Source: an optimization exercise on an open RTL-to-GDS flow (aim: small area, a short achievable clock period and few clock cycles per item). Production flows keep margins and buffers that such runs may drop.
RTL that was checked went through simulation tests only; none was proved equivalent to the original.
The series may have gaps, and a smaller design here may also do less where the tests do not look.
For runs 3 to 5, 7 to 15 and 17, only the layout was checked, not whether the RTL still works.

**Run 1: port wiring**

Scale: 4 px per um.
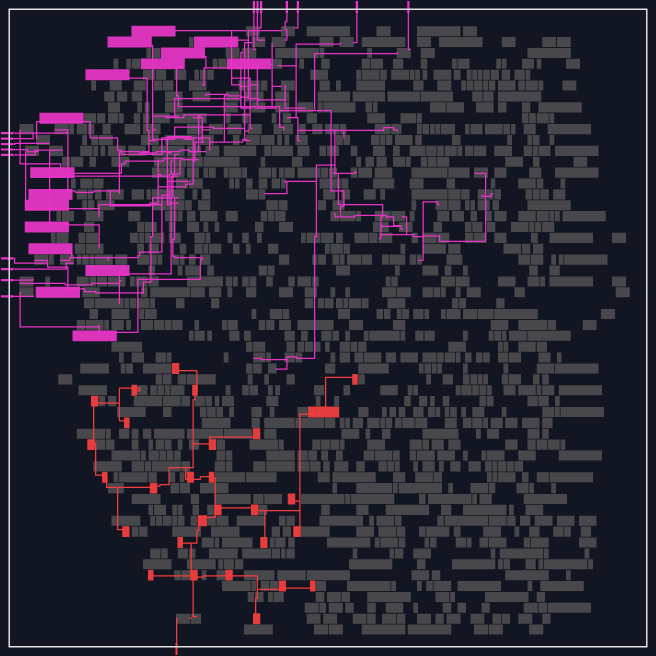
**Run 1: cell area per tile**

Scale: 2 px per um. The die is cut into 16 by 16 equal tiles; black is low, pale yellow is high, 0 to 100% covered.
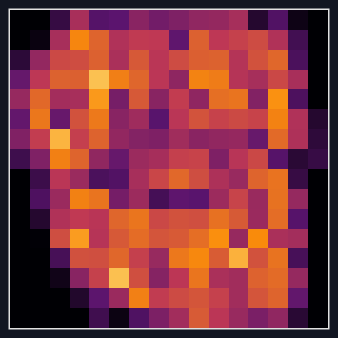
**Run 1: gate families picked out**

Scale: 3 px per um.
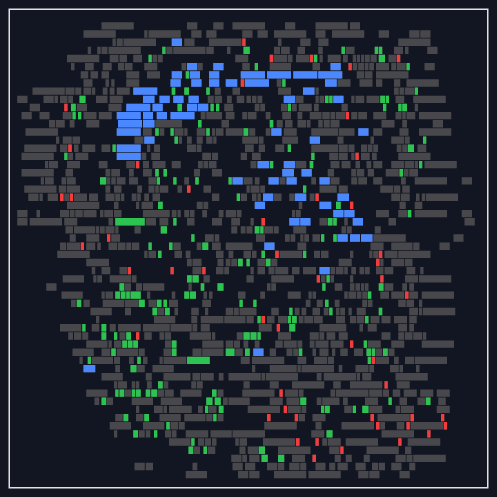
===== design.v =====
`timescale 1ns / 1ps
module CORDIC #(
    parameter iterations = 16
    )(
    input clk,
    input rst,
    input input_ready,
    input [15:0] angle,  
    output reg output_ready,
    output reg signed [15:0] cosine_out,  
    output reg signed [15:0] sine_out
    );
    wire [15:0] SCALE_FACTOR_LUT [7:0];
    wire [15:0] ANGLE_LUT [15:0]; 
        localparam [1:0] START  = 2'b00,
                         CORDIC = 2'b01;
    reg [1:0] STATE;  
    reg signed [15:0] calc_angle;
    reg [15:0] angle_in;
    integer loop_num;
    assign ANGLE_LUT[0] = 16'd11520;  
    assign ANGLE_LUT[1] = 'd6801;  
    assign ANGLE_LUT[2] = 'd3593;   
    assign ANGLE_LUT[3] = 'd1824;   
    assign ANGLE_LUT[4] = 'd915;   
    assign ANGLE_LUT[5] = 'd458;    
    assign ANGLE_LUT[6] = 'd205;    
    assign ANGLE_LUT[7] = 'd115;    
    assign ANGLE_LUT[8] = 'd57;    
    assign ANGLE_LUT[9] = 'd29;     
    assign ANGLE_LUT[10] = 'd14;    
    assign ANGLE_LUT[11] = 'd7;    
    assign ANGLE_LUT[12] = 'd4;     
    assign ANGLE_LUT[13] = 'd2;     
    assign ANGLE_LUT[14] = 'd1;     
    assign ANGLE_LUT[15] = 'd1;
    assign SCALE_FACTOR_LUT[0] = 16'd23170;  
    assign SCALE_FACTOR_LUT[1] = 16'd20724;
    assign SCALE_FACTOR_LUT[2] = 16'd20105;
    assign SCALE_FACTOR_LUT[3] = 16'd19950;
    assign SCALE_FACTOR_LUT[4] = 16'd19911;
    assign SCALE_FACTOR_LUT[5] = 16'd19901;
    assign SCALE_FACTOR_LUT[6] = 16'd19899;
    assign SCALE_FACTOR_LUT[7] = 16'd19898;
    always @(posedge clk) begin
        if (rst) begin
            loop_num <= 'd0;
            output_ready <= 1'b0;
            STATE <= START;
        end else begin
            case (STATE)
                START: begin
                    if (input_ready) begin
                        if (iterations >= 'd8) begin
                            cosine_out <= SCALE_FACTOR_LUT[7];
                        end else begin
                            cosine_out <= SCALE_FACTOR_LUT[iterations - 1];
                        end
                        loop_num <= 'd0;
                        sine_out <= 'd0;
                        calc_angle <= 'd0;
                        output_ready <= 1'b0;
                        if (angle < 'd46080) begin
                            angle_in <= angle; 
                        end else begin
                            angle_in <= 'd46080;
                        end
                        STATE <= CORDIC;
                    end
                end
                CORDIC: begin
                    if ((loop_num >= iterations) || (loop_num >= 'd16)) begin
                        output_ready <= 1'b1;
                        STATE <= START;
                    end else begin
                        if ($signed({calc_angle[15], calc_angle}) <= $signed({1'b0, angle_in})) begin
                            cosine_out <= cosine_out - (sine_out >>> loop_num);
                            sine_out <= sine_out + (cosine_out >>> loop_num);
                            calc_angle <= calc_angle + ANGLE_LUT[loop_num];
                        end else begin
                            cosine_out <= cosine_out + (sine_out >>> loop_num);
                            sine_out <= sine_out - (cosine_out >>> loop_num);
                            calc_angle <= calc_angle - ANGLE_LUT[loop_num];
                        end
                    end
                    loop_num <= loop_num + 'd1;
                end
                default: begin
                    STATE <= START;
                end
            endcase
        end
    end
endmodule

===== run.sh =====
#!/bin/bash
# synth_recipe.tcl (not shown) runs the flow's synth.tcl, then flattens the netlist and writes it again
# the make line also repeats each setting of config.mk as NAME=value (left out here)
make -C /OpenROAD-flow-scripts/flow DESIGN_CONFIG=/design/flow/config.mk WORK_HOME=/design/flow/orfs CLKGATE_MAP_FILE= SYNTH_SCRIPT=/design/flow/synth_recipe.tcl finish

===== config.mk =====
export PLATFORM = sky130hd
export DESIGN_NAME = CORDIC
export DESIGN_NICKNAME = CORDIC
export VERILOG_FILES = /design/flow/design.v
export SDC_FILE = /design/flow/constraint.sdc
export NUM_CORES = 4
export LEC_CHECK = 0
export CAP_MARGIN = 20
export CORE_MARGIN = 2
export CORE_UTILIZATION = 40
export SLEW_MARGIN = 20

===== constraint.sdc =====
create_clock -name core_clock -period 10.0 [get_ports {clk}]
set_input_delay 2.0000 -clock core_clock [delete_from_list [all_inputs] [get_ports {clk}]]
set_output_delay 2.0000 -clock core_clock [all_outputs]
set_load 0.01 [all_outputs]

==> results.toml, run 1 <==
[outcome]
status = "timing/DRC/antenna clean"

[synthesis]
synth_edf_count = 64
synth_common_cells = "nor2_1 (107), nand2_1 (94), a21oi_1 (93)"
yosysMostFrequentCell = "nor2_1"
yosys_warnings = 1
synth-simple-area-share_pct = 21.8
ys_ff_latch = 98
synthArstFlopShare_pct = 0
synth_top_family_by_area = "simple AND/OR/NAND/NOR gates"
yosysUniqueCellTypes = 82
synth_nets = 1227
synthCells = 1133
synthAdderAreaFrac_pct = 10.0
synth_xor_area_share_pct = 7.38

[layout]
num-nets-final = 1239
area_growth_pct = 11.2
layout_commonest_cell = "nor2_1"
nFillCells = 2358
clk_share_pct = 2.79
multi_input_area_share_pct = 61.4
antenna_cells = 0
final_util_pct = 45.4
multi_input_cells = 919
final_area_sq_um = 10700
ff_latch_area_sq_um = 2610
largestClassByArea = "multi-input combinational cells"
registers.top_by_ff_count = "loop_num"
seq_cell_count = 98

[cts]
root_buffer = "clkbuf_16"
clock_latency_ps = 370
clk_pin_slew_ps = 80
numCtsBuffers = 9

[global_route]
met3_usage_pct = 2.63
grt.total_usage_pct = 21.6
grt_max_degree = 53
met2_usage_pct = 33.5
grt_overflow = 0
grt_util_met1_pct = 31.4
first_global_vias = 8110

[sta]
hold_viol_final = 0
drv_slew = 0
rsz0062_at_grt = "false"

[detailed_routing]
met2_length_um = 12200
drt_first_pass_iters = 5
routed_wl_um = 27400
via_count = 8561
routed_via_density = 5.83
highest_layer = "met4"

[placed_design]
place_ws_ps = 4340
dp_cells = 1453
dp_hpwl_um = 19800
port_buffers = 51
gp_congestion = 0.976

[worst_setup_path]
critPathLaunch = "loop_num[16]"
cpLargestDelayFamily = "compound AO/OA/AOI/OAI gates"
cp-end-kind = "register"
cp_cell_sequence = "nor3_1 -> nand3_2 -> nor2_2 -> a21boi_0 -> o211a_1 -> ha_1 -> nor2_1 -> a21oi_1 -> fa_1 -> a21o_1 -> a21oi_1 -> o21bai_1 -> a21oi_1 -> o21bai_1 -> a41o_1 -> o41a_1 -> a31oi_1 -> xnor2_1 -> and2_1"
worstPathArrival_ps = 5900
crit_end = "sine_out[14]"
reg2reg_to = "sine_out[14]"
path_depth = 19
r2r_start = "loop_num[16]"
path_buf_inv = 0

[worst_hold_path]
worstHoldStart = "loop_num[0]"

[floorplan]
fp.dieArea_sq_um = 25300
io_pins = 52
coreArea_sq_um = 23500
rows = 56

[job]
drv_cap = 0
Testbench counts for the RTL of run 1, summed over its fixed seeds: cycles 43,200, items 2,400.
Notes on 'port wiring' above:
magenta -> `sine_out`  # bits 16, direction output, edge 9 left, 7 top, end cells 16, buffers 17, wire 1,680 um
red -> `rst`  # bits 1, direction input, edge bottom, end cells 29, buffers 2, wire 343 um

Notes on 'cell area per tile' above:
fullest tile = 87%
mean over tiles = 41%
nearly empty tiles = 13%
densest ninth of the die = bottom middle
tiles over 75% full = 3.1%

Notes on 'gate families picked out' above:
green -> nand cells  # cells 170
blue -> mux cells  # cells 67, where top middle
red -> inv cells  # cells 50, where all over the die

**Run 1: where the registers sit**

Scale: 3 px per um. Other sequential cells in the stronger gray, the rest of the logic in the fainter gray.
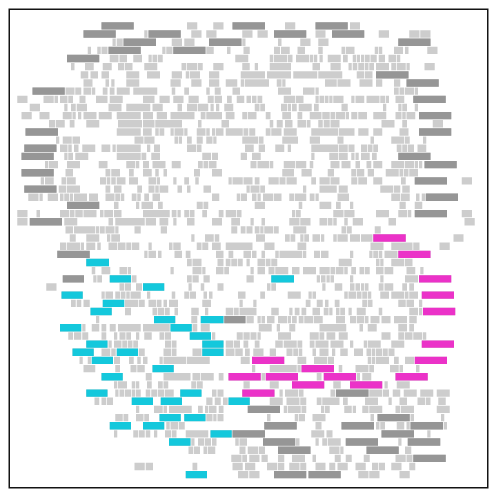

==> run 2, diff against run 1 <==
==> design.v (replaced) <==
module CORDIC (
    input clk,
    input rst,
    input input_ready,
    input [15:0] angle,
    output reg output_ready,
    output reg signed [15:0] cosine_out,
    output reg signed [15:0] sine_out
);
    reg               busy;
    reg        [3:0]  cnt;    
    reg signed [13:0] r;      
    wire        big  = (angle >= 16'd25546);
    wire        d1   = (angle >= 16'd11520);
    wire [15:0] r2a  = angle - 16'd18321;    
    wire [15:0] r2b  = angle - 16'd4719;     
    wire [13:0] r2   = big ? 14'sd7225 : d1 ? r2a[13:0] : r2b[13:0];
    wire [12:0] t =
        (cnt == 4'd2) ? 13'd3593 :
        (cnt == 4'd3) ? 13'd1824 :
        (cnt == 4'd4) ? 13'd915 :
        (cnt == 4'd5) ? 13'd458 :
        (cnt == 4'd6) ? 13'd205 :
        (cnt == 4'd7) ? 13'd115 :
        (cnt == 4'd8) ? 13'd57 :
        (cnt == 4'd9) ? 13'd29 :
        (cnt == 4'd10) ? 13'd14 :
        (cnt == 4'd11) ? 13'd7 :
        (cnt == 4'd12) ? 13'd4 :
        (cnt == 4'd13) ? 13'd2 :
        (cnt == 4'd14) ? 13'd1 :
                        13'd1;
    wire               up = ~r[13];    
    wire signed [15:0] ss = sine_out >>> cnt;
    wire signed [15:0] cs = cosine_out >>> cnt;
    always @(posedge clk) begin
        if (rst) begin
            busy <= 1'b0;
            output_ready <= 1'b0;
        end else if (input_ready) begin
            busy <= 1'b1;
            output_ready <= 1'b0;
        end else if (busy && cnt == 4'd15) begin
            busy <= 1'b0;
            output_ready <= 1'b1;
        end
        if (input_ready) begin
            cnt <= 4'd2;
            cosine_out <= d1 ? 16'sd9949 : 16'sd29847;
            sine_out <= d1 ? 16'sd29847 : 16'sd9949;
            r <= r2;
        end else if (busy) begin
            cnt <= cnt + 4'd1;
            cosine_out <= up ? cosine_out - ss : cosine_out + ss;
            sine_out <= up ? sine_out + cs : sine_out - cs;
            r <= up ? r - $signed({1'b0, t}) : r + $signed({1'b0, t});
        end
    end
endmodule
**Run 2: where the registers sit**

Scale: 4 px per um. Other sequential cells in the stronger gray, the rest of the logic in the fainter gray.
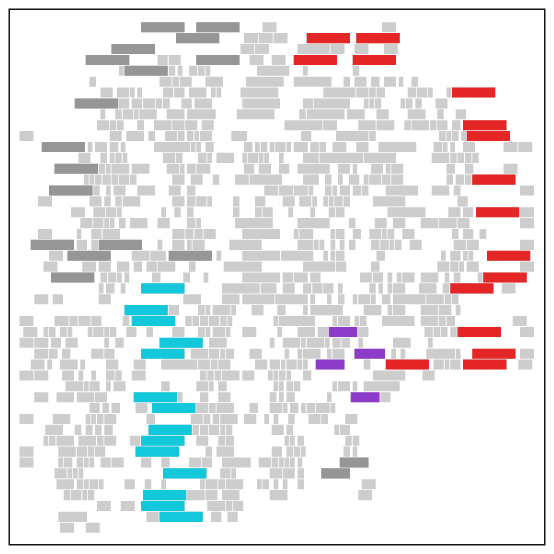
red -> `sine_out`  # sequential cells 16
purple -> `cnt`  # sequential cells 4
cyan -> `r`  # sequential cells 14

**Run 2: cell area per tile**

Scale: 3 px per um. The die is cut into 13 by 13 equal tiles; black is low, pale yellow is high, 0 to 100% covered.
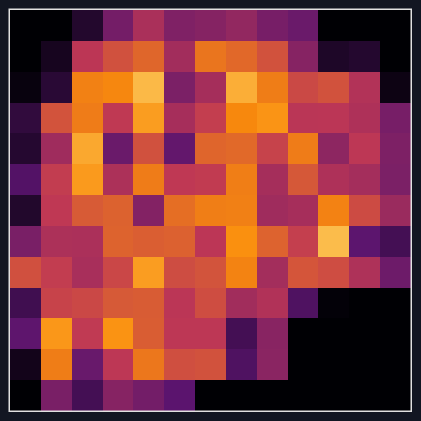
emptiest ninth of the die = bottom right
tiles over 75% full = 6.5%
mean over tiles = 41%
nearly empty tiles = 15%

==> results.toml, run 2 <==
[layout]
area_growth_pct = 12.0
num-nets-final = 862
clk_share_pct = 2.18
final_util_pct = 45.7
multi_input_cells = 634
multi_input_area_share_pct = 65.3
seq_cell_count = 52
antenna_cells = 0
layout_commonest_cell = "nor2_1"
ff_latch_area_sq_um = 1500
nFillCells = 1601
largestClassByArea = "multi-input combinational cells"

[worst_setup_path]
crit_end = "cosine_out[15]"
critPathLaunch = "cnt[0]"
path_depth = 15
r2r_start = "cnt[0]"
worstPathArrival_ps = 5600
reg2reg_to = "cosine_out[15]"
cp-end-kind = "register"

[synthesis]
yosysMostFrequentCell = "nor2_1"
synth_edf_count = 46
synthCells = 752
synth_nets = 835
synthAdderAreaFrac_pct = 12.4
synth-simple-area-share_pct = 16.1
synth_xor_area_share_pct = 10.4
synth_common_cells = "nor2_1 (78), a21oi_1 (67), nand2_1 (66)"
yosysUniqueCellTypes = 70
ys_ff_latch = 52
yosys_warnings = 1
synthArstFlopShare_pct = 0

[floorplan]
coreArea_sq_um = 16500
nWellTaps = 220
io_pins = 52
fp.dieArea_sq_um = 17800
rows = 47

[placed_design]
gp_congestion = 0.932
place_ws_ps = 4420
dp_cells = 992
port_buffers = 51
dp_hpwl_um = 13800

[global_route]
grt_max_degree = 45
grt.total_usage_pct = 20.8
first_global_vias = 5870
grt_util_met1_pct = 27.7
grt_overflow = 0
met2_usage_pct = 34.4
met3_usage_pct = 3.35

[detailed_routing]
highest_layer = "met4"
wl_met1_um = 8370
routed_wl_um = 18300
met2_length_um = 8440
drt_first_pass_iters = 5
routed_via_density = 5.94

[outcome]
status = "timing/DRC/antenna clean"

[cts]
clock_latency_ps = 310
root_buffer = "clkbuf_16"
clk_pin_slew_ps = 80

[sta]
hold_viol_final = 0
drv_slew = 0
rsz0062_at_grt = "false"
relSlewSlack_pct = 36.1

[job]
drv_cap = 0

[worst_hold_path]
worstHoldStart = "output_ready"
Testbench counts for the RTL of run 2, summed over its fixed seeds: cycles 36,000, items 2,400.
**Run 2: gate families picked out**

Scale: 4 px per um.
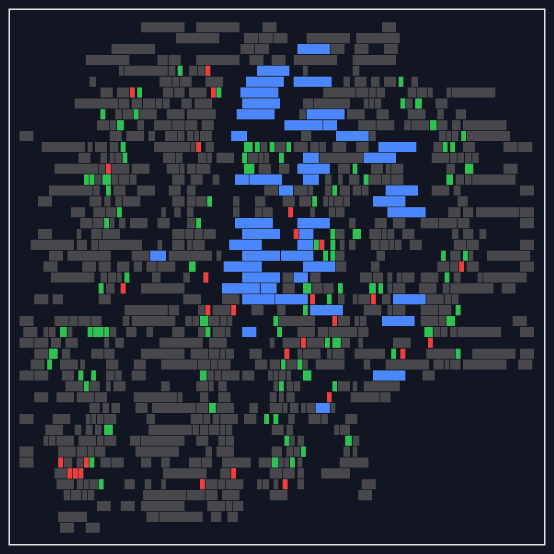
red -> inv cells  # cells 29
blue -> mux cells  # cells 46
green -> nand cells  # cells 91

**Run 2: critical path on the layout**

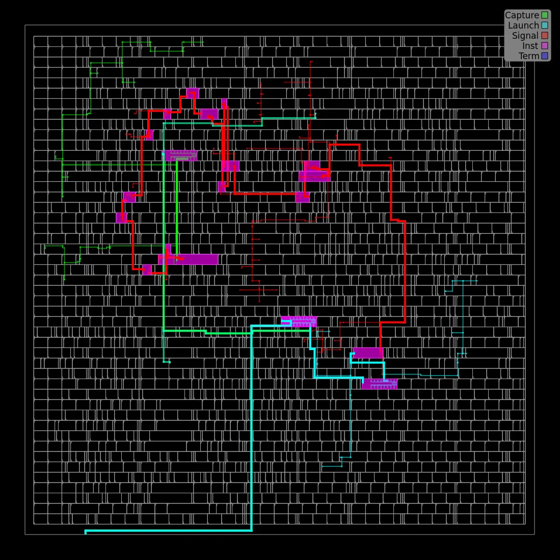

==> run 3, diff against run 2 <==
==> design.v (replaced) <==
module CORDIC (
    input clk,
    input rst,
    input input_ready,
    input [15:0] angle,
    output reg output_ready,
    output reg signed [15:0] cosine_out,
    output reg signed [15:0] sine_out
);
    reg               busy;
    reg        [3:0]  cnt;    
    reg               up;     
    reg signed [15:0] r;      
    wire [15:0] a_c = (angle >= 16'd25546) ? 16'd25546 : angle;
    wire d1 = (angle >= 16'd11520);
    wire d2 = d1 ? (angle >= 16'd18321) : (angle >= 16'd4719);
    wire d1_held = ~cosine_out[14];
    reg signed [15:0] k;
    always @* begin
        k = 16'sd0;
        if (cnt == 4'd2) k = d1_held ? (up ? -16'sd21914 : -16'sd14728)
                                     : (up ? -16'sd8312 : -16'sd1126);
        if (cnt == 4'd3) k = up ? -16'sd1824 : 16'sd1824;
        if (cnt == 4'd4) k = up ? -16'sd915 : 16'sd915;
        if (cnt == 4'd5) k = up ? -16'sd458 : 16'sd458;
        if (cnt == 4'd6) k = up ? -16'sd205 : 16'sd205;
        if (cnt == 4'd7) k = up ? -16'sd115 : 16'sd115;
        if (cnt == 4'd8) k = up ? -16'sd57 : 16'sd57;
        if (cnt == 4'd9) k = up ? -16'sd29 : 16'sd29;
        if (cnt == 4'd10) k = up ? -16'sd14 : 16'sd14;
        if (cnt == 4'd11) k = up ? -16'sd7 : 16'sd7;
        if (cnt == 4'd12) k = up ? -16'sd4 : 16'sd4;
        if (cnt == 4'd13) k = up ? -16'sd2 : 16'sd2;
        if (cnt == 4'd14 || cnt == 4'd15) k = up ? -16'sd1 : 16'sd1;
    end
    wire signed [15:0] r_n = r + k;
    wire signed [15:0] ss = sine_out >>> cnt;
    wire signed [15:0] cs = cosine_out >>> cnt;
    wire signed [15:0] c_n = cosine_out + (ss ^ {16{up}}) + {15'd0, up};
    wire signed [15:0] s_n = sine_out + (cs ^ {16{~up}}) + {15'd0, ~up};
    always @(posedge clk) begin
        if (rst) begin
            busy <= 1'b0;
            output_ready <= 1'b0;
        end else if (input_ready) begin
            busy <= 1'b1;
            output_ready <= 1'b0;
        end else if (busy && cnt == 4'd15) begin
            busy <= 1'b0;
            output_ready <= 1'b1;
        end
        if (input_ready) begin
            cnt <= 4'd2;
            cosine_out <= d1 ? 16'sd9949 : 16'sd29847;    
            sine_out <= d1 ? 16'sd29847 : 16'sd9949;
            r <= a_c;
            up <= d2;
        end else if (busy) begin
            cnt <= cnt + 4'd1;
            cosine_out <= c_n;
            sine_out <= s_n;
            r <= r_n;
            up <= ~r_n[15];
        end
    end
endmodule
--- a/config.mk
+++ b/config.mk
@@ -6,6 +6,8 @@
 export NUM_CORES = 4
 export LEC_CHECK = 0
+export ABC_AREA = 1
 export CAP_MARGIN = 20
 export CORE_MARGIN = 2
 export CORE_UTILIZATION = 40
+export SETUP_SLACK_MARGIN = 5
 export SLEW_MARGIN = 20
**Run 3: critical path on the layout**

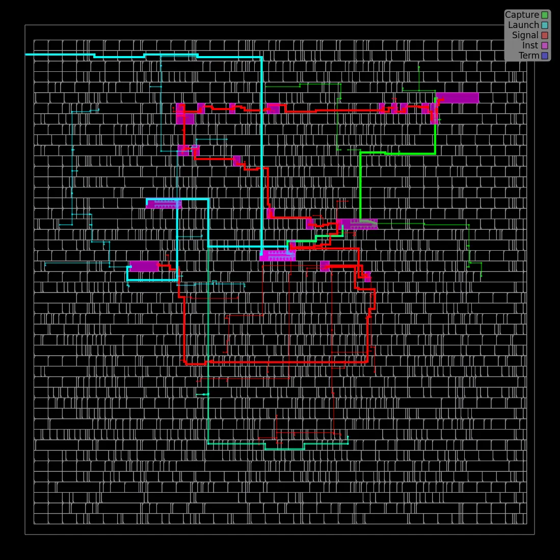
fin cells: 1,229
Final Util: 46.2%
minimum clock period: 4410 ps
setup TNS: 0 ps
final worst slack: 5590 ps

**Run 3: port wiring**

Scale: 4 px per um.
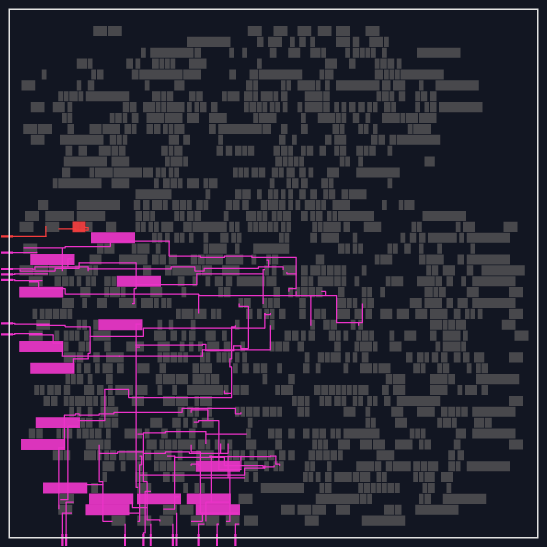
magenta -> `sine_out`  # bits 16, direction output, edge 10 bottom, 6 left, end cells 16, buffers 16, wire 1,250 um
red -> `rst`  # bits 1, direction input, edge left, end cells 2, buffers 1, wire 20.7 um

**Run 3: where the registers sit**

Scale: 4 px per um. Other sequential cells in the stronger gray, the rest of the logic in the fainter gray.
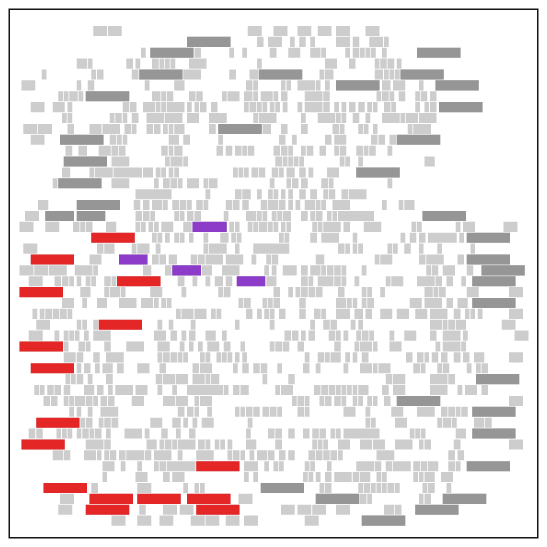
purple -> `cnt`  # sequential cells 4
red -> `sine_out`  # sequential cells 16

==> results.toml, run 3 <==
[cts]
clk_pin_slew_ps = 90
cts_resized = 1
clock_latency_ps = 320
root_buffer = "clkbuf_16"
numCtsBuffers = 5

[synthesis]
synth_common_cells = "nand2_1 (270), nand3_1 (104), inv_1 (87)"
yosysMostFrequentCell = "nand2_1"
synthArstFlopShare_pct = 0
synthAdderAreaFrac_pct = 11.5
ys_ff_latch = 55
synth_nets = 1056
synth-simple-area-share_pct = 30.2
synth_edf_count = 49
yosysUniqueCellTypes = 44
synthCells = 979
synth_xor_area_share_pct = 6.31
synth_top_family_by_area = "simple AND/OR/NAND/NOR gates"

[worst_setup_path]
path_buf_inv = 3
cp-end-kind = "register"
crit_end = "r[14]"
cp_max_fo = 15
worstPathArrival_ps = 4450
cp_cell_sequence = "nor2_2 -> inv_1 -> nor2_1 -> inv_1 -> o21ai_0 -> a21oi_1 -> a21oi_1 -> o21ai_0 -> a21boi_0 -> ha_1 -> a21oi_1 -> o21ai_0 -> nand2_1 -> o2111ai_1 -> nand2_1 -> inv_1 -> o21ai_0 -> nand3_1 -> nand3_1 -> o21ai_0"
reg2reg_to = "r[14]"
critPathLaunch = "cnt[2]"
cpLargestDelayFamily = "compound AO/OA/AOI/OAI gates"

[layout]
num-nets-final = 1089
area_growth_pct = 12.8
seq_cell_count = 55
ff_latch_area_sq_um = 1600
final_area_sq_um = 7360
multi_input_cells = 801
layout_commonest_cell = "nand2_1"
inv_count = 92
num-nonclk-buffers = 57
multi_input_area_share_pct = 60.3
antenna_cells = 0
final_cell_mix = "nand2_1 (269), nand3_1 (104), inv_1 (86), a21oi_1 (84), o21ai_0 (69)"
largestClassByArea = "multi-input combinational cells"
nFillCells = 1729

[placed_design]
port_buffers = 51
place_ws_ps = 4870
dp_hpwl_um = 15500
gp_congestion = 0.949

[sta]
worst_clock_skew_ps = 14.1
relSlewSlack_pct = 46.7
drv_slew = 0
setup_viol = 0

[global_route]
grt_overflow = 0
met2_usage_pct = 35.7
grt_max_degree = 38
grt.total_usage_pct = 23.6
grt_util_met1_pct = 35.3
first_global_vias = 6297
met3_usage_pct = 3.77

[floorplan]
fp.dieArea_sq_um = 17400
nWellTaps = 216
coreArea_sq_um = 15900

[detailed_routing]
highest_layer = "met4"
routed_wl_um = 20600
wl_met1_um = 10300
routed_via_density = 5.51
drt_first_pass_iters = 6

[outcome]
status = "timing/DRC/antenna clean"

[job]
drv_cap = 0

[worst_hold_path]
worstHoldStart = "output_ready"
**Run 3: cell area per tile**

Scale: 3 px per um. The die is cut into 13 by 13 equal tiles; black is low, pale yellow is high, 0 to 100% covered.
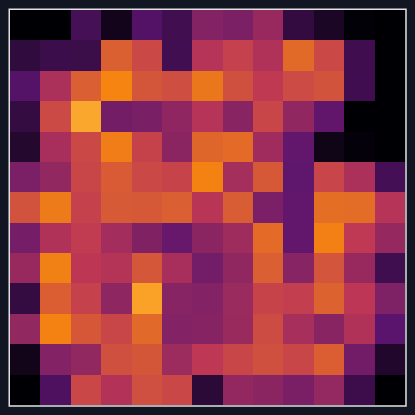

==> run 4, diff against run 3 <==
==> flow/run.sh (new file) <==
#!/bin/bash
set -euo pipefail
bash standard.sh SETUP_SLACK_MARGIN=6 finish > make_finish.log 2>&1
==> standard.sh (new file) <==
#!/bin/bash
# synth_recipe.tcl (not shown) runs the flow's synth.tcl, then flattens the netlist and writes it again
# the make line also repeats each setting of config.mk as NAME=value (left out here)
make -C /OpenROAD-flow-scripts/flow DESIGN_CONFIG=/design/flow/config.mk WORK_HOME=/design/flow/orfs CLKGATE_MAP_FILE= SYNTH_SCRIPT=/design/flow/synth_recipe.tcl "${@:-finish}"
--- a/config.mk
+++ b/config.mk
@@ -10,4 +10,3 @@
 export CORE_MARGIN = 2
 export CORE_UTILIZATION = 40
-export SETUP_SLACK_MARGIN = 5
 export SLEW_MARGIN = 20
removed: run.sh
**Run 4: cell area per tile**

Scale: 3 px per um. The die is cut into 13 by 13 equal tiles; black is low, pale yellow is high, 0 to 100% covered.
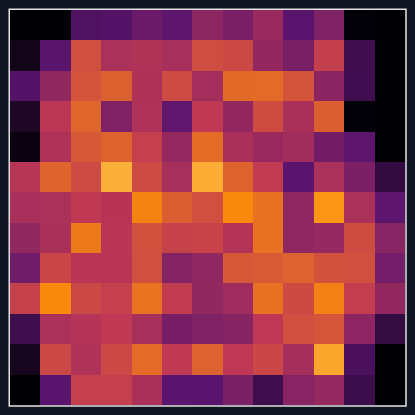
nearly empty tiles = 7.1%
mean over tiles = 43%
emptiest ninth of the die = top right
densest ninth of the die = middle
tiles over 75% full = 2.4%
fullest tile = 83%

**Run 4: where the registers sit**

Scale: 4 px per um. Other sequential cells in the stronger gray, the rest of the logic in the fainter gray.
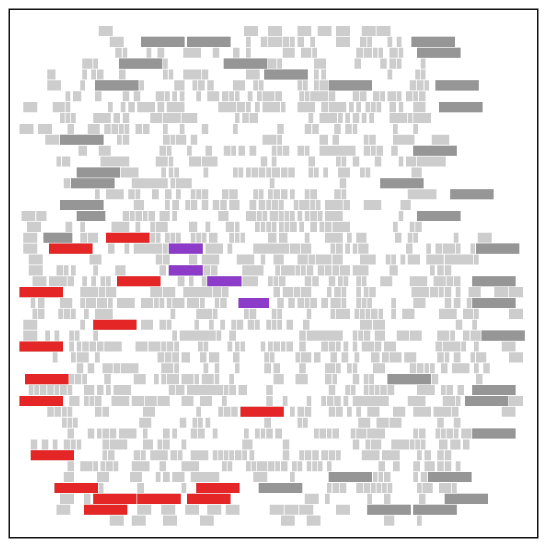
purple -> `cnt`  # sequential cells 4
red -> `sine_out`  # sequential cells 16
not colored = 35

==> results.toml, run 4 <==
[outcome]
status = "timing/DRC/antenna clean"

[detailed_routing]
wl_met1_um = 10600
routed_wl_um = 21300
via_count = 6938

[layout]
final_cell_mix = "nand2_1 (266), nand3_1 (104), inv_1 (85), a21oi_1 (84), o21ai_0 (65)"
num-nonclk-buffers = 74
inv_count = 93
largestClassByArea = "multi-input combinational cells"
multi_input_cells = 801
clk_share_pct = 1.86
final_area_sq_um = 7660
final_util_pct = 48.0
area_growth_pct = 17.4
num-nets-final = 1107
final_cell_count_no_fill = 1247

[floorplan]
nWellTaps = 216
coreArea_sq_um = 15900
fp.dieArea_sq_um = 17400
io_pins = 52
rows = 46

[sta]
layout_setup_ws_ps = 6150
rsz0062_at_grt = "true"
drv_slew = 0
setup_viol = 0
setup_tns_ps = 0
worst_clock_skew_ps = 7.64
relSlewSlack_pct = 59.5

[worst_setup_path]
path_depth = 5
worstPathArrival_ps = 3830
r2r_start = "cnt[0]"
cp_max_fo = 37
crit_end = "r[15]"
path_buf_inv = 4
cpLargestDelayFamily = "buffers and inverters"
cp-end-kind = "register"
critPathLaunch = "input_ready"

[placed_design]
port_buffers = 51
gp_congestion = 0.945
dp_hpwl_um = 15600
dp_cells = 1220

[global_route]
grt_util_met1_pct = 35.7
met2_usage_pct = 35.3
first_global_vias = 6244
grt_max_degree = 38
grt_overflow = 0
met3_usage_pct = 3.96

[cts]
cts_resized = 9
clk_pin_slew_ps = 80
numCtsBuffers = 5

[synthesis]
ys_ff_latch = 55
synth_edf_count = 49
synthAdderAreaFrac_pct = 11.5
synthCells = 979
synth-simple-area-share_pct = 30.2
synthArstFlopShare_pct = 0
synth_nets = 1056
yosysUniqueCellTypes = 44
synth_xor_area_share_pct = 6.31
yosysMostFrequentCell = "nand2_1"
synth_common_cells = "nand2_1 (270), nand3_1 (104), inv_1 (87)"

[worst_hold_path]
worstHoldStart = "output_ready"

[job]
drv_cap = 0
**Run 4: gate families picked out**

Scale: 4 px per um.
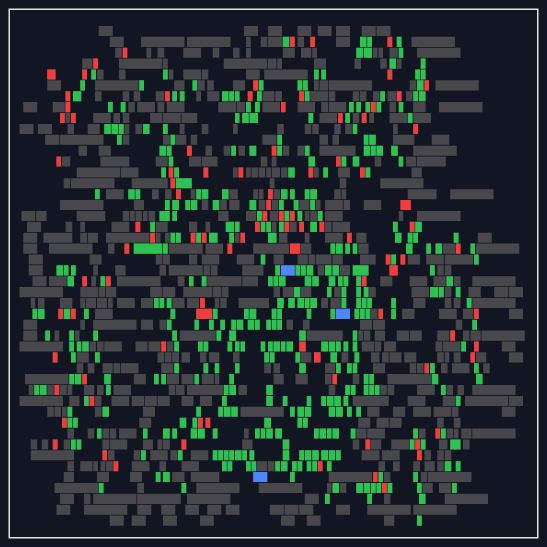
green -> nand cells  # cells 382
red -> inv cells  # cells 93, where all over the die
blue -> mux cells  # cells 3

**Run 4: port wiring**

Scale: 4 px per um.
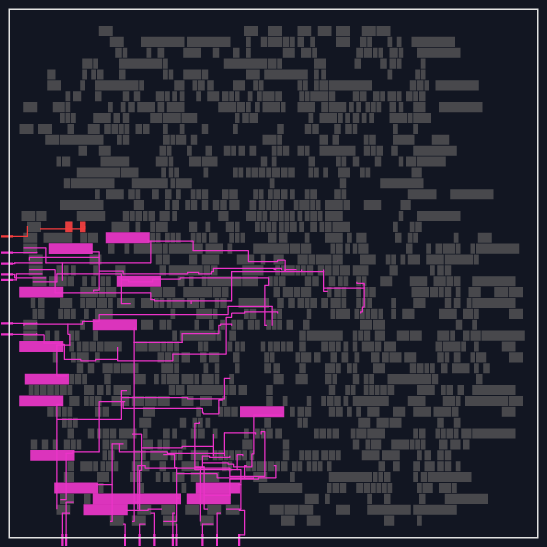

==> run 5, diff against run 4 <==
==> flow/run.sh (replaced) <==
#!/bin/bash
set -euo pipefail
bash standard.sh SETUP_SLACK_MARGIN=7 finish > make_finish.log 2>&1
**Run 5: port wiring**

Scale: 4 px per um.
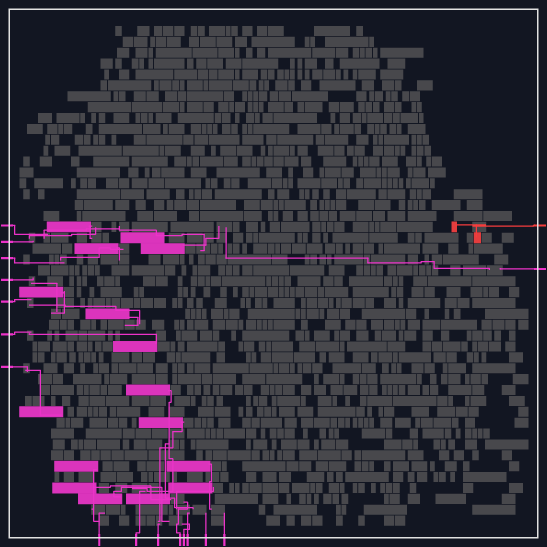
red -> `rst`  # bits 1, direction input, edge right, end cells 2, buffers 1, wire 26.3 um
magenta -> `sine_out`  # bits 16, direction output, edge 8 bottom, 7 left, 1 right, end cells 16, buffers 21, wire 612 um

**Run 5: where the registers sit**

Scale: 4 px per um. Other sequential cells in the stronger gray, the rest of the logic in the fainter gray.
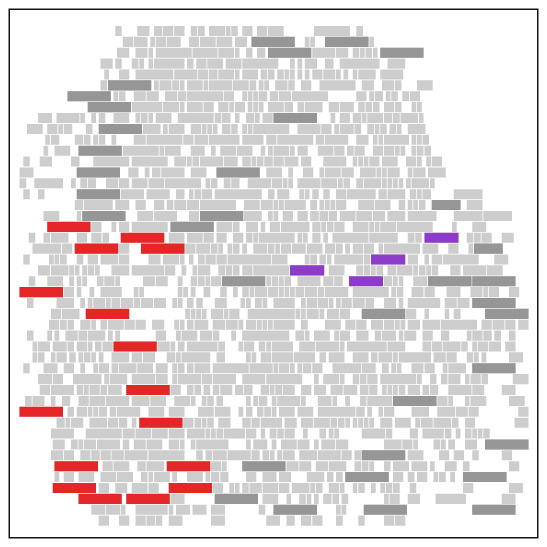
purple -> `cnt`  # sequential cells 4
red -> `sine_out`  # sequential cells 16

**Run 5: critical path on the layout**

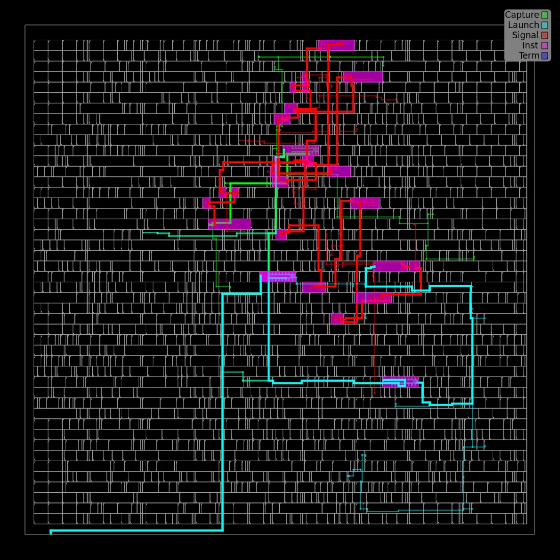
fin cells: 1,426
Final Util: 68.8%
final worst slack: 6550 ps

==> results.toml, run 5 <==
[outcome]
status = "timing/DRC/antenna clean"

[layout]
antenna_cells = 0
seq_cell_count = 55
num-nonclk-buffers = 248
ff_latch_area_sq_um = 1610
multi_input_area_share_pct = 56.1
nFillCells = 1211
multi_input_cells = 804
layout_commonest_cell = "nand2_1"
final_cell_mix = "nand2_1 (199), buf_4 (140), nand3_1 (79), inv_1 (59), edfxtp_1 (49)"
final_area_sq_um = 11000
area_growth_pct = 68.1
num-nets-final = 1286

[synthesis]
synth_nets = 1056
yosys_warnings = 1
synth_top_family_by_area = "simple AND/OR/NAND/NOR gates"
synth_edf_count = 49
synthArstFlopShare_pct = 0
synthCells = 979
synth_common_cells = "nand2_1 (270), nand3_1 (104), inv_1 (87)"
yosysUniqueCellTypes = 44
synthAdderAreaFrac_pct = 11.5

[sta]
setup_tns_ps = 0
finalCriticalPeriod_ps = 3450
rsz0062_at_grt = "true"
setup_viol = 0
hold_viol_final = 0

[floorplan]
fp.dieArea_sq_um = 17400
nWellTaps = 216
io_pins = 52
rows = 46

[worst_setup_path]
cp_max_fo = 5
path_depth = 21
r2r_start = "cnt[0]"
critPathLaunch = "cnt[0]"
path_buf_inv = 5
crit_end = "up"
reg2reg_to = "up"
cp_cell_sequence = "buf_4 -> ha_4 -> inv_6 -> nand2_8 -> o21ai_4 -> nand3b_1 -> buf_4 -> nand2_4 -> nand2_4 -> inv_2 -> nand2_2 -> a41oi_2 -> ha_4 -> nand2_1 -> nor2_1 -> inv_1 -> a21oi_2 -> a2111oi_4 -> nand3_1 -> nand3_1 -> nand3_1"
cp-end-kind = "register"

[global_route]
grt.total_usage_pct = 29.4
grt_util_met1_pct = 40.2
grt_overflow = 0
grt_max_degree = 30

[detailed_routing]
highest_layer = "met4"
routed_wl_um = 28800
via_count = 8475
routed_via_density = 5.94
wl_met1_um = 11700
met2_length_um = 12900

[placed_design]
place_ws_ps = 5640
dp_cells = 1217
port_buffers = 51

[cts]
numCtsBuffers = 5
clock_latency_ps = 320
root_buffer = "clkbuf_16"
cts_resized = 370

[job]
drv_cap = 0

[worst_hold_path]
worstHoldStart = "output_ready"
**Run 5: cell area per tile**

Scale: 3 px per um. The die is cut into 13 by 13 equal tiles; black is low, pale yellow is high, 0 to 100% covered.
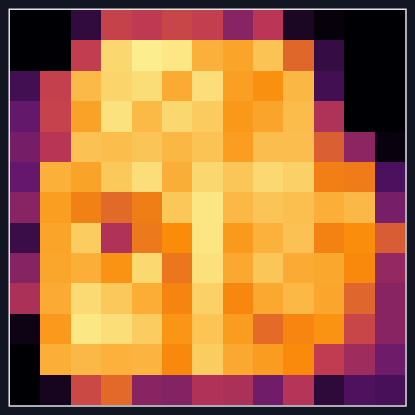

==> run 6, diff against run 5 <==
--- a/design.v
+++ b/design.v
@@ -13,12 +13,9 @@
     reg signed [15:0] r;      
     wire [15:0] a_c = (angle >= 16'd25546) ? 16'd25546 : angle;
-    wire d1 = (angle >= 16'd11520);
-    wire d2 = d1 ? (angle >= 16'd18321) : (angle >= 16'd4719);
-    wire d1_held = ~cosine_out[14];
     reg signed [15:0] k;
     always @* begin
         k = 16'sd0;
-        if (cnt == 4'd2) k = d1_held ? (up ? -16'sd21914 : -16'sd14728)
-                                     : (up ? -16'sd8312 : -16'sd1126);
+        if (cnt == 4'd1) k = up ? -16'sd18321 : -16'sd4719;
+        if (cnt == 4'd2) k = up ? -16'sd3593 : 16'sd3593;
         if (cnt == 4'd3) k = up ? -16'sd1824 : 16'sd1824;
         if (cnt == 4'd4) k = up ? -16'sd915 : 16'sd915;
@@ -51,9 +48,9 @@
         end
         if (input_ready) begin
-            cnt <= 4'd2;
-            cosine_out <= d1 ? 16'sd9949 : 16'sd29847;    
-            sine_out <= d1 ? 16'sd29847 : 16'sd9949;
+            cnt <= 4'd1;
+            cosine_out <= 16'sd19898;    
+            sine_out <= 16'sd19898;
             r <= a_c;
-            up <= d2;
+            up <= (angle >= 16'd11520);
         end else if (busy) begin
             cnt <= cnt + 4'd1;
==> run.sh (new file) <==
#!/bin/bash
# synth_recipe.tcl (not shown) runs the flow's synth.tcl, then flattens the netlist and writes it again
# the make line also repeats each setting of config.mk as NAME=value (left out here)
make -C /OpenROAD-flow-scripts/flow DESIGN_CONFIG=/design/flow/config.mk WORK_HOME=/design/flow/orfs CLKGATE_MAP_FILE= SYNTH_SCRIPT=/design/flow/synth_recipe.tcl finish
removed: flow/run.sh
removed: standard.sh
**Run 6: cell area per tile**

Scale: 3 px per um. The die is cut into 13 by 13 equal tiles; black is low, pale yellow is high, 0 to 100% covered.
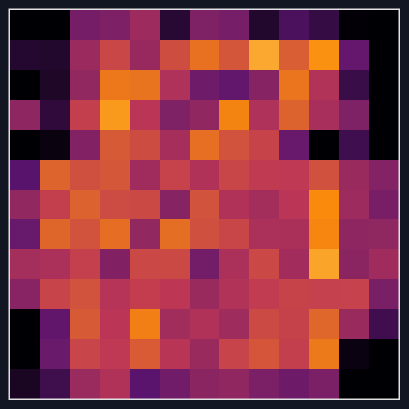
nearly empty tiles = 9.5%
fullest tile = 81%
mean over tiles = 41%
densest ninth of the die = middle

**Run 6: port wiring**

Scale: 4 px per um.
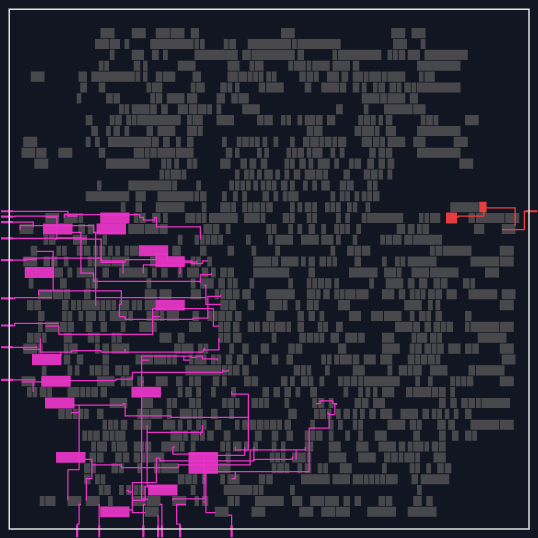
magenta -> `sine_out`  # bits 16, direction output, edge 9 left, 7 bottom, end cells 16, buffers 16, wire 1,140 um
red -> `rst`  # bits 1, direction input, edge right, end cells 2, buffers 1, wire 33.7 um

==> results.toml, run 6 <==
[outcome]
status = "timing/DRC/antenna clean"

[synthesis]
yosys_warnings = 1
synth-simple-area-share_pct = 31.9
synth_common_cells = "nand2_1 (261), a21oi_1 (100), o21ai_0 (92)"
synth_nets = 1085
synth_xor_area_share_pct = 5.56
synthAdderAreaFrac_pct = 10.5
ys_ff_latch = 55
yosysUniqueCellTypes = 46
synth_top_family_by_area = "simple AND/OR/NAND/NOR gates"
synthCells = 1015
synth_top_cell_by_area = "nand2_1"
synthArstFlopShare_pct = 0

[layout]
final_cell_mix = "nand2_1 (261), a21oi_1 (100), o21ai_0 (92), nor2_1 (88), inv_1 (83)"
ff_latch_area_sq_um = 1270
multi_input_cells = 835
nFillCells = 1690
clk_share_pct = 2.08
antenna_cells = 0
final_cell_count_no_fill = 1256
layout_commonest_cell = "nand2_1"
num-nonclk-buffers = 58
inv_count = 89
seq_cell_count = 55
num-nets-final = 1114
drive_gt1_share_pct = 4.21
final_area_sq_um = 7110

[worst_setup_path]
reg2reg_to = "r[13]"
path_depth = 22
cp-end-kind = "register"
cp_max_fo = 34
critPathLaunch = "cnt[1]"
cp_cell_sequence = "inv_1 -> ha_1 -> o21ai_1 -> nor2_1 -> a211oi_1 -> nor3_1 -> o21ai_0 -> nand3_1 -> a21oi_1 -> a21oi_1 -> ha_1 -> nand3_1 -> nand2_1 -> a21boi_0 -> o21ai_0 -> a31oi_1 -> o21bai_1 -> nand2_1 -> nand2_1 -> nand2_1 -> nand3_1 -> nand2_1"
worstPathArrival_ps = 5590
crit_end = "r[13]"

[cts]
numCtsBuffers = 5
cts_resized = 0
cts_buffer_depth = 2
clk_pin_slew_ps = 90
root_buffer = "clkbuf_16"
clock_latency_ps = 310

[job]
drv_cap = 0

[global_route]
grt_util_met1_pct = 36.4
met2_usage_pct = 34.8
grt_max_degree = 36
grt_overflow = 0
first_global_vias = 6258
grt.total_usage_pct = 23.7

[detailed_routing]
routed_wl_um = 19500
wl_met1_um = 10200
routed_via_density = 5.49
via_count = 6900
highest_layer = "met4"
met2_length_um = 7940

[floorplan]
io_pins = 52
rows = 45
fp.dieW_um = 130
fp.dieArea_sq_um = 16800
coreArea_sq_um = 15300

[sta]
rsz0062_at_grt = "false"
drv_slew = 0
worst_clock_skew_ps = 6.81
setup_viol = 0
hold_viol_final = 0
finalCriticalPeriod_ps = 5510
relSlewSlack_pct = 29.3
setup_tns_ps = 0

[placed_design]
place_ws_ps = 4610
port_buffers = 51
dp_cells = 1248
dp_hpwl_um = 14600
gp_congestion = 0.964

[worst_hold_path]
worstHoldStart = "output_ready"
Testbench counts for the RTL of run 6, summed over its fixed seeds: cycles 38,400, items 2,400.
**Run 6: where the registers sit**

Scale: 4 px per um. Other sequential cells in the stronger gray, the rest of the logic in the fainter gray.
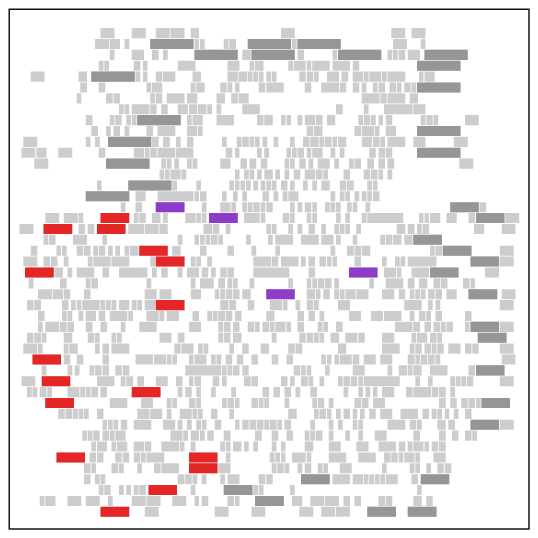
purple -> `cnt`  # sequential cells 4, where middle
red -> `sine_out`  # sequential cells 16
not colored = 35

**Run 6: gate families picked out**

Scale: 4 px per um.
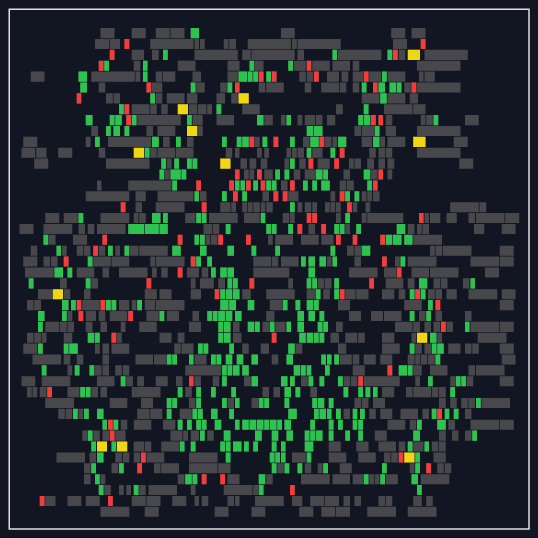

==> run 7, diff against run 6 <==
==> design.v (replaced) <==
module CORDIC (
    input clk,
    input rst,
    input input_ready,
    input [15:0] angle,
    output reg output_ready,
    output reg signed [15:0] cosine_out,
    output reg signed [15:0] sine_out
);
    reg               busy;
    reg        [3:0]  cnt;    
    reg               d1;     
    reg               up;     
    reg signed [16:0] r;      
    wire in_d1 = (angle >= 16'd11520);
    wire in_d2 = in_d1 ? (angle >= 16'd18321) : (angle >= 16'd4719);
    reg signed [16:0] k;
    always @* begin
        k = 17'sd0;
        if (cnt == 4'd2) k = d1 ? (up ? -17'sd21914 : -17'sd14728)
                                : (up ? -17'sd8312 : -17'sd1126);
        if (cnt == 4'd3) k = up ? -17'sd1824 : 17'sd1824;
        if (cnt == 4'd4) k = up ? -17'sd915 : 17'sd915;
        if (cnt == 4'd5) k = up ? -17'sd458 : 17'sd458;
        if (cnt == 4'd6) k = up ? -17'sd205 : 17'sd205;
        if (cnt == 4'd7) k = up ? -17'sd115 : 17'sd115;
        if (cnt == 4'd8) k = up ? -17'sd57 : 17'sd57;
        if (cnt == 4'd9) k = up ? -17'sd29 : 17'sd29;
        if (cnt == 4'd10) k = up ? -17'sd14 : 17'sd14;
        if (cnt == 4'd11) k = up ? -17'sd7 : 17'sd7;
        if (cnt == 4'd12) k = up ? -17'sd4 : 17'sd4;
        if (cnt == 4'd13) k = up ? -17'sd2 : 17'sd2;
        if (cnt == 4'd14 || cnt == 4'd15) k = up ? -17'sd1 : 17'sd1;
    end
    wire signed [16:0] r_n = r + k;
    wire signed [15:0] c3 = d1 ? (up ? 16'sd2488 : 16'sd17410)
                               : (up ? 16'sd27360 : 16'sd32334);
    wire signed [15:0] s3 = d1 ? (up ? 16'sd32334 : 16'sd27360)
                               : (up ? 16'sd17410 : 16'sd2488);
    wire signed [15:0] ss = sine_out >>> cnt;
    wire signed [15:0] cs = cosine_out >>> cnt;
    wire signed [15:0] c_n = cosine_out + (ss ^ {16{up}}) + {15'd0, up};
    wire signed [15:0] s_n = sine_out + (cs ^ {16{~up}}) + {15'd0, ~up};
    always @(posedge clk) begin
        if (rst) begin
            busy <= 1'b0;
            output_ready <= 1'b0;
        end else if (busy) begin
            if (cnt == 4'd15) begin
                busy <= 1'b0;
                output_ready <= 1'b1;
            end
        end else if (input_ready) begin
            busy <= 1'b1;
            output_ready <= 1'b0;
        end
        if (busy) begin
            cnt <= cnt + 4'd1;
            r <= r_n;
            up <= ~r_n[16];
            cosine_out <= (cnt == 4'd2) ? c3 : c_n;
            sine_out <= (cnt == 4'd2) ? s3 : s_n;
        end else begin
            cnt <= 4'd2;
            r <= {1'b0, angle};
            d1 <= in_d1;
            up <= in_d2;
        end
    end
endmodule
==> flow/run.sh (new file) <==
#!/bin/bash
# Standard layout with extra make settings for timing repair.
set -euo pipefail
bash standard.sh SETUP_SLACK_MARGIN=6 finish > make_finish.log 2>&1
==> standard.sh (new file) <==
#!/bin/bash
# synth_recipe.tcl (not shown) runs the flow's synth.tcl, then flattens the netlist and writes it again
# the make line also repeats each setting of config.mk as NAME=value (left out here)
make -C /OpenROAD-flow-scripts/flow DESIGN_CONFIG=/design/flow/config.mk WORK_HOME=/design/flow/orfs CLKGATE_MAP_FILE= SYNTH_SCRIPT=/design/flow/synth_recipe.tcl "${@:-finish}"
removed: run.sh
**Run 7: gate families picked out**

Scale: 4 px per um.
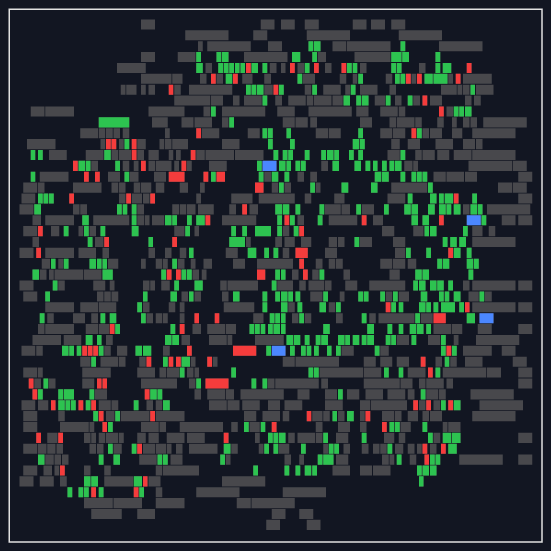
red -> inv cells  # cells 100, where all over the die
green -> nand cells  # cells 383, where all over the die
blue -> mux cells  # cells 4

**Run 7: cell area per tile**

Scale: 3 px per um. The die is cut into 13 by 13 equal tiles; black is low, pale yellow is high, 0 to 100% covered.
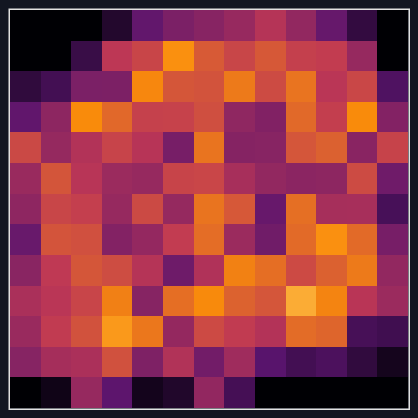
emptiest ninth of the die = top left
nearly empty tiles = 7.7%
tiles over 75% full = 2.4%
mean over tiles = 43%
fullest tile = 82%

**Run 7: critical path on the layout**

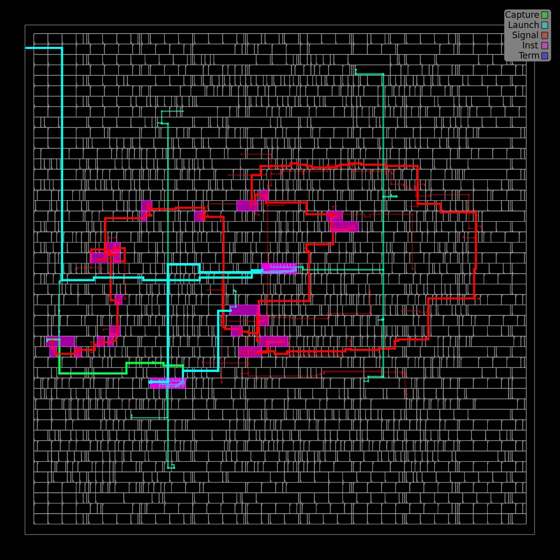
final worst slack: 6310 ps
Final Util: 47.5%
minimum clock period: 3690 ps
fin cells: 1,272

==> results.toml, run 7 <==
[placed_design]
dp_hpwl_um = 15500
dp_cells = 1247
place_ws_ps = 5190
port_buffers = 51
gp_congestion = 0.949

[synthesis]
yosysUniqueCellTypes = 52
synthFlopType = "edfxtp_1"
synth_common_cells = "nand2_1 (271), nand3_1 (90), o21ai_0 (90)"
synth-simple-area-share_pct = 31.5
synth_xor_area_share_pct = 6.73
synth_edf_count = 33
ys_ff_latch = 57
synth_nets = 1081
synth_top_family_by_area = "simple AND/OR/NAND/NOR gates"
yosysMostFrequentCell = "nand2_1"
synthAdderAreaFrac_pct = 11.1
synthArstFlopShare_pct = 0
yosys_warnings = 1
synth_top_cell_by_area = "nand2_1"
synthCells = 1005

[worst_setup_path]
critPathLaunch = "cnt[0]"
critPathSlowestCell = "dfxtp_2"
cpLargestDelayFamily = "compound AO/OA/AOI/OAI gates"
path_depth = 21
cp_cell_sequence = "buf_12 -> clkinv_8 -> ha_2 -> inv_4 -> nor2_4 -> buf_12 -> buf_4 -> o211ai_1 -> a31oi_1 -> o31ai_1 -> nand2_1 -> ha_1 -> a21oi_1 -> inv_1 -> a31oi_1 -> o21ai_0 -> a21o_1 -> nand2_1 -> nand3_1 -> nand3_1 -> o21ai_0"
reg2reg_depth = 21
crit_end = "r[9]"
reg2reg_to = "r[9]"
critPathLaunchType = "register"
worstPathArrival_ps = 3900
path_buf_inv = 6
cp-end-kind = "register"
r2r_start = "cnt[0]"
cp_max_fo = 28

[cts]
cts_buffer_depth = 2
numCtsBuffers = 9
cts_resized = 10
root_buffer = "clkbuf_16"
clock_latency_ps = 350
clk_pin_slew_ps = 60

[detailed_routing]
drt_first_pass_iters = 7
highest_layer = "met4"
dr_wl_met3_um = 938
via_count = 6871
routed_via_density = 5.40
met2_length_um = 9990
wl_met1_um = 9360
drt_iter0_drc = 536
routed_wl_um = 20900

[global_route]
met2_usage_pct = 41.0
grt_pass1_wl_um = 33600
grt_util_met1_pct = 30.4
grt.total_usage_pct = 24.1
grt_max_degree = 50
met3_usage_pct = 3.41
first_global_vias = 6471
grt_overflow = 0

[floorplan]
fp.dieArea_sq_um = 17600
initial_core_util_pct = 40.4
die_h_um = 133
nWellTaps = 220
fp.dieW_um = 133
coreArea_sq_um = 16400
io_pins = 52
rows = 47

[layout]
clk_share_pct = 3.71
area_growth_pct = 17.5
antenna_cells = 0
reg_top3 = "r: 17 flops, cosine_out: 16 flops, sine_out: 16 flops"
registers.top_by_ff_count = "r"
nFillCells = 1701
num-nets-final = 1123
final_area_sq_um = 7800
seq_cell_count = 57
final_cell_mix = "nand2_1 (270), nand3_1 (90), o21ai_0 (88), inv_1 (81), a21oi_1 (69)"
num-nonclk-buffers = 62
layout_commonest_cell = "nand2_1"
multi_input_cells = 817
ff_latch_area_sq_um = 1480
multi_input_area_share_pct = 59.8
inv_count = 100
drive_gt1_share_pct = 8.84
largestClassByArea = "multi-input combinational cells"

[job]
drv_cap = 0

[sta]
rsz0062_at_grt = "true"
holdWs_ps = 500
relSlewSlack_pct = 47.3
drv_slew = 0
hold_viol_final = 0
setup_viol = 0
setup_tns_ps = 0
worst_clock_skew_ps = 9.25

[outcome]
status = "timing/DRC/antenna clean"

[worst_hold_path]
worstHoldStart = "output_ready"
**Run 7: where the registers sit**

Scale: 4 px per um. Other sequential cells in the stronger gray, the rest of the logic in the fainter gray.
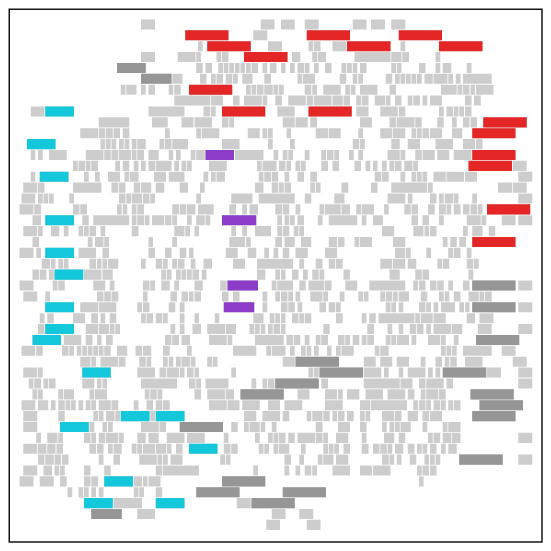

==> run 8, diff against run 7 <==
==> flow/run.sh (replaced) <==
#!/bin/bash
# Standard layout with extra make settings for timing repair.
set -euo pipefail
bash standard.sh SETUP_SLACK_MARGIN=6 'BUFFER_PORTS_ARGS=-buffer_cell sky130_fd_sc_hd__buf_2' finish > make_finish.log 2>&1
**Run 8: where the registers sit**

Scale: 4 px per um. Other sequential cells in the stronger gray, the rest of the logic in the fainter gray.
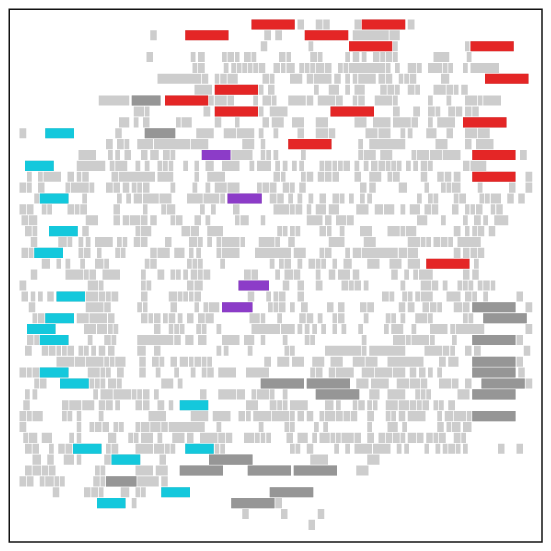
cyan -> `r`  # sequential cells 17
red -> `sine_out`  # sequential cells 16
purple -> `cnt`  # sequential cells 4, where middle
not colored = 20

**Run 8: cell area per tile**

Scale: 3 px per um. The die is cut into 13 by 13 equal tiles; black is low, pale yellow is high, 0 to 100% covered.
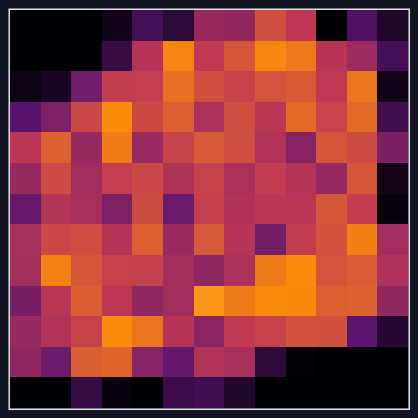
nearly empty tiles = 11%
tiles over 75% full = 1.2%
fullest tile = 77%

**Run 8: gate families picked out**

Scale: 4 px per um.
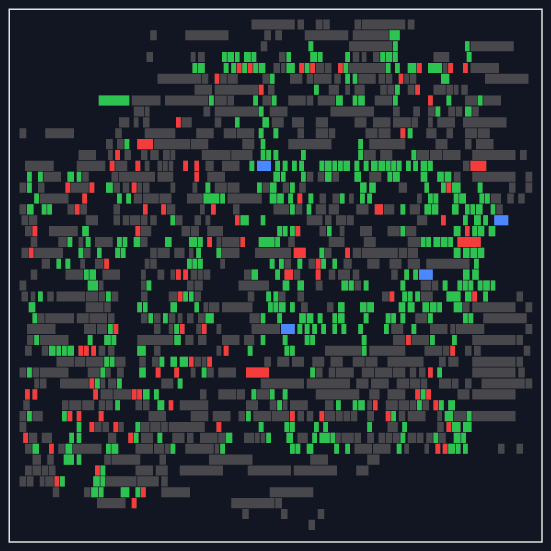
red -> inv cells  # cells 100, where all over the die
green -> nand cells  # cells 383, where all over the die
blue -> mux cells  # cells 4

==> results.toml, run 8 <==
[synthesis]
synthCells = 1005
yosys_warnings = 1
ys_ff_latch = 57
yosysUniqueCellTypes = 52
synth_nets = 1081
synth_edf_count = 33
synthArstFlopShare_pct = 0
synth_xor_area_share_pct = 6.73
synth_top_family_by_area = "simple AND/OR/NAND/NOR gates"
synth_top_cell_by_area = "nand2_1"
synthFlopType = "edfxtp_1"
synth_common_cells = "nand2_1 (271), nand3_1 (90), o21ai_0 (90)"
yosysMostFrequentCell = "nand2_1"
synth-simple-area-share_pct = 31.5
synthAdderAreaFrac_pct = 11.1

[detailed_routing]
via_count = 6826
dr_wl_met3_um = 1000
wl_met1_um = 9430
routed_via_density = 5.37
drt_iter0_drc = 650
drt_first_pass_iters = 6
met2_length_um = 9580
routed_wl_um = 20700
highest_layer = "met4"

[placed_design]
port_buffers = 51
dp_cells = 1247
gp_congestion = 0.912
place_ws_ps = 5310
dp_hpwl_um = 15400

[global_route]
met2_usage_pct = 38.8
grt_util_met1_pct = 30.6
grt_overflow = 0
grt.total_usage_pct = 23.4
met3_usage_pct = 3.03
first_global_vias = 6319
grt_max_degree = 50
grt_pass1_wl_um = 32600

[layout]
registers.top_by_ff_count = "r"
largest_reg_flops = 17
final_area_sq_um = 7520
reg_top3 = "r: 17 flops, cosine_out: 16 flops, sine_out: 16 flops"
area_growth_pct = 13.4
multi_input_cells = 817
largestClassByArea = "multi-input combinational cells"
clk_share_pct = 4.42
ff_latch_area_sq_um = 1480
num-nets-final = 1122
nFillCells = 1725
layout_commonest_cell = "nand2_1"
multi_input_area_share_pct = 61.6
final_cell_count_no_fill = 1271
final_util_pct = 45.9
antenna_cells = 0
seq_cell_count = 57
final_cell_mix = "nand2_1 (270), nand3_1 (90), o21ai_0 (88), inv_1 (81), a21oi_1 (68)"
num-nonclk-buffers = 61
inv_count = 100

[cts]
cts_resized = 10
clk_pin_slew_ps = 60
clock_latency_ps = 340
root_buffer = "clkbuf_16"

[floorplan]
fp.dieArea_sq_um = 17600
rows = 47
io_pins = 52
fp.dieW_um = 133
coreArea_sq_um = 16400
die_h_um = 133
nWellTaps = 220
initial_core_util_pct = 40.4

[worst_hold_path]
worstHoldStart = "output_ready"

[sta]
finalCriticalPeriod_ps = 3750
layout_setup_ws_ps = 6250
tightest_slew_ps = 751
holdWs_ps = 496
relSlewSlack_pct = 49.6
rsz0062_at_grt = "true"
hold_viol_final = 0
setup_viol = 0
drv_slew = 0

[worst_setup_path]
r2r_start = "cnt[0]"
reg2reg_to = "r[12]"
cpLargestDelayFamily = "simple AND/OR/NAND/NOR gates"
path_depth = 27
worstPathArrival_ps = 3950
path_buf_inv = 5
cp-end-kind = "register"
crit_end = "r[12]"
reg2reg_depth = 27

[outcome]
status = "timing/DRC/antenna clean"
**Run 8: port wiring**

Scale: 4 px per um.
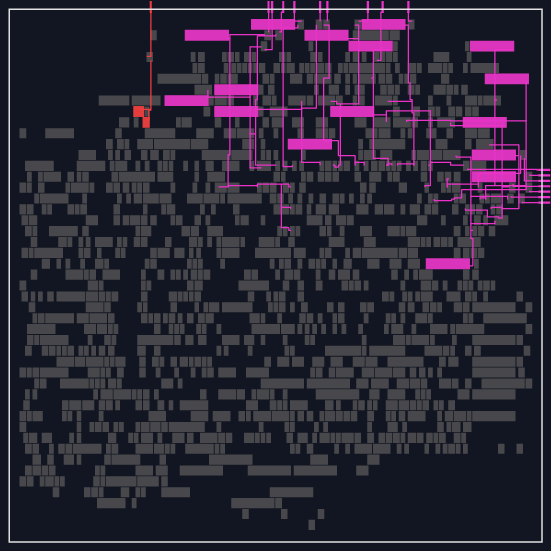

==> run 9, diff against run 8 <==
==> design.v (replaced) <==
module CORDIC (
    input clk,
    input rst,
    input input_ready,
    input [15:0] angle,
    output reg output_ready,
    output reg signed [15:0] cosine_out,
    output reg signed [15:0] sine_out
);
    reg               busy;
    reg        [3:0]  m;      
    reg               d1;     
    reg               up;     
    reg signed [16:0] r;      
    wire in_d1 = (angle >= 16'd11520);
    wire in_d2 = in_d1 ? (angle >= 16'd18321) : (angle >= 16'd4719);
    reg signed [16:0] k;
    always @* begin
        k = 17'sd0;
        if (m == 4'd15) k = d1 ? (up ? -17'sd21914 : -17'sd14728)
                               : (up ? -17'sd8312 : -17'sd1126);
        if (m == 4'd0) k = up ? -17'sd1824 : 17'sd1824;
        if (m == 4'd1) k = up ? -17'sd915 : 17'sd915;
        if (m == 4'd2) k = up ? -17'sd458 : 17'sd458;
        if (m == 4'd3) k = up ? -17'sd205 : 17'sd205;
        if (m == 4'd4) k = up ? -17'sd115 : 17'sd115;
        if (m == 4'd5) k = up ? -17'sd57 : 17'sd57;
        if (m == 4'd6) k = up ? -17'sd29 : 17'sd29;
        if (m == 4'd7) k = up ? -17'sd14 : 17'sd14;
        if (m == 4'd8) k = up ? -17'sd7 : 17'sd7;
        if (m == 4'd9) k = up ? -17'sd4 : 17'sd4;
        if (m == 4'd10) k = up ? -17'sd2 : 17'sd2;
        if (m == 4'd11) k = up ? -17'sd1 : 17'sd1;
        if (m == 4'd12) k = up ? -17'sd1 : 17'sd1;
    end
    wire signed [16:0] r_n = r + k;
    wire signed [15:0] c3 = d1 ? (up ? 16'sd2488 : 16'sd17410)
                               : (up ? 16'sd27360 : 16'sd32334);
    wire signed [15:0] s3 = d1 ? (up ? 16'sd32334 : 16'sd27360)
                               : (up ? 16'sd17410 : 16'sd2488);
    wire signed [15:0] ss = busy ? (sine_out >>> 3) >>> m : 16'sd0;
    wire signed [15:0] cs = busy ? (cosine_out >>> 3) >>> m : 16'sd0;
    wire first = busy && (m == 4'd15);
    wire signed [15:0] c_n = cosine_out + (ss ^ {16{up}}) + {15'd0, up};
    wire signed [15:0] s_n = sine_out + (cs ^ {16{~up}}) + {15'd0, ~up};
    always @(posedge clk) begin
        if (rst) begin
            busy <= 1'b0;
            output_ready <= 1'b0;
        end else if (busy) begin
            if (m == 4'd12) begin
                busy <= 1'b0;
                output_ready <= 1'b1;
            end
        end else if (input_ready) begin
            busy <= 1'b1;
            output_ready <= 1'b0;
        end
        cosine_out <= first ? c3 : c_n;
        sine_out <= first ? s3 : s_n;
        if (busy) begin
            m <= m + 4'd1;
            r <= r_n;
            up <= ~r_n[16];
        end else begin
            m <= 4'd15;
            r <= {1'b0, angle};
            d1 <= in_d1;
            up <= in_d2;
        end
    end
endmodule
**Run 9: port wiring**

Scale: 4 px per um.
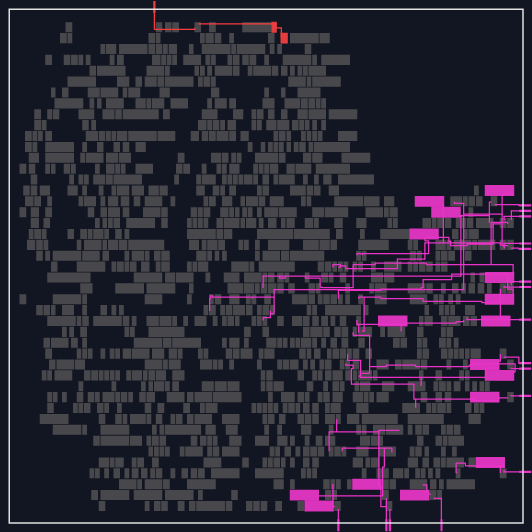
magenta -> `sine_out`  # bits 16, direction output, edge 12 right, 4 bottom, end cells 16, buffers 16, wire 899 um
red -> `rst`  # bits 1, direction input, edge top, end cells 2, buffers 1, wire 39.1 um

**Run 9: where the registers sit**

Scale: 4 px per um. Other sequential cells in the stronger gray, the rest of the logic in the fainter gray.
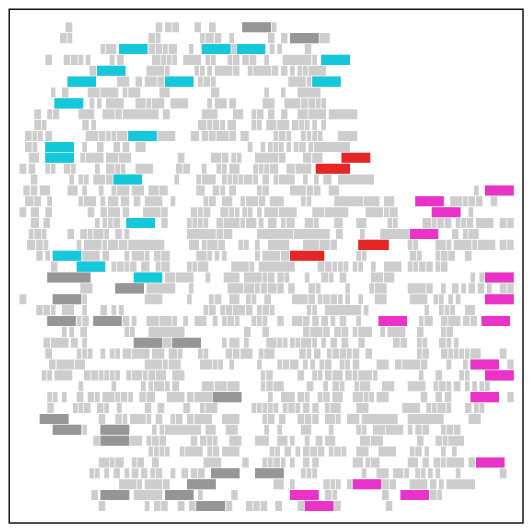
cyan -> `r`  # sequential cells 17
magenta -> `sine_out`  # sequential cells 16
red -> `m`  # sequential cells 4

==> results.toml, run 9 <==
[outcome]
status = "timing/DRC/antenna clean"

[layout]
multi_input_area_share_pct = 63.5
antenna_cells = 0
inv_count = 106
reg_top3 = "r: 17 flops, cosine_out: 16 flops, sine_out: 16 flops"
final_cell_mix = "nand2_1 (269), inv_1 (86), nand3_1 (81), o21ai_0 (77), a21oi_1 (75)"
registers.top_by_ff_count = "r"
clk_share_pct = 3.80
num-nets-final = 1115
largestClassByArea = "multi-input combinational cells"
num-nonclk-buffers = 77
ff_latch_area_sq_um = 1160
drive_gt1_share_pct = 15.0
final_util_pct = 47.2
layout_commonest_cell = "nand2_1"
seq_cell_count = 57
final_cell_count_no_fill = 1231
area_growth_pct = 16.1

[global_route]
met3_usage_pct = 5.13
first_global_vias = 6148
grt_max_degree = 41
grt_util_met1_pct = 32.2
grt.total_usage_pct = 23.3
grt_overflow = 0
grt_pass1_wl_um = 30500

[worst_setup_path]
r2r_start = "m[0]"
cpLargestDelayFamily = "simple AND/OR/NAND/NOR gates"
crit_end = "up"
cp_max_fo = 14
cp-end-kind = "register"
worstPathArrival_ps = 3930
path_depth = 27
critPathLaunchType = "register"

[sta]
setup_viol = 0
tightest_slew_ps = 736
holdWs_ps = 468
relSlewSlack_pct = 50.6

[detailed_routing]
drt_first_pass_iters = 7
wl_met1_um = 9090
routed_via_density = 5.46
drt_iter0_drc = 552
highest_layer = "met4"
met2_length_um = 8490

[synthesis]
yosysUniqueCellTypes = 57
synthCells = 980
synthArstFlopShare_pct = 0
ys_ff_latch = 57
synth_xor_area_share_pct = 5.55
yosys_warnings = 1
synth_top_cell_by_area = "dfxtp_1"
synth-simple-area-share_pct = 33.1
yosysMostFrequentCell = "nand2_1"
synth_edf_count = 1
synthAdderAreaFrac_pct = 11.9
synth_common_cells = "nand2_1 (270), inv_1 (91), nand3_1 (81)"
synth_nets = 1056
synthFlopType = "dfxtp_1"
synth_top_family_by_area = "simple AND/OR/NAND/NOR gates"

[floorplan]
nWellTaps = 188
fp.dieArea_sq_um = 16400
die_h_um = 128
fp.dieW_um = 128
io_pins = 52
rows = 45
initial_core_util_pct = 40.7
coreArea_sq_um = 15100

[cts]
cts_buffer_depth = 2
root_buffer = "clkbuf_16"
numCtsBuffers = 9
clock_latency_ps = 340

[job]
drv_cap = 0

[placed_design]
port_buffers = 51
dp_hpwl_um = 14200

[worst_hold_path]
worstHoldStart = "sine_out[0]"
**Run 9: cell area per tile**

Scale: 3 px per um. The die is cut into 13 by 13 equal tiles; black is low, pale yellow is high, 0 to 100% covered.
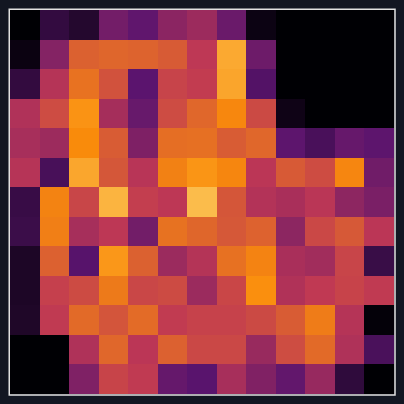
nearly empty tiles = 13%
fullest tile = 86%
mean over tiles = 42%

**Run 9: critical path on the layout**

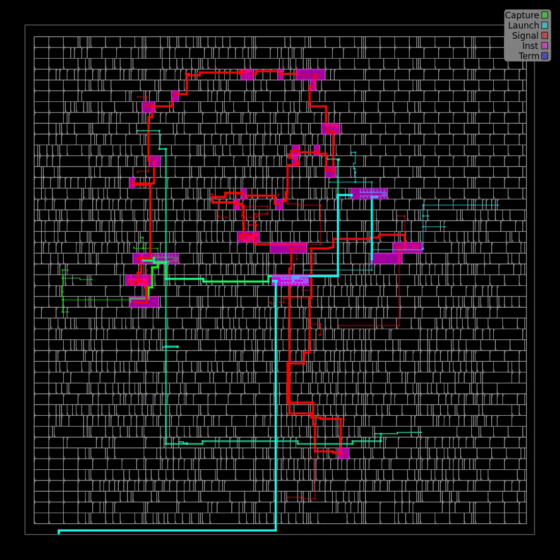

==> run 10, diff against run 9 <==
--- a/config.mk
+++ b/config.mk
@@ -10,3 +10,4 @@
 export CORE_MARGIN = 2
 export CORE_UTILIZATION = 40
+export CTS_BUF_LIST = sky130_fd_sc_hd__clkbuf_2 sky130_fd_sc_hd__clkbuf_4 sky130_fd_sc_hd__clkbuf_8
 export SLEW_MARGIN = 20
**Run 10: critical path on the layout**

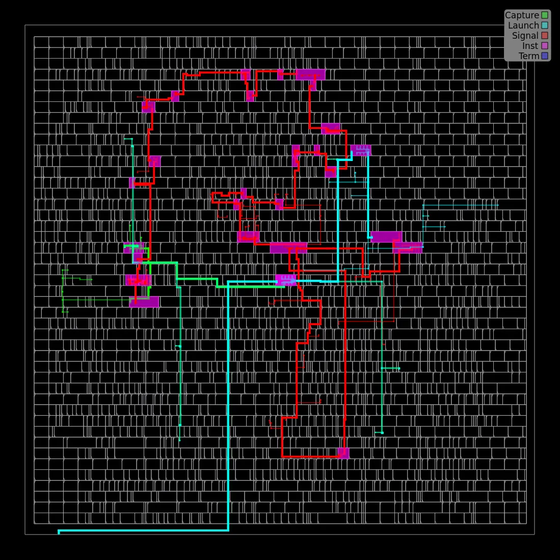
minimum clock period: 3720 ps
Final Util: 46.4%
final worst slack: 6280 ps
fin cells: 1,228

**Run 10: cell area per tile**

Scale: 3 px per um. The die is cut into 13 by 13 equal tiles; black is low, pale yellow is high, 0 to 100% covered.
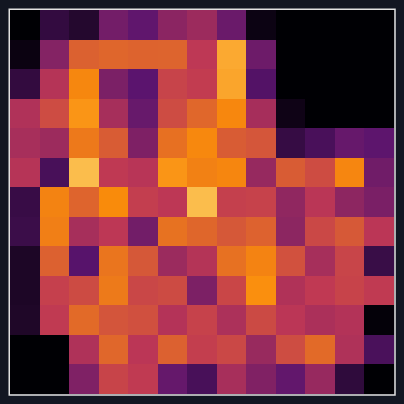
mean over tiles = 41%
densest ninth of the die = middle
emptiest ninth of the die = top right
nearly empty tiles = 13%
fullest tile = 86%

**Run 10: port wiring**

Scale: 4 px per um.
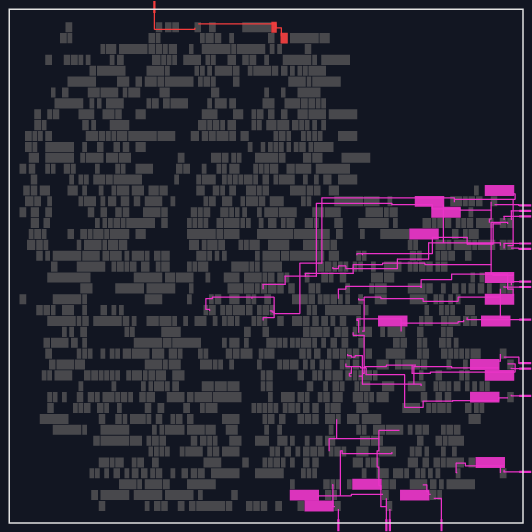
red -> `rst`  # bits 1, direction input, edge top, end cells 2, buffers 1, wire 38.8 um
magenta -> `sine_out`  # bits 16, direction output, edge 12 right, 4 bottom, end cells 16, buffers 16, wire 915 um

==> results.toml, run 10 <==
[layout]
antenna_cells = 0
final_area_sq_um = 7020
layout_commonest_cell = "nand2_1"
multi_input_area_share_pct = 64.7
num-nets-final = 1112
drive_gt1_share_pct = 14.7
area_growth_pct = 14.1
reg_top3 = "r: 17 flops, cosine_out: 16 flops, sine_out: 16 flops"
num-nonclk-buffers = 74
nFillCells = 1592
largest_reg_flops = 17
multi_input_cells = 788
ff_latch_area_sq_um = 1160
inv_count = 106
registers.top_by_ff_count = "r"

[floorplan]
die_h_um = 128
fp.dieW_um = 128
io_pins = 52
rows = 45
fp.dieArea_sq_um = 16400
nWellTaps = 188
coreArea_sq_um = 15100

[worst_setup_path]
critPathLaunchType = "register"
r2r_start = "m[0]"
cp-end-kind = "register"
path_buf_inv = 8
crit_end = "up"
cp_max_fo = 16
critPathLaunch = "m[0]"
cpLargestDelayFamily = "simple AND/OR/NAND/NOR gates"
reg2reg_to = "up"
reg2reg_depth = 27

[synthesis]
synthArstFlopShare_pct = 0
synthAdderAreaFrac_pct = 11.9
synth_top_cell_by_area = "dfxtp_1"
synth_common_cells = "nand2_1 (270), inv_1 (91), nand3_1 (81)"
synth-simple-area-share_pct = 33.1
yosysUniqueCellTypes = 57
yosys_warnings = 1
synthFlopType = "dfxtp_1"
synth_top_family_by_area = "simple AND/OR/NAND/NOR gates"
synth_edf_count = 1
ys_ff_latch = 57

[detailed_routing]
highest_layer = "met4"
wl_met1_um = 9240
routed_wl_um = 19000
drt_first_pass_iters = 5
dr_wl_met3_um = 991
met2_length_um = 8440
via_count = 6747

[sta]
drv_slew = 0
setup_tns_ps = 0
hold_viol_final = 0
setup_viol = 0
rsz0062_at_grt = "false"

[global_route]
first_global_vias = 6124
grt_util_met1_pct = 33.2
grt.total_usage_pct = 23.4
met3_usage_pct = 2.80
grt_pass1_wl_um = 30600
grt_max_degree = 41
met2_usage_pct = 36.9

[outcome]
status = "timing/DRC/antenna clean"

[cts]
cts_buffer_depth = 2
root_buffer = "clkbuf_8"
numCtsBuffers = 9
cts_resized = 11
clock_latency_ps = 370
clk_pin_slew_ps = 70

[job]
drv_cap = 0

[placed_design]
port_buffers = 51
**Run 10: gate families picked out**

Scale: 4 px per um.
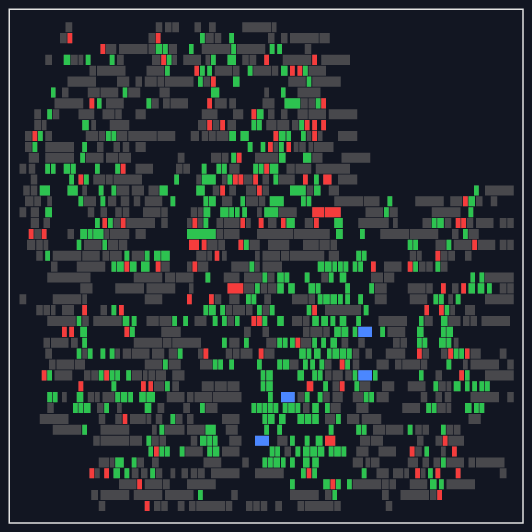

==> run 11, diff against run 10 <==
--- a/config.mk
+++ b/config.mk
@@ -9,5 +9,5 @@
 export CAP_MARGIN = 20
 export CORE_MARGIN = 2
-export CORE_UTILIZATION = 40
+export CORE_UTILIZATION = 65
 export CTS_BUF_LIST = sky130_fd_sc_hd__clkbuf_2 sky130_fd_sc_hd__clkbuf_4 sky130_fd_sc_hd__clkbuf_8
 export SLEW_MARGIN = 20
**Run 11: gate families picked out**

Scale: 4 px per um.
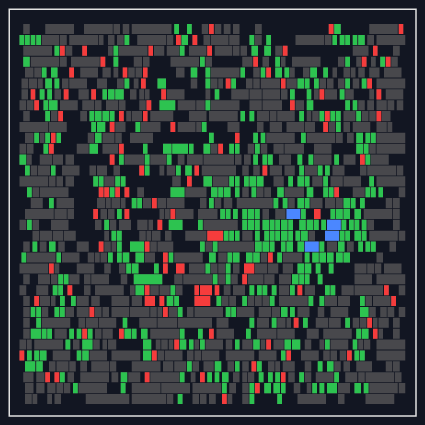
green -> nand cells  # cells 373, where all over the die
red -> inv cells  # cells 106, where all over the die
blue -> mux cells  # cells 4, where right middle

**Run 11: port wiring**

Scale: 6 px per um.
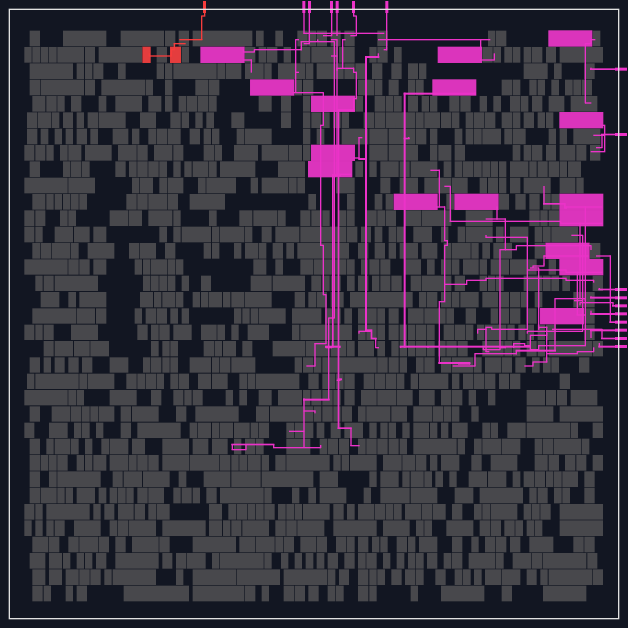
magenta -> `sine_out`  # bits 16, direction output, edge 10 right, 6 top, end cells 16, buffers 16, wire 994 um
red -> `rst`  # bits 1, direction input, edge top, end cells 2, buffers 1, wire 17.1 um

**Run 11: critical path on the layout**

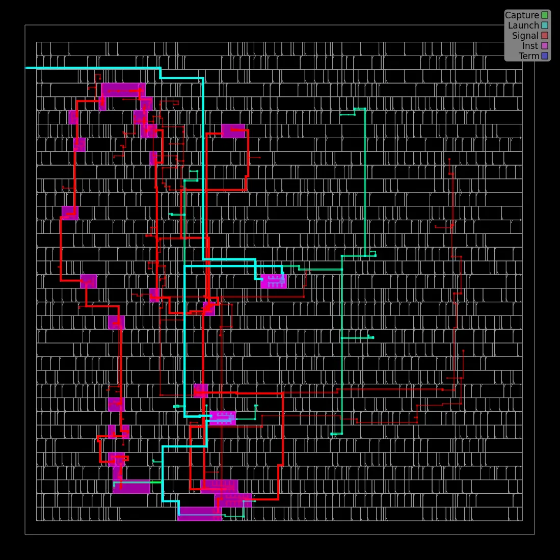
minimum clock period: 3820 ps
fin cells: 1,142
final worst slack: 6180 ps
Final Util: 74.5%

==> results.toml, run 11 <==
[synthesis]
synth-simple-area-share_pct = 33.1
synth_top_cell_by_area = "dfxtp_1"
synth_nets = 1056
synthArstFlopShare_pct = 0
ys_ff_latch = 57
synth_common_cells = "nand2_1 (270), inv_1 (91), nand3_1 (81)"
synthAdderAreaFrac_pct = 11.9
synthFlopType = "dfxtp_1"

[detailed_routing]
highest_layer = "met4"
routed_wl_um = 18500
via_count = 6895
routed_via_density = 6.04

[floorplan]
rows = 35
coreArea_sq_um = 9200
die_h_um = 101
nWellTaps = 111
fp.dieW_um = 101
fp.dieArea_sq_um = 10300
io_pins = 52
initial_core_util_pct = 67.0

[layout]
clk_share_pct = 2.65
num-nets-final = 1102
final_area_sq_um = 6850
multi_input_area_share_pct = 65.6
seq_cell_count = 57
num-nonclk-buffers = 64
ff_latch_area_sq_um = 1170
area_growth_pct = 11.3
drive_gt1_share_pct = 13.5
reg_top3 = "r: 17 flops, cosine_out: 16 flops, sine_out: 16 flops"
inv_count = 106
antenna_cells = 0
layout_commonest_cell = "nand2_1"
nFillCells = 804
largest_reg_flops = 17

[global_route]
met3_usage_pct = 3.52
first_global_vias = 6128
grt.total_usage_pct = 34.7
grt_util_met1_pct = 42.4

[worst_setup_path]
critPathLaunchType = "register"
path_depth = 25
worstPathArrival_ps = 4050
reg2reg_to = "r[14]"
r2r_start = "up"
cp-end-kind = "register"
cp_max_fo = 18
critPathSlowestCell = "dfxtp_4"
critPathLaunch = "up"
reg2reg_depth = 25
cpLargestDelayFamily = "compound AO/OA/AOI/OAI gates"

[sta]
setup_viol = 0
setup_tns_ps = 0
drv_slew = 0
worst_clock_skew_ps = 11.9
relSlewSlack_pct = 55.2
tightest_slew_ps = 668
holdWs_ps = 484
rsz0062_at_grt = "false"

[placed_design]
gp_congestion = 0.963
dp_cells = 1116
place_ws_ps = 5160

[cts]
cts_resized = 11
clk_pin_slew_ps = 70
clock_latency_ps = 360
root_buffer = "clkbuf_8"
cts_buffer_depth = 2
numCtsBuffers = 9

[job]
drv_cap = 0

[outcome]
status = "timing/DRC/antenna clean"

[worst_hold_path]
worstHoldStart = "output_ready"
**Run 11: where the registers sit**

Scale: 4 px per um. Other sequential cells in the stronger gray, the rest of the logic in the fainter gray.
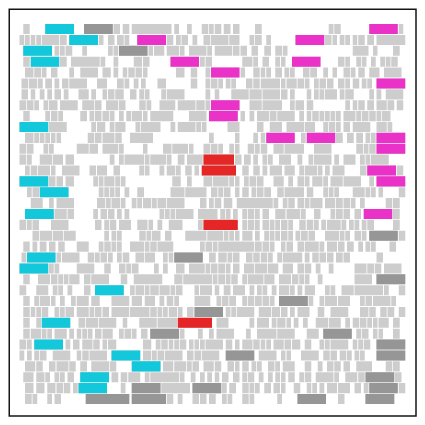

==> run 12, diff against run 11 <==
--- a/design.v
+++ b/design.v
@@ -13,4 +13,31 @@
     reg               up;     
     reg signed [16:0] r;      
+    function [16:0] bk_add;
+        input [16:0] a, b;
+        input        cin;
+        input integer w;
+        reg [16:0] g, p, G, P, c;
+        integer i, d;
+        begin
+            g = a & b;
+            p = a ^ b;
+            G = g;
+            P = p;
+            for (d = 1; d < 17; d = d * 2)
+                for (i = 2 * d - 1; i < 17; i = i + 2 * d) begin
+                    G[i] = G[i] | (P[i] & G[i - d]);
+                    P[i] = P[i] & P[i - d];
+                end
+            for (d = 8; d >= 1; d = d / 2)
+                for (i = 3 * d - 1; i < 17; i = i + 2 * d) begin
+                    G[i] = G[i] | (P[i] & G[i - d]);
+                    P[i] = P[i] & P[i - d];
+                end
+            c[0] = cin;
+            for (i = 1; i < 17; i = i + 1)
+                c[i] = G[i - 1] | (P[i - 1] & cin);
+            bk_add = p ^ c;
+        end
+    endfunction
     wire in_d1 = (angle >= 16'd11520);
     wire in_d2 = in_d1 ? (angle >= 16'd18321) : (angle >= 16'd4719);
@@ -34,5 +61,5 @@
         if (m == 4'd12) k = up ? -17'sd1 : 17'sd1;
     end
-    wire signed [16:0] r_n = r + k;
+    wire signed [16:0] r_n = bk_add(r, k, 1'b0, 17);
     wire signed [15:0] c3 = d1 ? (up ? 16'sd2488 : 16'sd17410)
                                : (up ? 16'sd27360 : 16'sd32334);
@@ -42,6 +69,8 @@
     wire signed [15:0] cs = busy ? (cosine_out >>> 3) >>> m : 16'sd0;
     wire first = busy && (m == 4'd15);
-    wire signed [15:0] c_n = cosine_out + (ss ^ {16{up}}) + {15'd0, up};
-    wire signed [15:0] s_n = sine_out + (cs ^ {16{~up}}) + {15'd0, ~up};
+    wire [16:0] c_w = bk_add({1'b0, cosine_out}, {1'b0, ss ^ {16{up}}}, up, 16);
+    wire signed [15:0] c_n = c_w[15:0];
+    wire [16:0] s_w = bk_add({1'b0, sine_out}, {1'b0, cs ^ {16{~up}}}, ~up, 16);
+    wire signed [15:0] s_n = s_w[15:0];
     always @(posedge clk) begin
         if (rst) begin
--- a/config.mk
+++ b/config.mk
@@ -6,8 +6,8 @@
 export NUM_CORES = 4
 export LEC_CHECK = 0
-export ABC_AREA = 1
+export ABC_AREA = 0
 export CAP_MARGIN = 20
 export CORE_MARGIN = 2
-export CORE_UTILIZATION = 65
+export CORE_UTILIZATION = 40
 export CTS_BUF_LIST = sky130_fd_sc_hd__clkbuf_2 sky130_fd_sc_hd__clkbuf_4 sky130_fd_sc_hd__clkbuf_8
 export SLEW_MARGIN = 20
**Run 12: where the registers sit**

Scale: 4 px per um. Other sequential cells in the stronger gray, the rest of the logic in the fainter gray.
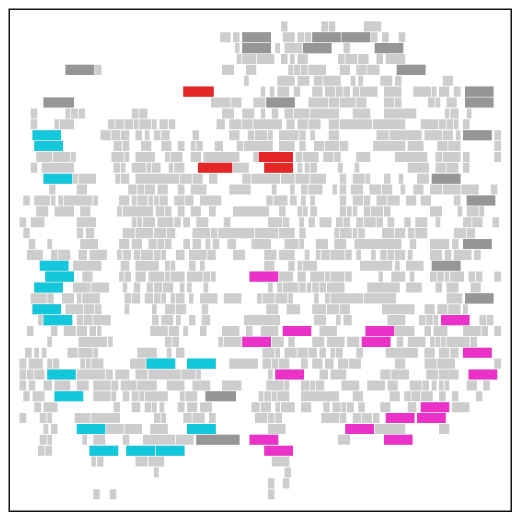
cyan -> `r`  # sequential cells 17
magenta -> `sine_out`  # sequential cells 16
red -> `m`  # sequential cells 4
not colored = 20

**Run 12: cell area per tile**

Scale: 3 px per um. The die is cut into 13 by 13 equal tiles; black is low, pale yellow is high, 0 to 100% covered.
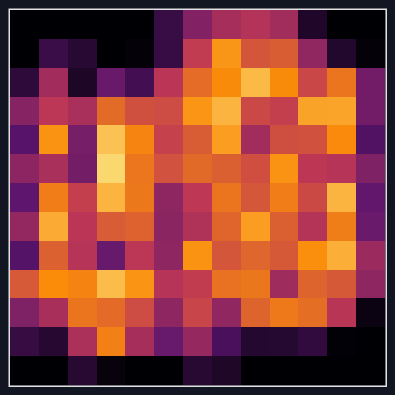
fullest tile = 91%
emptiest ninth of the die = top left
nearly empty tiles = 13%
tiles over 75% full = 12%

==> results.toml, run 12 <==
[outcome]
status = "timing/DRC/antenna clean"

[floorplan]
die_h_um = 125
io_pins = 52
fp.dieW_um = 125
rows = 44
initial_core_util_pct = 40.7

[sta]
tightest_slew_ps = 587
hold_viol_final = 0
setup_viol = 0
worst_clock_skew_ps = 10.4
holdWs_ps = 481
relSlewSlack_pct = 60.8
setup_tns_ps = 0

[worst_setup_path]
critPathLaunchType = "register"
path_depth = 15
critPathLaunch = "m[1]"
worstPathArrival_ps = 4260
critPathSlowestCell = "o41a_4"
cp_cell_sequence = "buf_4 -> mux2_2 -> mux2i_1 -> o211ai_1 -> o211ai_1 -> buf_4 -> xnor2_2 -> ha_1 -> nor2b_4 -> o31a_1 -> o41a_4 -> a311oi_4 -> nor3_2 -> or3_1 -> a31o_1"
path_buf_inv = 2
reg2reg_depth = 15
reg2reg_to = "sine_out[14]"
crit_end = "sine_out[14]"
cpLargestDelayFamily = "compound AO/OA/AOI/OAI gates"
cp_max_fo = 7

[cts]
root_buffer = "clkbuf_8"
cts_resized = 14
numCtsBuffers = 9
clk_pin_slew_ps = 80
cts_buffer_depth = 2

[worst_hold_path]
worstHoldStart = "output_ready"
hold_end = "output_ready"

[synthesis]
synthCells = 740
yosys_warnings = 1
synthFlopType = "dfxtp_1"
yosysUniqueCellTypes = 67
ys_ff_latch = 57
synth-simple-area-share_pct = 16.9
synth_xor_area_share_pct = 8.06
synthArstFlopShare_pct = 0
synth_nets = 822
synth_top_family_by_area = "compound AO/OA/AOI/OAI gates"
synthAdderAreaFrac_pct = 14.5
synth_edf_count = 1

[global_route]
met2_usage_pct = 39.4
grt_pass1_wl_um = 28400
grt.total_usage_pct = 22.5
first_global_vias = 5616
met3_usage_pct = 4.07
grt_max_degree = 70
grt_util_met1_pct = 27.5
grt_overflow = 0

[layout]
clk_share_pct = 2.84
reg_top3 = "r: 17 flops, cosine_out: 16 flops, sine_out: 16 flops"
drive_gt1_share_pct = 24.2
final_area_sq_um = 7060
antenna_cells = 0
registers.top_by_ff_count = "r"
multi_input_area_share_pct = 66.4
largestClassByArea = "multi-input combinational cells"
inv_count = 26
multi_input_cells = 613
largest_reg_flops = 17
ff_latch_area_sq_um = 1160
final_cell_mix = "nand2_1 (67), o21ai_0 (62), nor2_1 (60), a21oi_1 (58)"
final_util_pct = 48.9
num-nets-final = 879
nFillCells = 1409
seq_cell_count = 57
layout_commonest_cell = "nand2_1"
num-nonclk-buffers = 90
area_growth_pct = 20.3

[detailed_routing]
wl_met1_um = 7560
highest_layer = "met4"
drt_first_pass_iters = 6
routed_via_density = 5.95
dr_wl_met3_um = 963
via_count = 5866
drt_iter0_drc = 501

[placed_design]
dp_cells = 939
port_buffers = 51
gp_congestion = 0.882
dp_hpwl_um = 12800

[job]
drv_cap = 0
**Run 12: critical path on the layout**

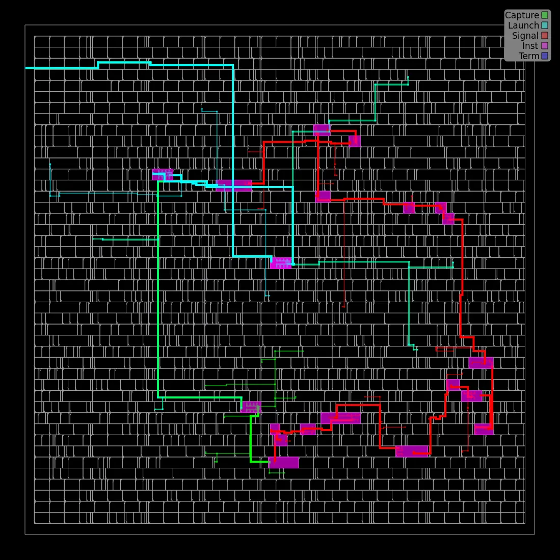
fin cells: 986
minimum clock period: 3990 ps

**Run 12: port wiring**

Scale: 4 px per um.
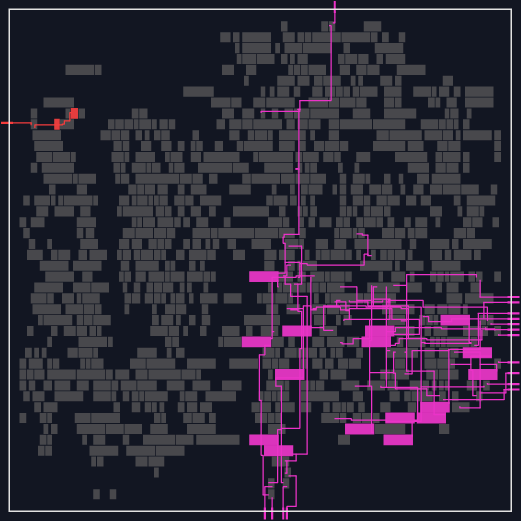

==> run 13, diff against run 12 <==
--- a/config.mk
+++ b/config.mk
@@ -6,5 +6,5 @@
 export NUM_CORES = 4
 export LEC_CHECK = 0
-export ABC_AREA = 0
+export ABC_AREA = 1
 export CAP_MARGIN = 20
 export CORE_MARGIN = 2
**Run 13: port wiring**

Scale: 4 px per um.
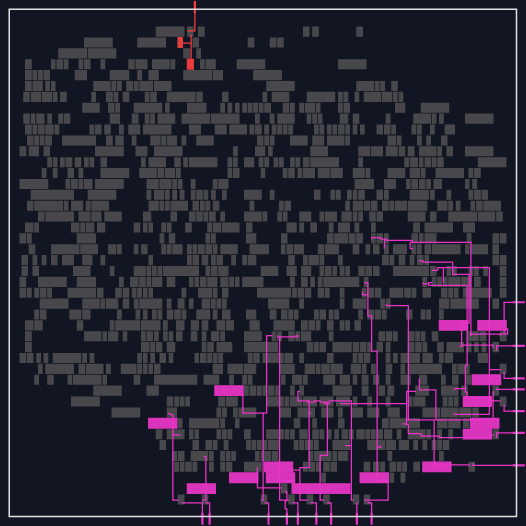
red -> `rst`  # bits 1, direction input, edge top, end cells 2, buffers 1, wire 17.5 um
magenta -> `sine_out`  # bits 16, direction output, edge 9 bottom, 7 right, end cells 16, buffers 16, wire 809 um

**Run 13: where the registers sit**

Scale: 4 px per um. Other sequential cells in the stronger gray, the rest of the logic in the fainter gray.
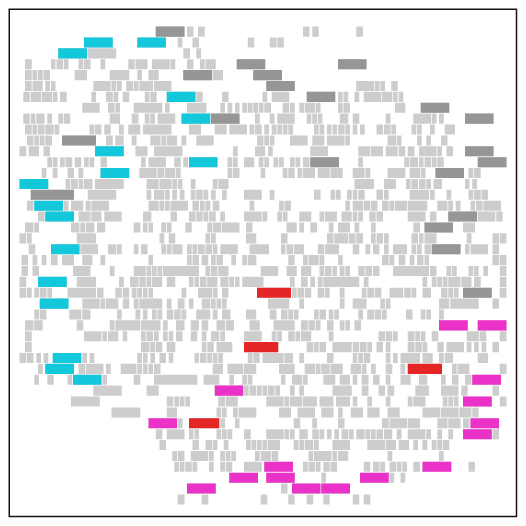
magenta -> `sine_out`  # sequential cells 16
cyan -> `r`  # sequential cells 17
red -> `m`  # sequential cells 4
not colored = 20

**Run 13: gate families picked out**

Scale: 4 px per um.
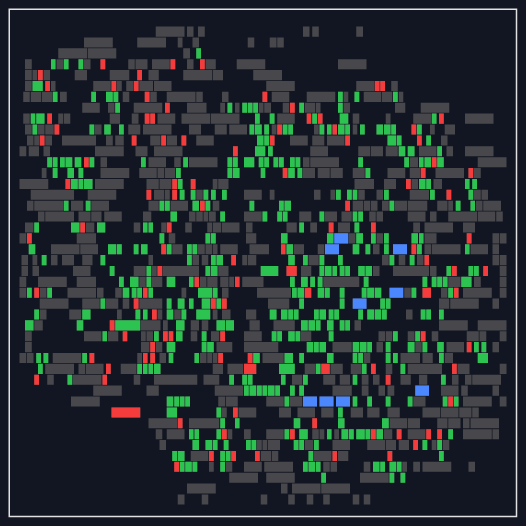
red -> inv cells  # cells 111, where all over the die
blue -> mux cells  # cells 9
green -> nand cells  # cells 387, where all over the die

==> results.toml, run 13 <==
[sta]
drv_slew = 0
setup_viol = 0
setup_tns_ps = 0
finalCriticalPeriod_ps = 3770
hold_viol_final = 0
rsz0062_at_grt = "true"

[global_route]
met3_usage_pct = 4.01
grt_max_degree = 47
grt_pass1_wl_um = 29300
grt_overflow = 0
grt.total_usage_pct = 22.8

[detailed_routing]
routed_wl_um = 18200
drt_iter0_drc = 586
wl_met1_um = 8140
met2_length_um = 8500
routed_via_density = 5.29

[worst_setup_path]
cp_max_fo = 15
path_depth = 21
cpLargestDelayFamily = "simple AND/OR/NAND/NOR gates"
path_buf_inv = 2
reg2reg_depth = 21
critPathLaunchType = "register"
critPathLaunch = "m[0]"
crit_end = "r[15]"
critPathSlowestCell = "dfxtp_4"
r2r_start = "m[0]"
reg2reg_to = "r[15]"

[floorplan]
nWellTaps = 184
fp.dieW_um = 126
coreArea_sq_um = 14600
fp.dieArea_sq_um = 16000

[layout]
clk_share_pct = 3.15
seq_cell_count = 57
antenna_cells = 0
registers.top_by_ff_count = "r"
nFillCells = 1547
reg_top3 = "r: 17 flops, cosine_out: 16 flops, sine_out: 16 flops"
final_area_sq_um = 6840
largest_reg_flops = 17
ff_latch_area_sq_um = 1170
multi_input_area_share_pct = 63.0
inv_count = 111
area_growth_pct = 14.0
largestClassByArea = "multi-input combinational cells"
drive_gt1_share_pct = 14.3

[placed_design]
port_buffers = 51
gp_congestion = 0.924
dp_cells = 1151
dp_hpwl_um = 13200

[synthesis]
synthCells = 947
synth_common_cells = "nand2_1 (282), inv_1 (99), nand3_1 (80), o21ai_0 (80), dfxtp_1 (56)"
synth_top_family_by_area = "simple AND/OR/NAND/NOR gates"
synthArstFlopShare_pct = 0
synth_top_cell_by_area = "dfxtp_1"
yosysUniqueCellTypes = 51
yosys_warnings = 1
yosysMostFrequentCell = "nand2_1"
synth_nets = 1029
ys_ff_latch = 57
synthAdderAreaFrac_pct = 14.1
synth_edf_count = 1
synth_xor_area_share_pct = 5.11
synth-simple-area-share_pct = 33.5
synthFlopType = "dfxtp_1"

[cts]
clock_latency_ps = 370
root_buffer = "clkbuf_8"
cts_buffer_depth = 2
numCtsBuffers = 9

[outcome]
status = "timing/DRC/antenna clean"
**Run 13: cell area per tile**

Scale: 3 px per um. The die is cut into 13 by 13 equal tiles; black is low, pale yellow is high, 0 to 100% covered.
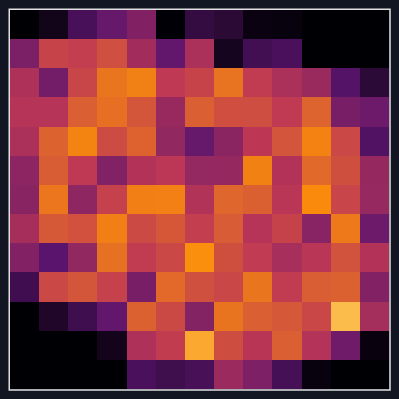

==> run 14, diff against run 13 <==
--- a/design.v
+++ b/design.v
@@ -13,4 +13,5 @@
     reg               up;     
     reg signed [16:0] r;      
+    reg               first;  
     function [16:0] bk_add;
         input [16:0] a, b;
@@ -42,24 +43,29 @@
     wire in_d1 = (angle >= 16'd11520);
     wire in_d2 = in_d1 ? (angle >= 16'd18321) : (angle >= 16'd4719);
-    reg signed [16:0] k;
+    wire [3:0] m_next = busy ? m + 4'd1 : 4'd0;
+    reg [10:0] t_next;
     always @* begin
-        k = 17'sd0;
-        if (m == 4'd15) k = d1 ? (up ? -17'sd21914 : -17'sd14728)
+        case (m_next)
+            4'd0: t_next = 11'd1824;
+            4'd1: t_next = 11'd915;
+            4'd2: t_next = 11'd458;
+            4'd3: t_next = 11'd205;
+            4'd4: t_next = 11'd115;
+            4'd5: t_next = 11'd57;
+            4'd6: t_next = 11'd29;
+            4'd7: t_next = 11'd14;
+            4'd8: t_next = 11'd7;
+            4'd9: t_next = 11'd4;
+            4'd10: t_next = 11'd2;
+            4'd11: t_next = 11'd1;
+            4'd12: t_next = 11'd1;
+            default: t_next = 11'd1;
+        endcase
+    end
+    reg [10:0] t;
+    wire signed [16:0] k0 = d1 ? (up ? -17'sd21914 : -17'sd14728)
                                : (up ? -17'sd8312 : -17'sd1126);
-        if (m == 4'd0) k = up ? -17'sd1824 : 17'sd1824;
-        if (m == 4'd1) k = up ? -17'sd915 : 17'sd915;
-        if (m == 4'd2) k = up ? -17'sd458 : 17'sd458;
-        if (m == 4'd3) k = up ? -17'sd205 : 17'sd205;
-        if (m == 4'd4) k = up ? -17'sd115 : 17'sd115;
-        if (m == 4'd5) k = up ? -17'sd57 : 17'sd57;
-        if (m == 4'd6) k = up ? -17'sd29 : 17'sd29;
-        if (m == 4'd7) k = up ? -17'sd14 : 17'sd14;
-        if (m == 4'd8) k = up ? -17'sd7 : 17'sd7;
-        if (m == 4'd9) k = up ? -17'sd4 : 17'sd4;
-        if (m == 4'd10) k = up ? -17'sd2 : 17'sd2;
-        if (m == 4'd11) k = up ? -17'sd1 : 17'sd1;
-        if (m == 4'd12) k = up ? -17'sd1 : 17'sd1;
-    end
-    wire signed [16:0] r_n = bk_add(r, k, 1'b0, 17);
+    wire [16:0] k = first ? k0 : ({17{up}} ^ {6'd0, t});
+    wire signed [16:0] r_n = bk_add(r, k, up & ~first, 17);
     wire signed [15:0] c3 = d1 ? (up ? 16'sd2488 : 16'sd17410)
                                : (up ? 16'sd27360 : 16'sd32334);
@@ -68,5 +74,4 @@
     wire signed [15:0] ss = busy ? (sine_out >>> 3) >>> m : 16'sd0;
     wire signed [15:0] cs = busy ? (cosine_out >>> 3) >>> m : 16'sd0;
-    wire first = busy && (m == 4'd15);
     wire [16:0] c_w = bk_add({1'b0, cosine_out}, {1'b0, ss ^ {16{up}}}, up, 16);
     wire signed [15:0] c_n = c_w[15:0];
@@ -88,4 +93,6 @@
         cosine_out <= first ? c3 : c_n;
         sine_out <= first ? s3 : s_n;
+        first <= ~busy;
+        t <= t_next;
         if (busy) begin
             m <= m + 4'd1;
**Run 14: cell area per tile**

Scale: 3 px per um. The die is cut into 13 by 13 equal tiles; black is low, pale yellow is high, 0 to 100% covered.
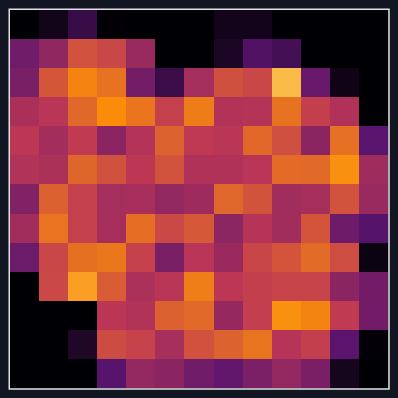
mean over tiles = 40%
emptiest ninth of the die = top right
nearly empty tiles = 16%
tiles over 75% full = 3.0%
fullest tile = 85%

**Run 14: critical path on the layout**

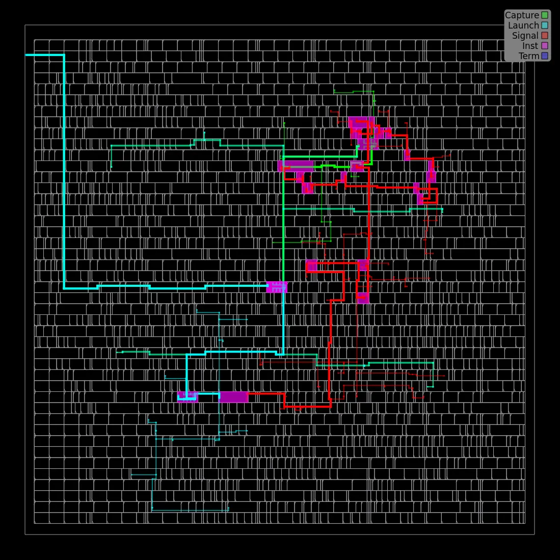
fin cells: 1,160
Final Util: 45.0%

**Run 14: port wiring**

Scale: 4 px per um.
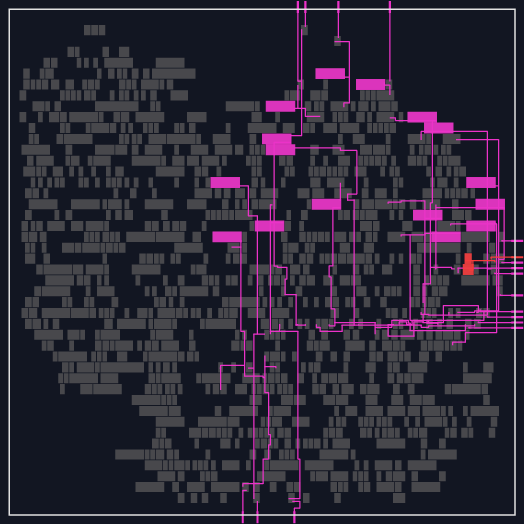
magenta -> `sine_out`  # bits 16, direction output, edge 9 right, 4 top, 3 bottom, end cells 16, buffers 16, wire 1,180 um
red -> `rst`  # bits 1, direction input, edge right, end cells 2, buffers 1, wire 16.8 um

==> results.toml, run 14 <==
[outcome]
status = "timing/DRC/antenna clean"

[layout]
seq_cell_count = 69
area_growth_pct = 9.72
largest_reg_flops = 17
nFillCells = 1619
clk_share_pct = 3.88
multi_input_area_share_pct = 60.7
ff_latch_area_sq_um = 1390
inv_count = 102
largestClassByArea = "multi-input combinational cells"

[synthesis]
yosys_warnings = 1
synthArstFlopShare_pct = 0
synth_top_family_by_area = "simple AND/OR/NAND/NOR gates"
synthCells = 939
synthAdderAreaFrac_pct = 12.3
synth-simple-area-share_pct = 33.4
yosysUniqueCellTypes = 41
synth_edf_count = 1
synth_common_cells = "nand2_1 (300), inv_1 (96), nand3_1 (79)"
yosysMostFrequentCell = "nand2_1"
synth_xor_area_share_pct = 6.32

[detailed_routing]
highest_layer = "met4"
wl_met1_um = 7950
dr_wl_met3_um = 946
drt_iter0_drc = 408

[placed_design]
dp_hpwl_um = 12500

[worst_setup_path]
cpLargestDelayFamily = "simple AND/OR/NAND/NOR gates"
cp-end-kind = "register"
critPathLaunch = "m[3]"

[floorplan]
io_pins = 52
coreArea_sq_um = 14500
die_h_um = 126

[job]
drv_cap = 0

[sta]
holdWs_ps = 461
hold_viol_final = 0
finalCriticalPeriod_ps = 3550
worst_clock_skew_ps = 16.4
setup_tns_ps = 0

[global_route]
grt_max_degree = 48
first_global_vias = 5321

[cts]
numCtsBuffers = 9
cts_resized = 0
cts_buffer_depth = 2
**Run 14: where the registers sit**

Scale: 4 px per um. Other sequential cells in the stronger gray, the rest of the logic in the fainter gray.
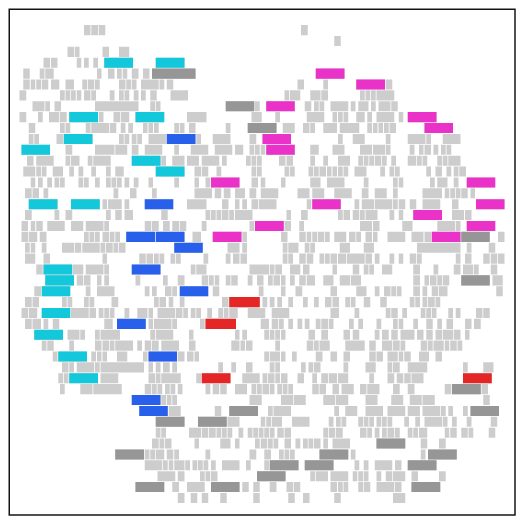

==> run 15, diff against run 14 <==
==> flow/run.sh (replaced) <==
#!/bin/bash
# Standard layout with extra make settings for timing repair.
set -euo pipefail
bash standard.sh SETUP_SLACK_MARGIN=6.5 'BUFFER_PORTS_ARGS=-buffer_cell sky130_fd_sc_hd__buf_2' finish > make_finish.log 2>&1
**Run 15: where the registers sit**

Scale: 4 px per um. Other sequential cells in the stronger gray, the rest of the logic in the fainter gray.
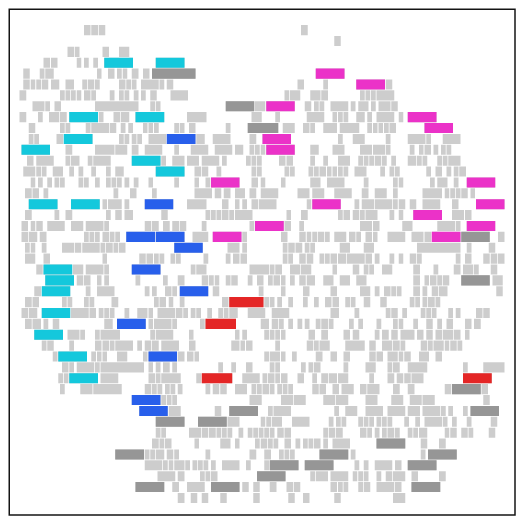
blue -> `t`  # sequential cells 11
cyan -> `r`  # sequential cells 17
red -> `m`  # sequential cells 4
magenta -> `sine_out`  # sequential cells 16
not colored = 21

**Run 15: cell area per tile**

Scale: 3 px per um. The die is cut into 13 by 13 equal tiles; black is low, pale yellow is high, 0 to 100% covered.
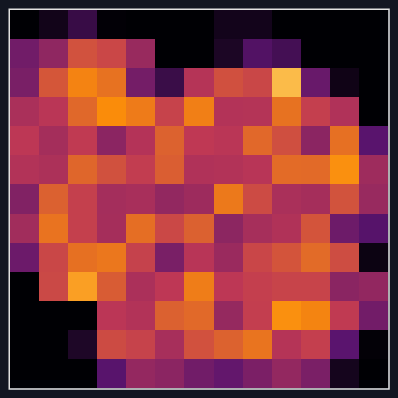
emptiest ninth of the die = top right
tiles over 75% full = 3.0%
nearly empty tiles = 16%
fullest tile = 85%
mean over tiles = 40%

==> results.toml, run 15 <==
[worst_setup_path]
r2r_start = "m[0]"
cp_max_fo = 35
path_buf_inv = 3
cpLargestDelayFamily = "simple AND/OR/NAND/NOR gates"
critPathLaunch = "m[0]"
path_depth = 23
crit_end = "sine_out[11]"

[synthesis]
synthArstFlopShare_pct = 0
yosys_warnings = 1
yosysUniqueCellTypes = 41
yosysMostFrequentCell = "nand2_1"
synth_top_family_by_area = "simple AND/OR/NAND/NOR gates"
synthCells = 939
synth_xor_area_share_pct = 6.32

[layout]
num-nonclk-buffers = 57
clk_share_pct = 3.87
reg_top3 = "r: 17 flops, cosine_out: 16 flops, sine_out: 16 flops"
final_area_sq_um = 6570
drive_gt1_share_pct = 10.3

[global_route]
grt_pass1_wl_um = 27300
grt_overflow = 0
met2_usage_pct = 34.4
grt.total_usage_pct = 21.6

[detailed_routing]
routed_via_density = 5.12
drt_iter0_drc = 425
via_count = 5949

[floorplan]
die_h_um = 126
nWellTaps = 184

[sta]
worst_clock_skew_ps = 16.4
drv_slew = 0
setup_tns_ps = 0

[placed_design]
gp_congestion = 0.894

[outcome]
status = "timing/DRC/antenna clean"

[cts]
clk_pin_slew_ps = 80
cts_buffer_depth = 2

[worst_hold_path]
worstHoldStart = "output_ready"
hold_end = "output_ready"
**Run 15: critical path on the layout**

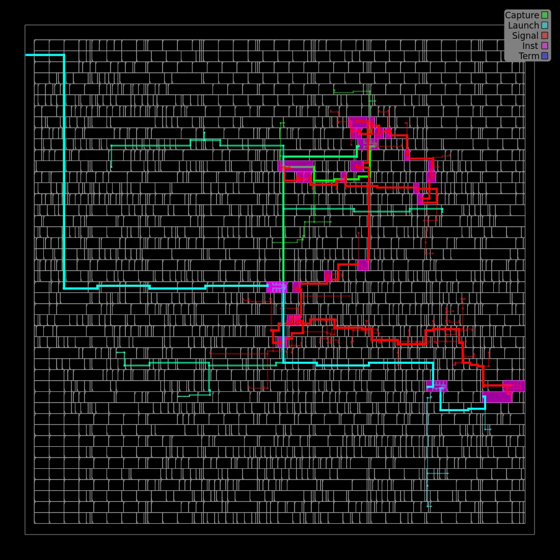
Final Util: 45.2%
minimum clock period: 3150 ps

**Run 15: port wiring**

Scale: 4 px per um.
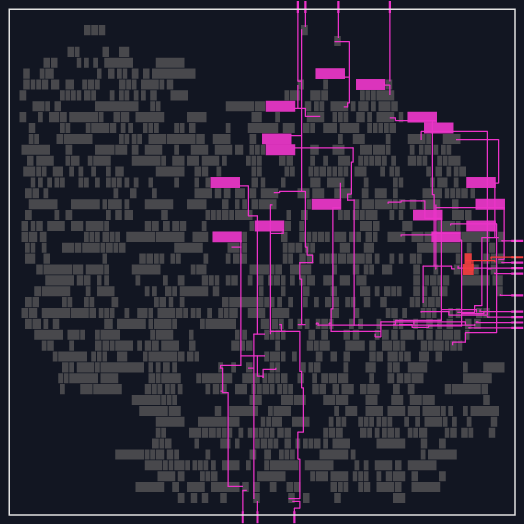

==> run 16, diff against run 15 <==
--- a/design.v
+++ b/design.v
@@ -91,7 +91,7 @@
             output_ready <= 1'b0;
         end
+        first <= ~rst && ~busy && input_ready;
         cosine_out <= first ? c3 : c_n;
         sine_out <= first ? s3 : s_n;
-        first <= ~busy;
         t <= t_next;
         if (busy) begin
**Run 16: port wiring**

Scale: 4 px per um.
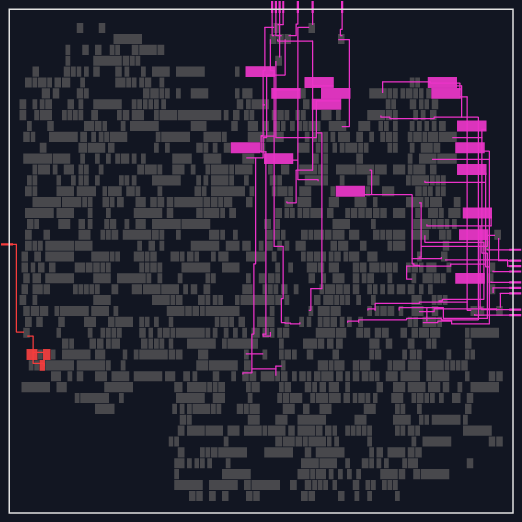
magenta -> `sine_out`  # bits 16, direction output, edge 9 right, 7 top, end cells 16, buffers 16, wire 1,270 um
red -> `rst`  # bits 1, direction input, edge left, end cells 3, buffers 1, wire 39.6 um

**Run 16: where the registers sit**

Scale: 4 px per um. Other sequential cells in the stronger gray, the rest of the logic in the fainter gray.
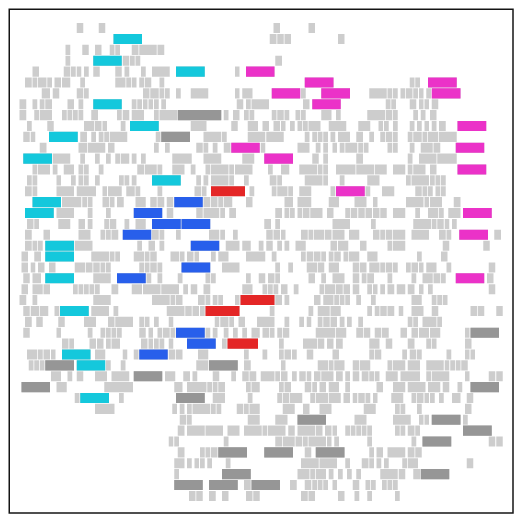
cyan -> `r`  # sequential cells 17
magenta -> `sine_out`  # sequential cells 16
blue -> `t`  # sequential cells 11
red -> `m`  # sequential cells 4, where middle

==> results.toml, run 16 <==
[cts]
root_buffer = "clkbuf_8"
clock_latency_ps = 380

[outcome]
status = "timing/DRC/antenna clean"

[floorplan]
die_h_um = 126
initial_core_util_pct = 40.8

[worst_setup_path]
cp_cell_sequence = "buf_4 -> clkinvlp_4 -> nor2_1 -> inv_1 -> o21ai_0 -> a21oi_1 -> ha_1 -> nand2_1 -> inv_1 -> a21oi_1 -> nand3_2 -> nand2_1 -> nand2_2 -> nand2_1 -> nand2_1 -> nand2_1 -> nand2_1 -> nand3_1 -> nand2_1"
path_buf_inv = 4
cp-end-kind = "register"
worstPathArrival_ps = 3500
reg2reg_depth = 19
r2r_start = "first"
crit_end = "r[15]"

[layout]
inv_count = 103
num-nonclk-buffers = 65
registers.top_by_ff_count = "r"
num-nets-final = 1049
nFillCells = 1571
seq_cell_count = 69

[detailed_routing]
drt_iter0_drc = 397
via_count = 5923
highest_layer = "met4"

[sta]
tightest_slew_ps = 743
holdWs_ps = 476
setup_tns_ps = 0
relSlewSlack_pct = 50.2
rsz0062_at_grt = "false"
worst_clock_skew_ps = 12.8
setup_viol = 0

[placed_design]
place_ws_ps = 6200
dp_cells = 1132

[global_route]
grt_max_degree = 44
met3_usage_pct = 5.26
first_global_vias = 5284
grt_overflow = 0
met2_usage_pct = 35.4

[synthesis]
synth_common_cells = "nand2_1 (292), inv_1 (96), nand3_1 (71)"
synthArstFlopShare_pct = 0
synth_edf_count = 1
synth-simple-area-share_pct = 32.7
synth_top_cell_by_area = "dfxtp_1"

[worst_hold_path]
hold_end = "output_ready"
Testbench counts for the RTL of run 16, summed over its fixed seeds: cycles 36,000, items 2,400.
**Run 16: critical path on the layout**

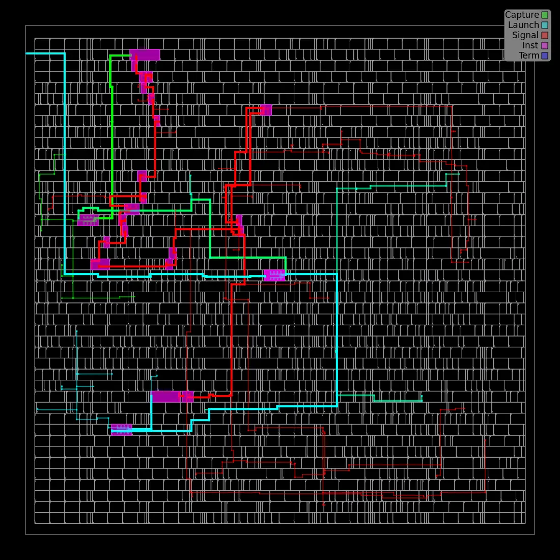
final worst slack: 6790 ps
minimum clock period: 3210 ps
fin cells: 1,161
Final Util: 45.4%

**Run 16: gate families picked out**

Scale: 4 px per um.
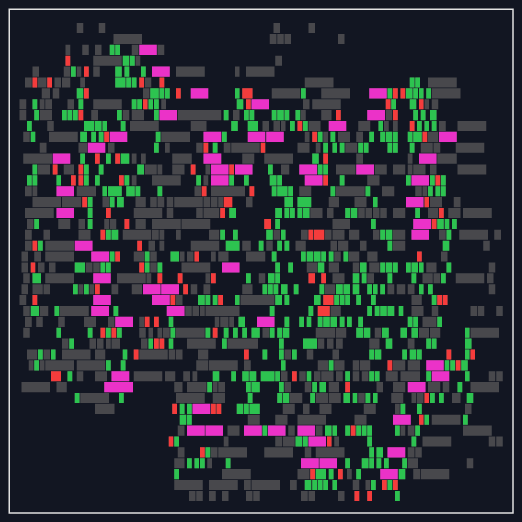

==> run 17, diff against run 16 <==
--- a/design.v
+++ b/design.v
@@ -91,7 +91,7 @@
             output_ready <= 1'b0;
         end
-        first <= ~rst && ~busy && input_ready;
         cosine_out <= first ? c3 : c_n;
         sine_out <= first ? s3 : s_n;
+        first <= ~busy;
         t <= t_next;
         if (busy) begin
==> flow/run.sh (replaced) <==
#!/bin/bash
# Standard layout with extra make settings for timing repair.
set -euo pipefail
bash standard.sh SETUP_SLACK_MARGIN=7.5 'BUFFER_PORTS_ARGS=-buffer_cell sky130_fd_sc_hd__buf_2' finish > make_finish.log 2>&1
**Run 17: gate families picked out**

Scale: 4 px per um.
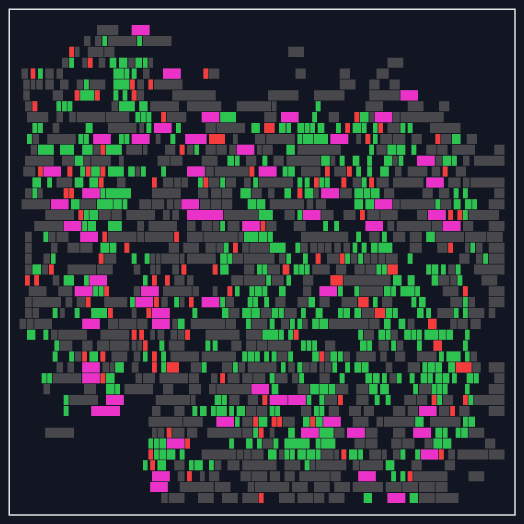
red -> inv cells  # cells 105, where all over the die
green -> nand cells  # cells 399, where all over the die
magenta -> fa/ha/maj cells  # cells 58, where all over the die

**Run 17: where the registers sit**

Scale: 4 px per um. Other sequential cells in the stronger gray, the rest of the logic in the fainter gray.
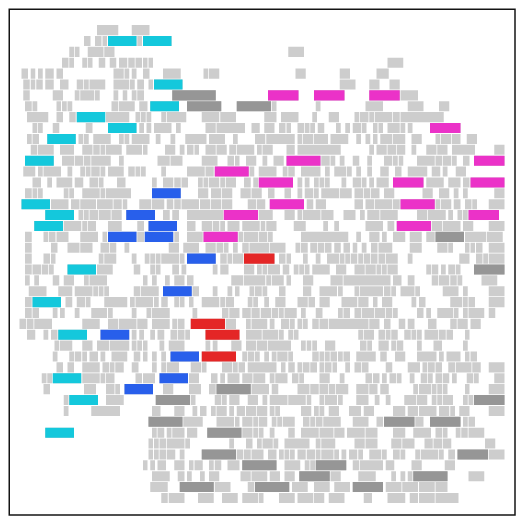
blue -> `t`  # sequential cells 11
magenta -> `sine_out`  # sequential cells 16
red -> `m`  # sequential cells 4
cyan -> `r`  # sequential cells 17

==> results.toml, run 17 <==
[detailed_routing]
drt_first_pass_iters = 5
met2_length_um = 9750
dr_wl_met3_um = 1340
wl_met1_um = 8780
drt_iter0_drc = 491

[cts]
clock_latency_ps = 380
clk_pin_slew_ps = 80
root_buffer = "clkbuf_8"
cts_resized = 228
cts_buffer_depth = 2

[floorplan]
rows = 44
io_pins = 52
initial_core_util_pct = 41.0
die_h_um = 126

[layout]
final_cell_count_no_fill = 1273
nFillCells = 1377
multi_input_cells = 733
largestClassByArea = "multi-input combinational cells"
final_cell_mix = "nand2_1 (239), buf_4 (98), inv_1 (82), nand3_1 (68), nand2_2 (56)"
registers.top_by_ff_count = "r"
num-nets-final = 1161
drive_gt1_share_pct = 35.2
ff_latch_area_sq_um = 1500

[global_route]
met3_usage_pct = 4.84
first_global_vias = 6209
grt_util_met1_pct = 32.9
grt.total_usage_pct = 25.2
grt_pass1_wl_um = 31800
met2_usage_pct = 41.0

[worst_setup_path]
path_buf_inv = 3
cp_max_fo = 4
critPathSlowestCell = "dfxtp_4"
crit_end = "cosine_out[11]"
reg2reg_depth = 22
cp-end-kind = "register"
worstPathArrival_ps = 3230
path_depth = 22

[synthesis]
synth_top_family_by_area = "simple AND/OR/NAND/NOR gates"
synthAdderAreaFrac_pct = 12.3
synthFlopType = "dfxtp_1"
synth_xor_area_share_pct = 6.32
synth_edf_count = 1
synth_top_cell_by_area = "dfxtp_1"
yosysUniqueCellTypes = 41
ys_ff_latch = 69
yosys_warnings = 1
synth_nets = 1016
synth-simple-area-share_pct = 33.4
synthCells = 939

[sta]
relSlewSlack_pct = 50.0
tightest_slew_ps = 746
worst_clock_skew_ps = 7.22

[outcome]
status = "timing/DRC/antenna clean"

[worst_hold_path]
worstHoldStart = "output_ready"

[placed_design]
port_buffers = 51

[job]
drv_cap = 0
**Run 17: cell area per tile**

Scale: 3 px per um. The die is cut into 13 by 13 equal tiles; black is low, pale yellow is high, 0 to 100% covered.
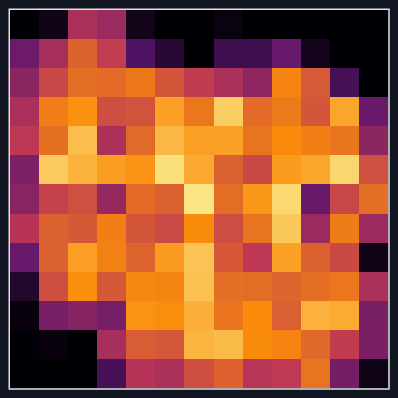
tiles over 75% full = 21%
fullest tile = 95%
nearly empty tiles = 10%

==> static timing again, ports no longer ideal <==
Ports are ideal in the flow. The routed layouts listed here were re-timed in OpenROAD.
Step 1 assumes that a clkbuf_16 drives the clock port and a buf_2 every other input.
Step 2 also shifts input and output timing later by t, the mid clock arrival at the registers, as if the neighbouring blocks saw the same clock.
Three values: ideal ports, drivers, drivers and shift; two values: the first two.
run | t (ns) | setup WS [ns] | cell pins on the clock port's net
run 1 | 0.414 | 4.243 / 4.243 / 4.243 | 1
run 2 | 0.343 | 4.462 / 4.462 / 4.420 | 1
run 3 | 0.356 | 5.590 / 5.590 / 5.274 | 1
run 4 | 0.355 | 6.153 / 6.173 / 5.818 | 1
run 5 | 0.354 | 6.554 / 6.554 / 6.408 | 1
run 6 | 0.354 | 4.485 / 4.485 / 4.485 | 1
run 7 | 0.391 | 6.311 / 6.311 / 6.311 | 1
run 8 | 0.381 | 6.255 / 6.255 / 6.255 | 1
run 9 | 0.381 | 6.292 / 6.292 / 6.292 | 1
run 10 | 0.400 | 6.277 / 6.277 / 6.277 | 1
run 11 | 0.391 | 6.176 / 6.176 / 6.176 | 1
run 12 | 0.408 | 6.011 / 6.011 / 6.011 | 1
run 13 | 0.407 | 6.227 / 6.227 / 6.227 | 1
run 14 | 0.416 | 6.454 / 6.454 / 6.454 | 1
run 15 | 0.417 | 6.846 / 6.846 / 6.821 | 1
run 16 | 0.413 | 6.792 / 6.792 / 6.792 | 1
run 17 | 0.413 | 7.024 / 7.024 / 6.950 | 1
After both steps setup and hold are still met in every run listed. The setup slack of run 4, which loses most, moves by +0.020 ns with the drivers and by -0.335 ns with both steps.
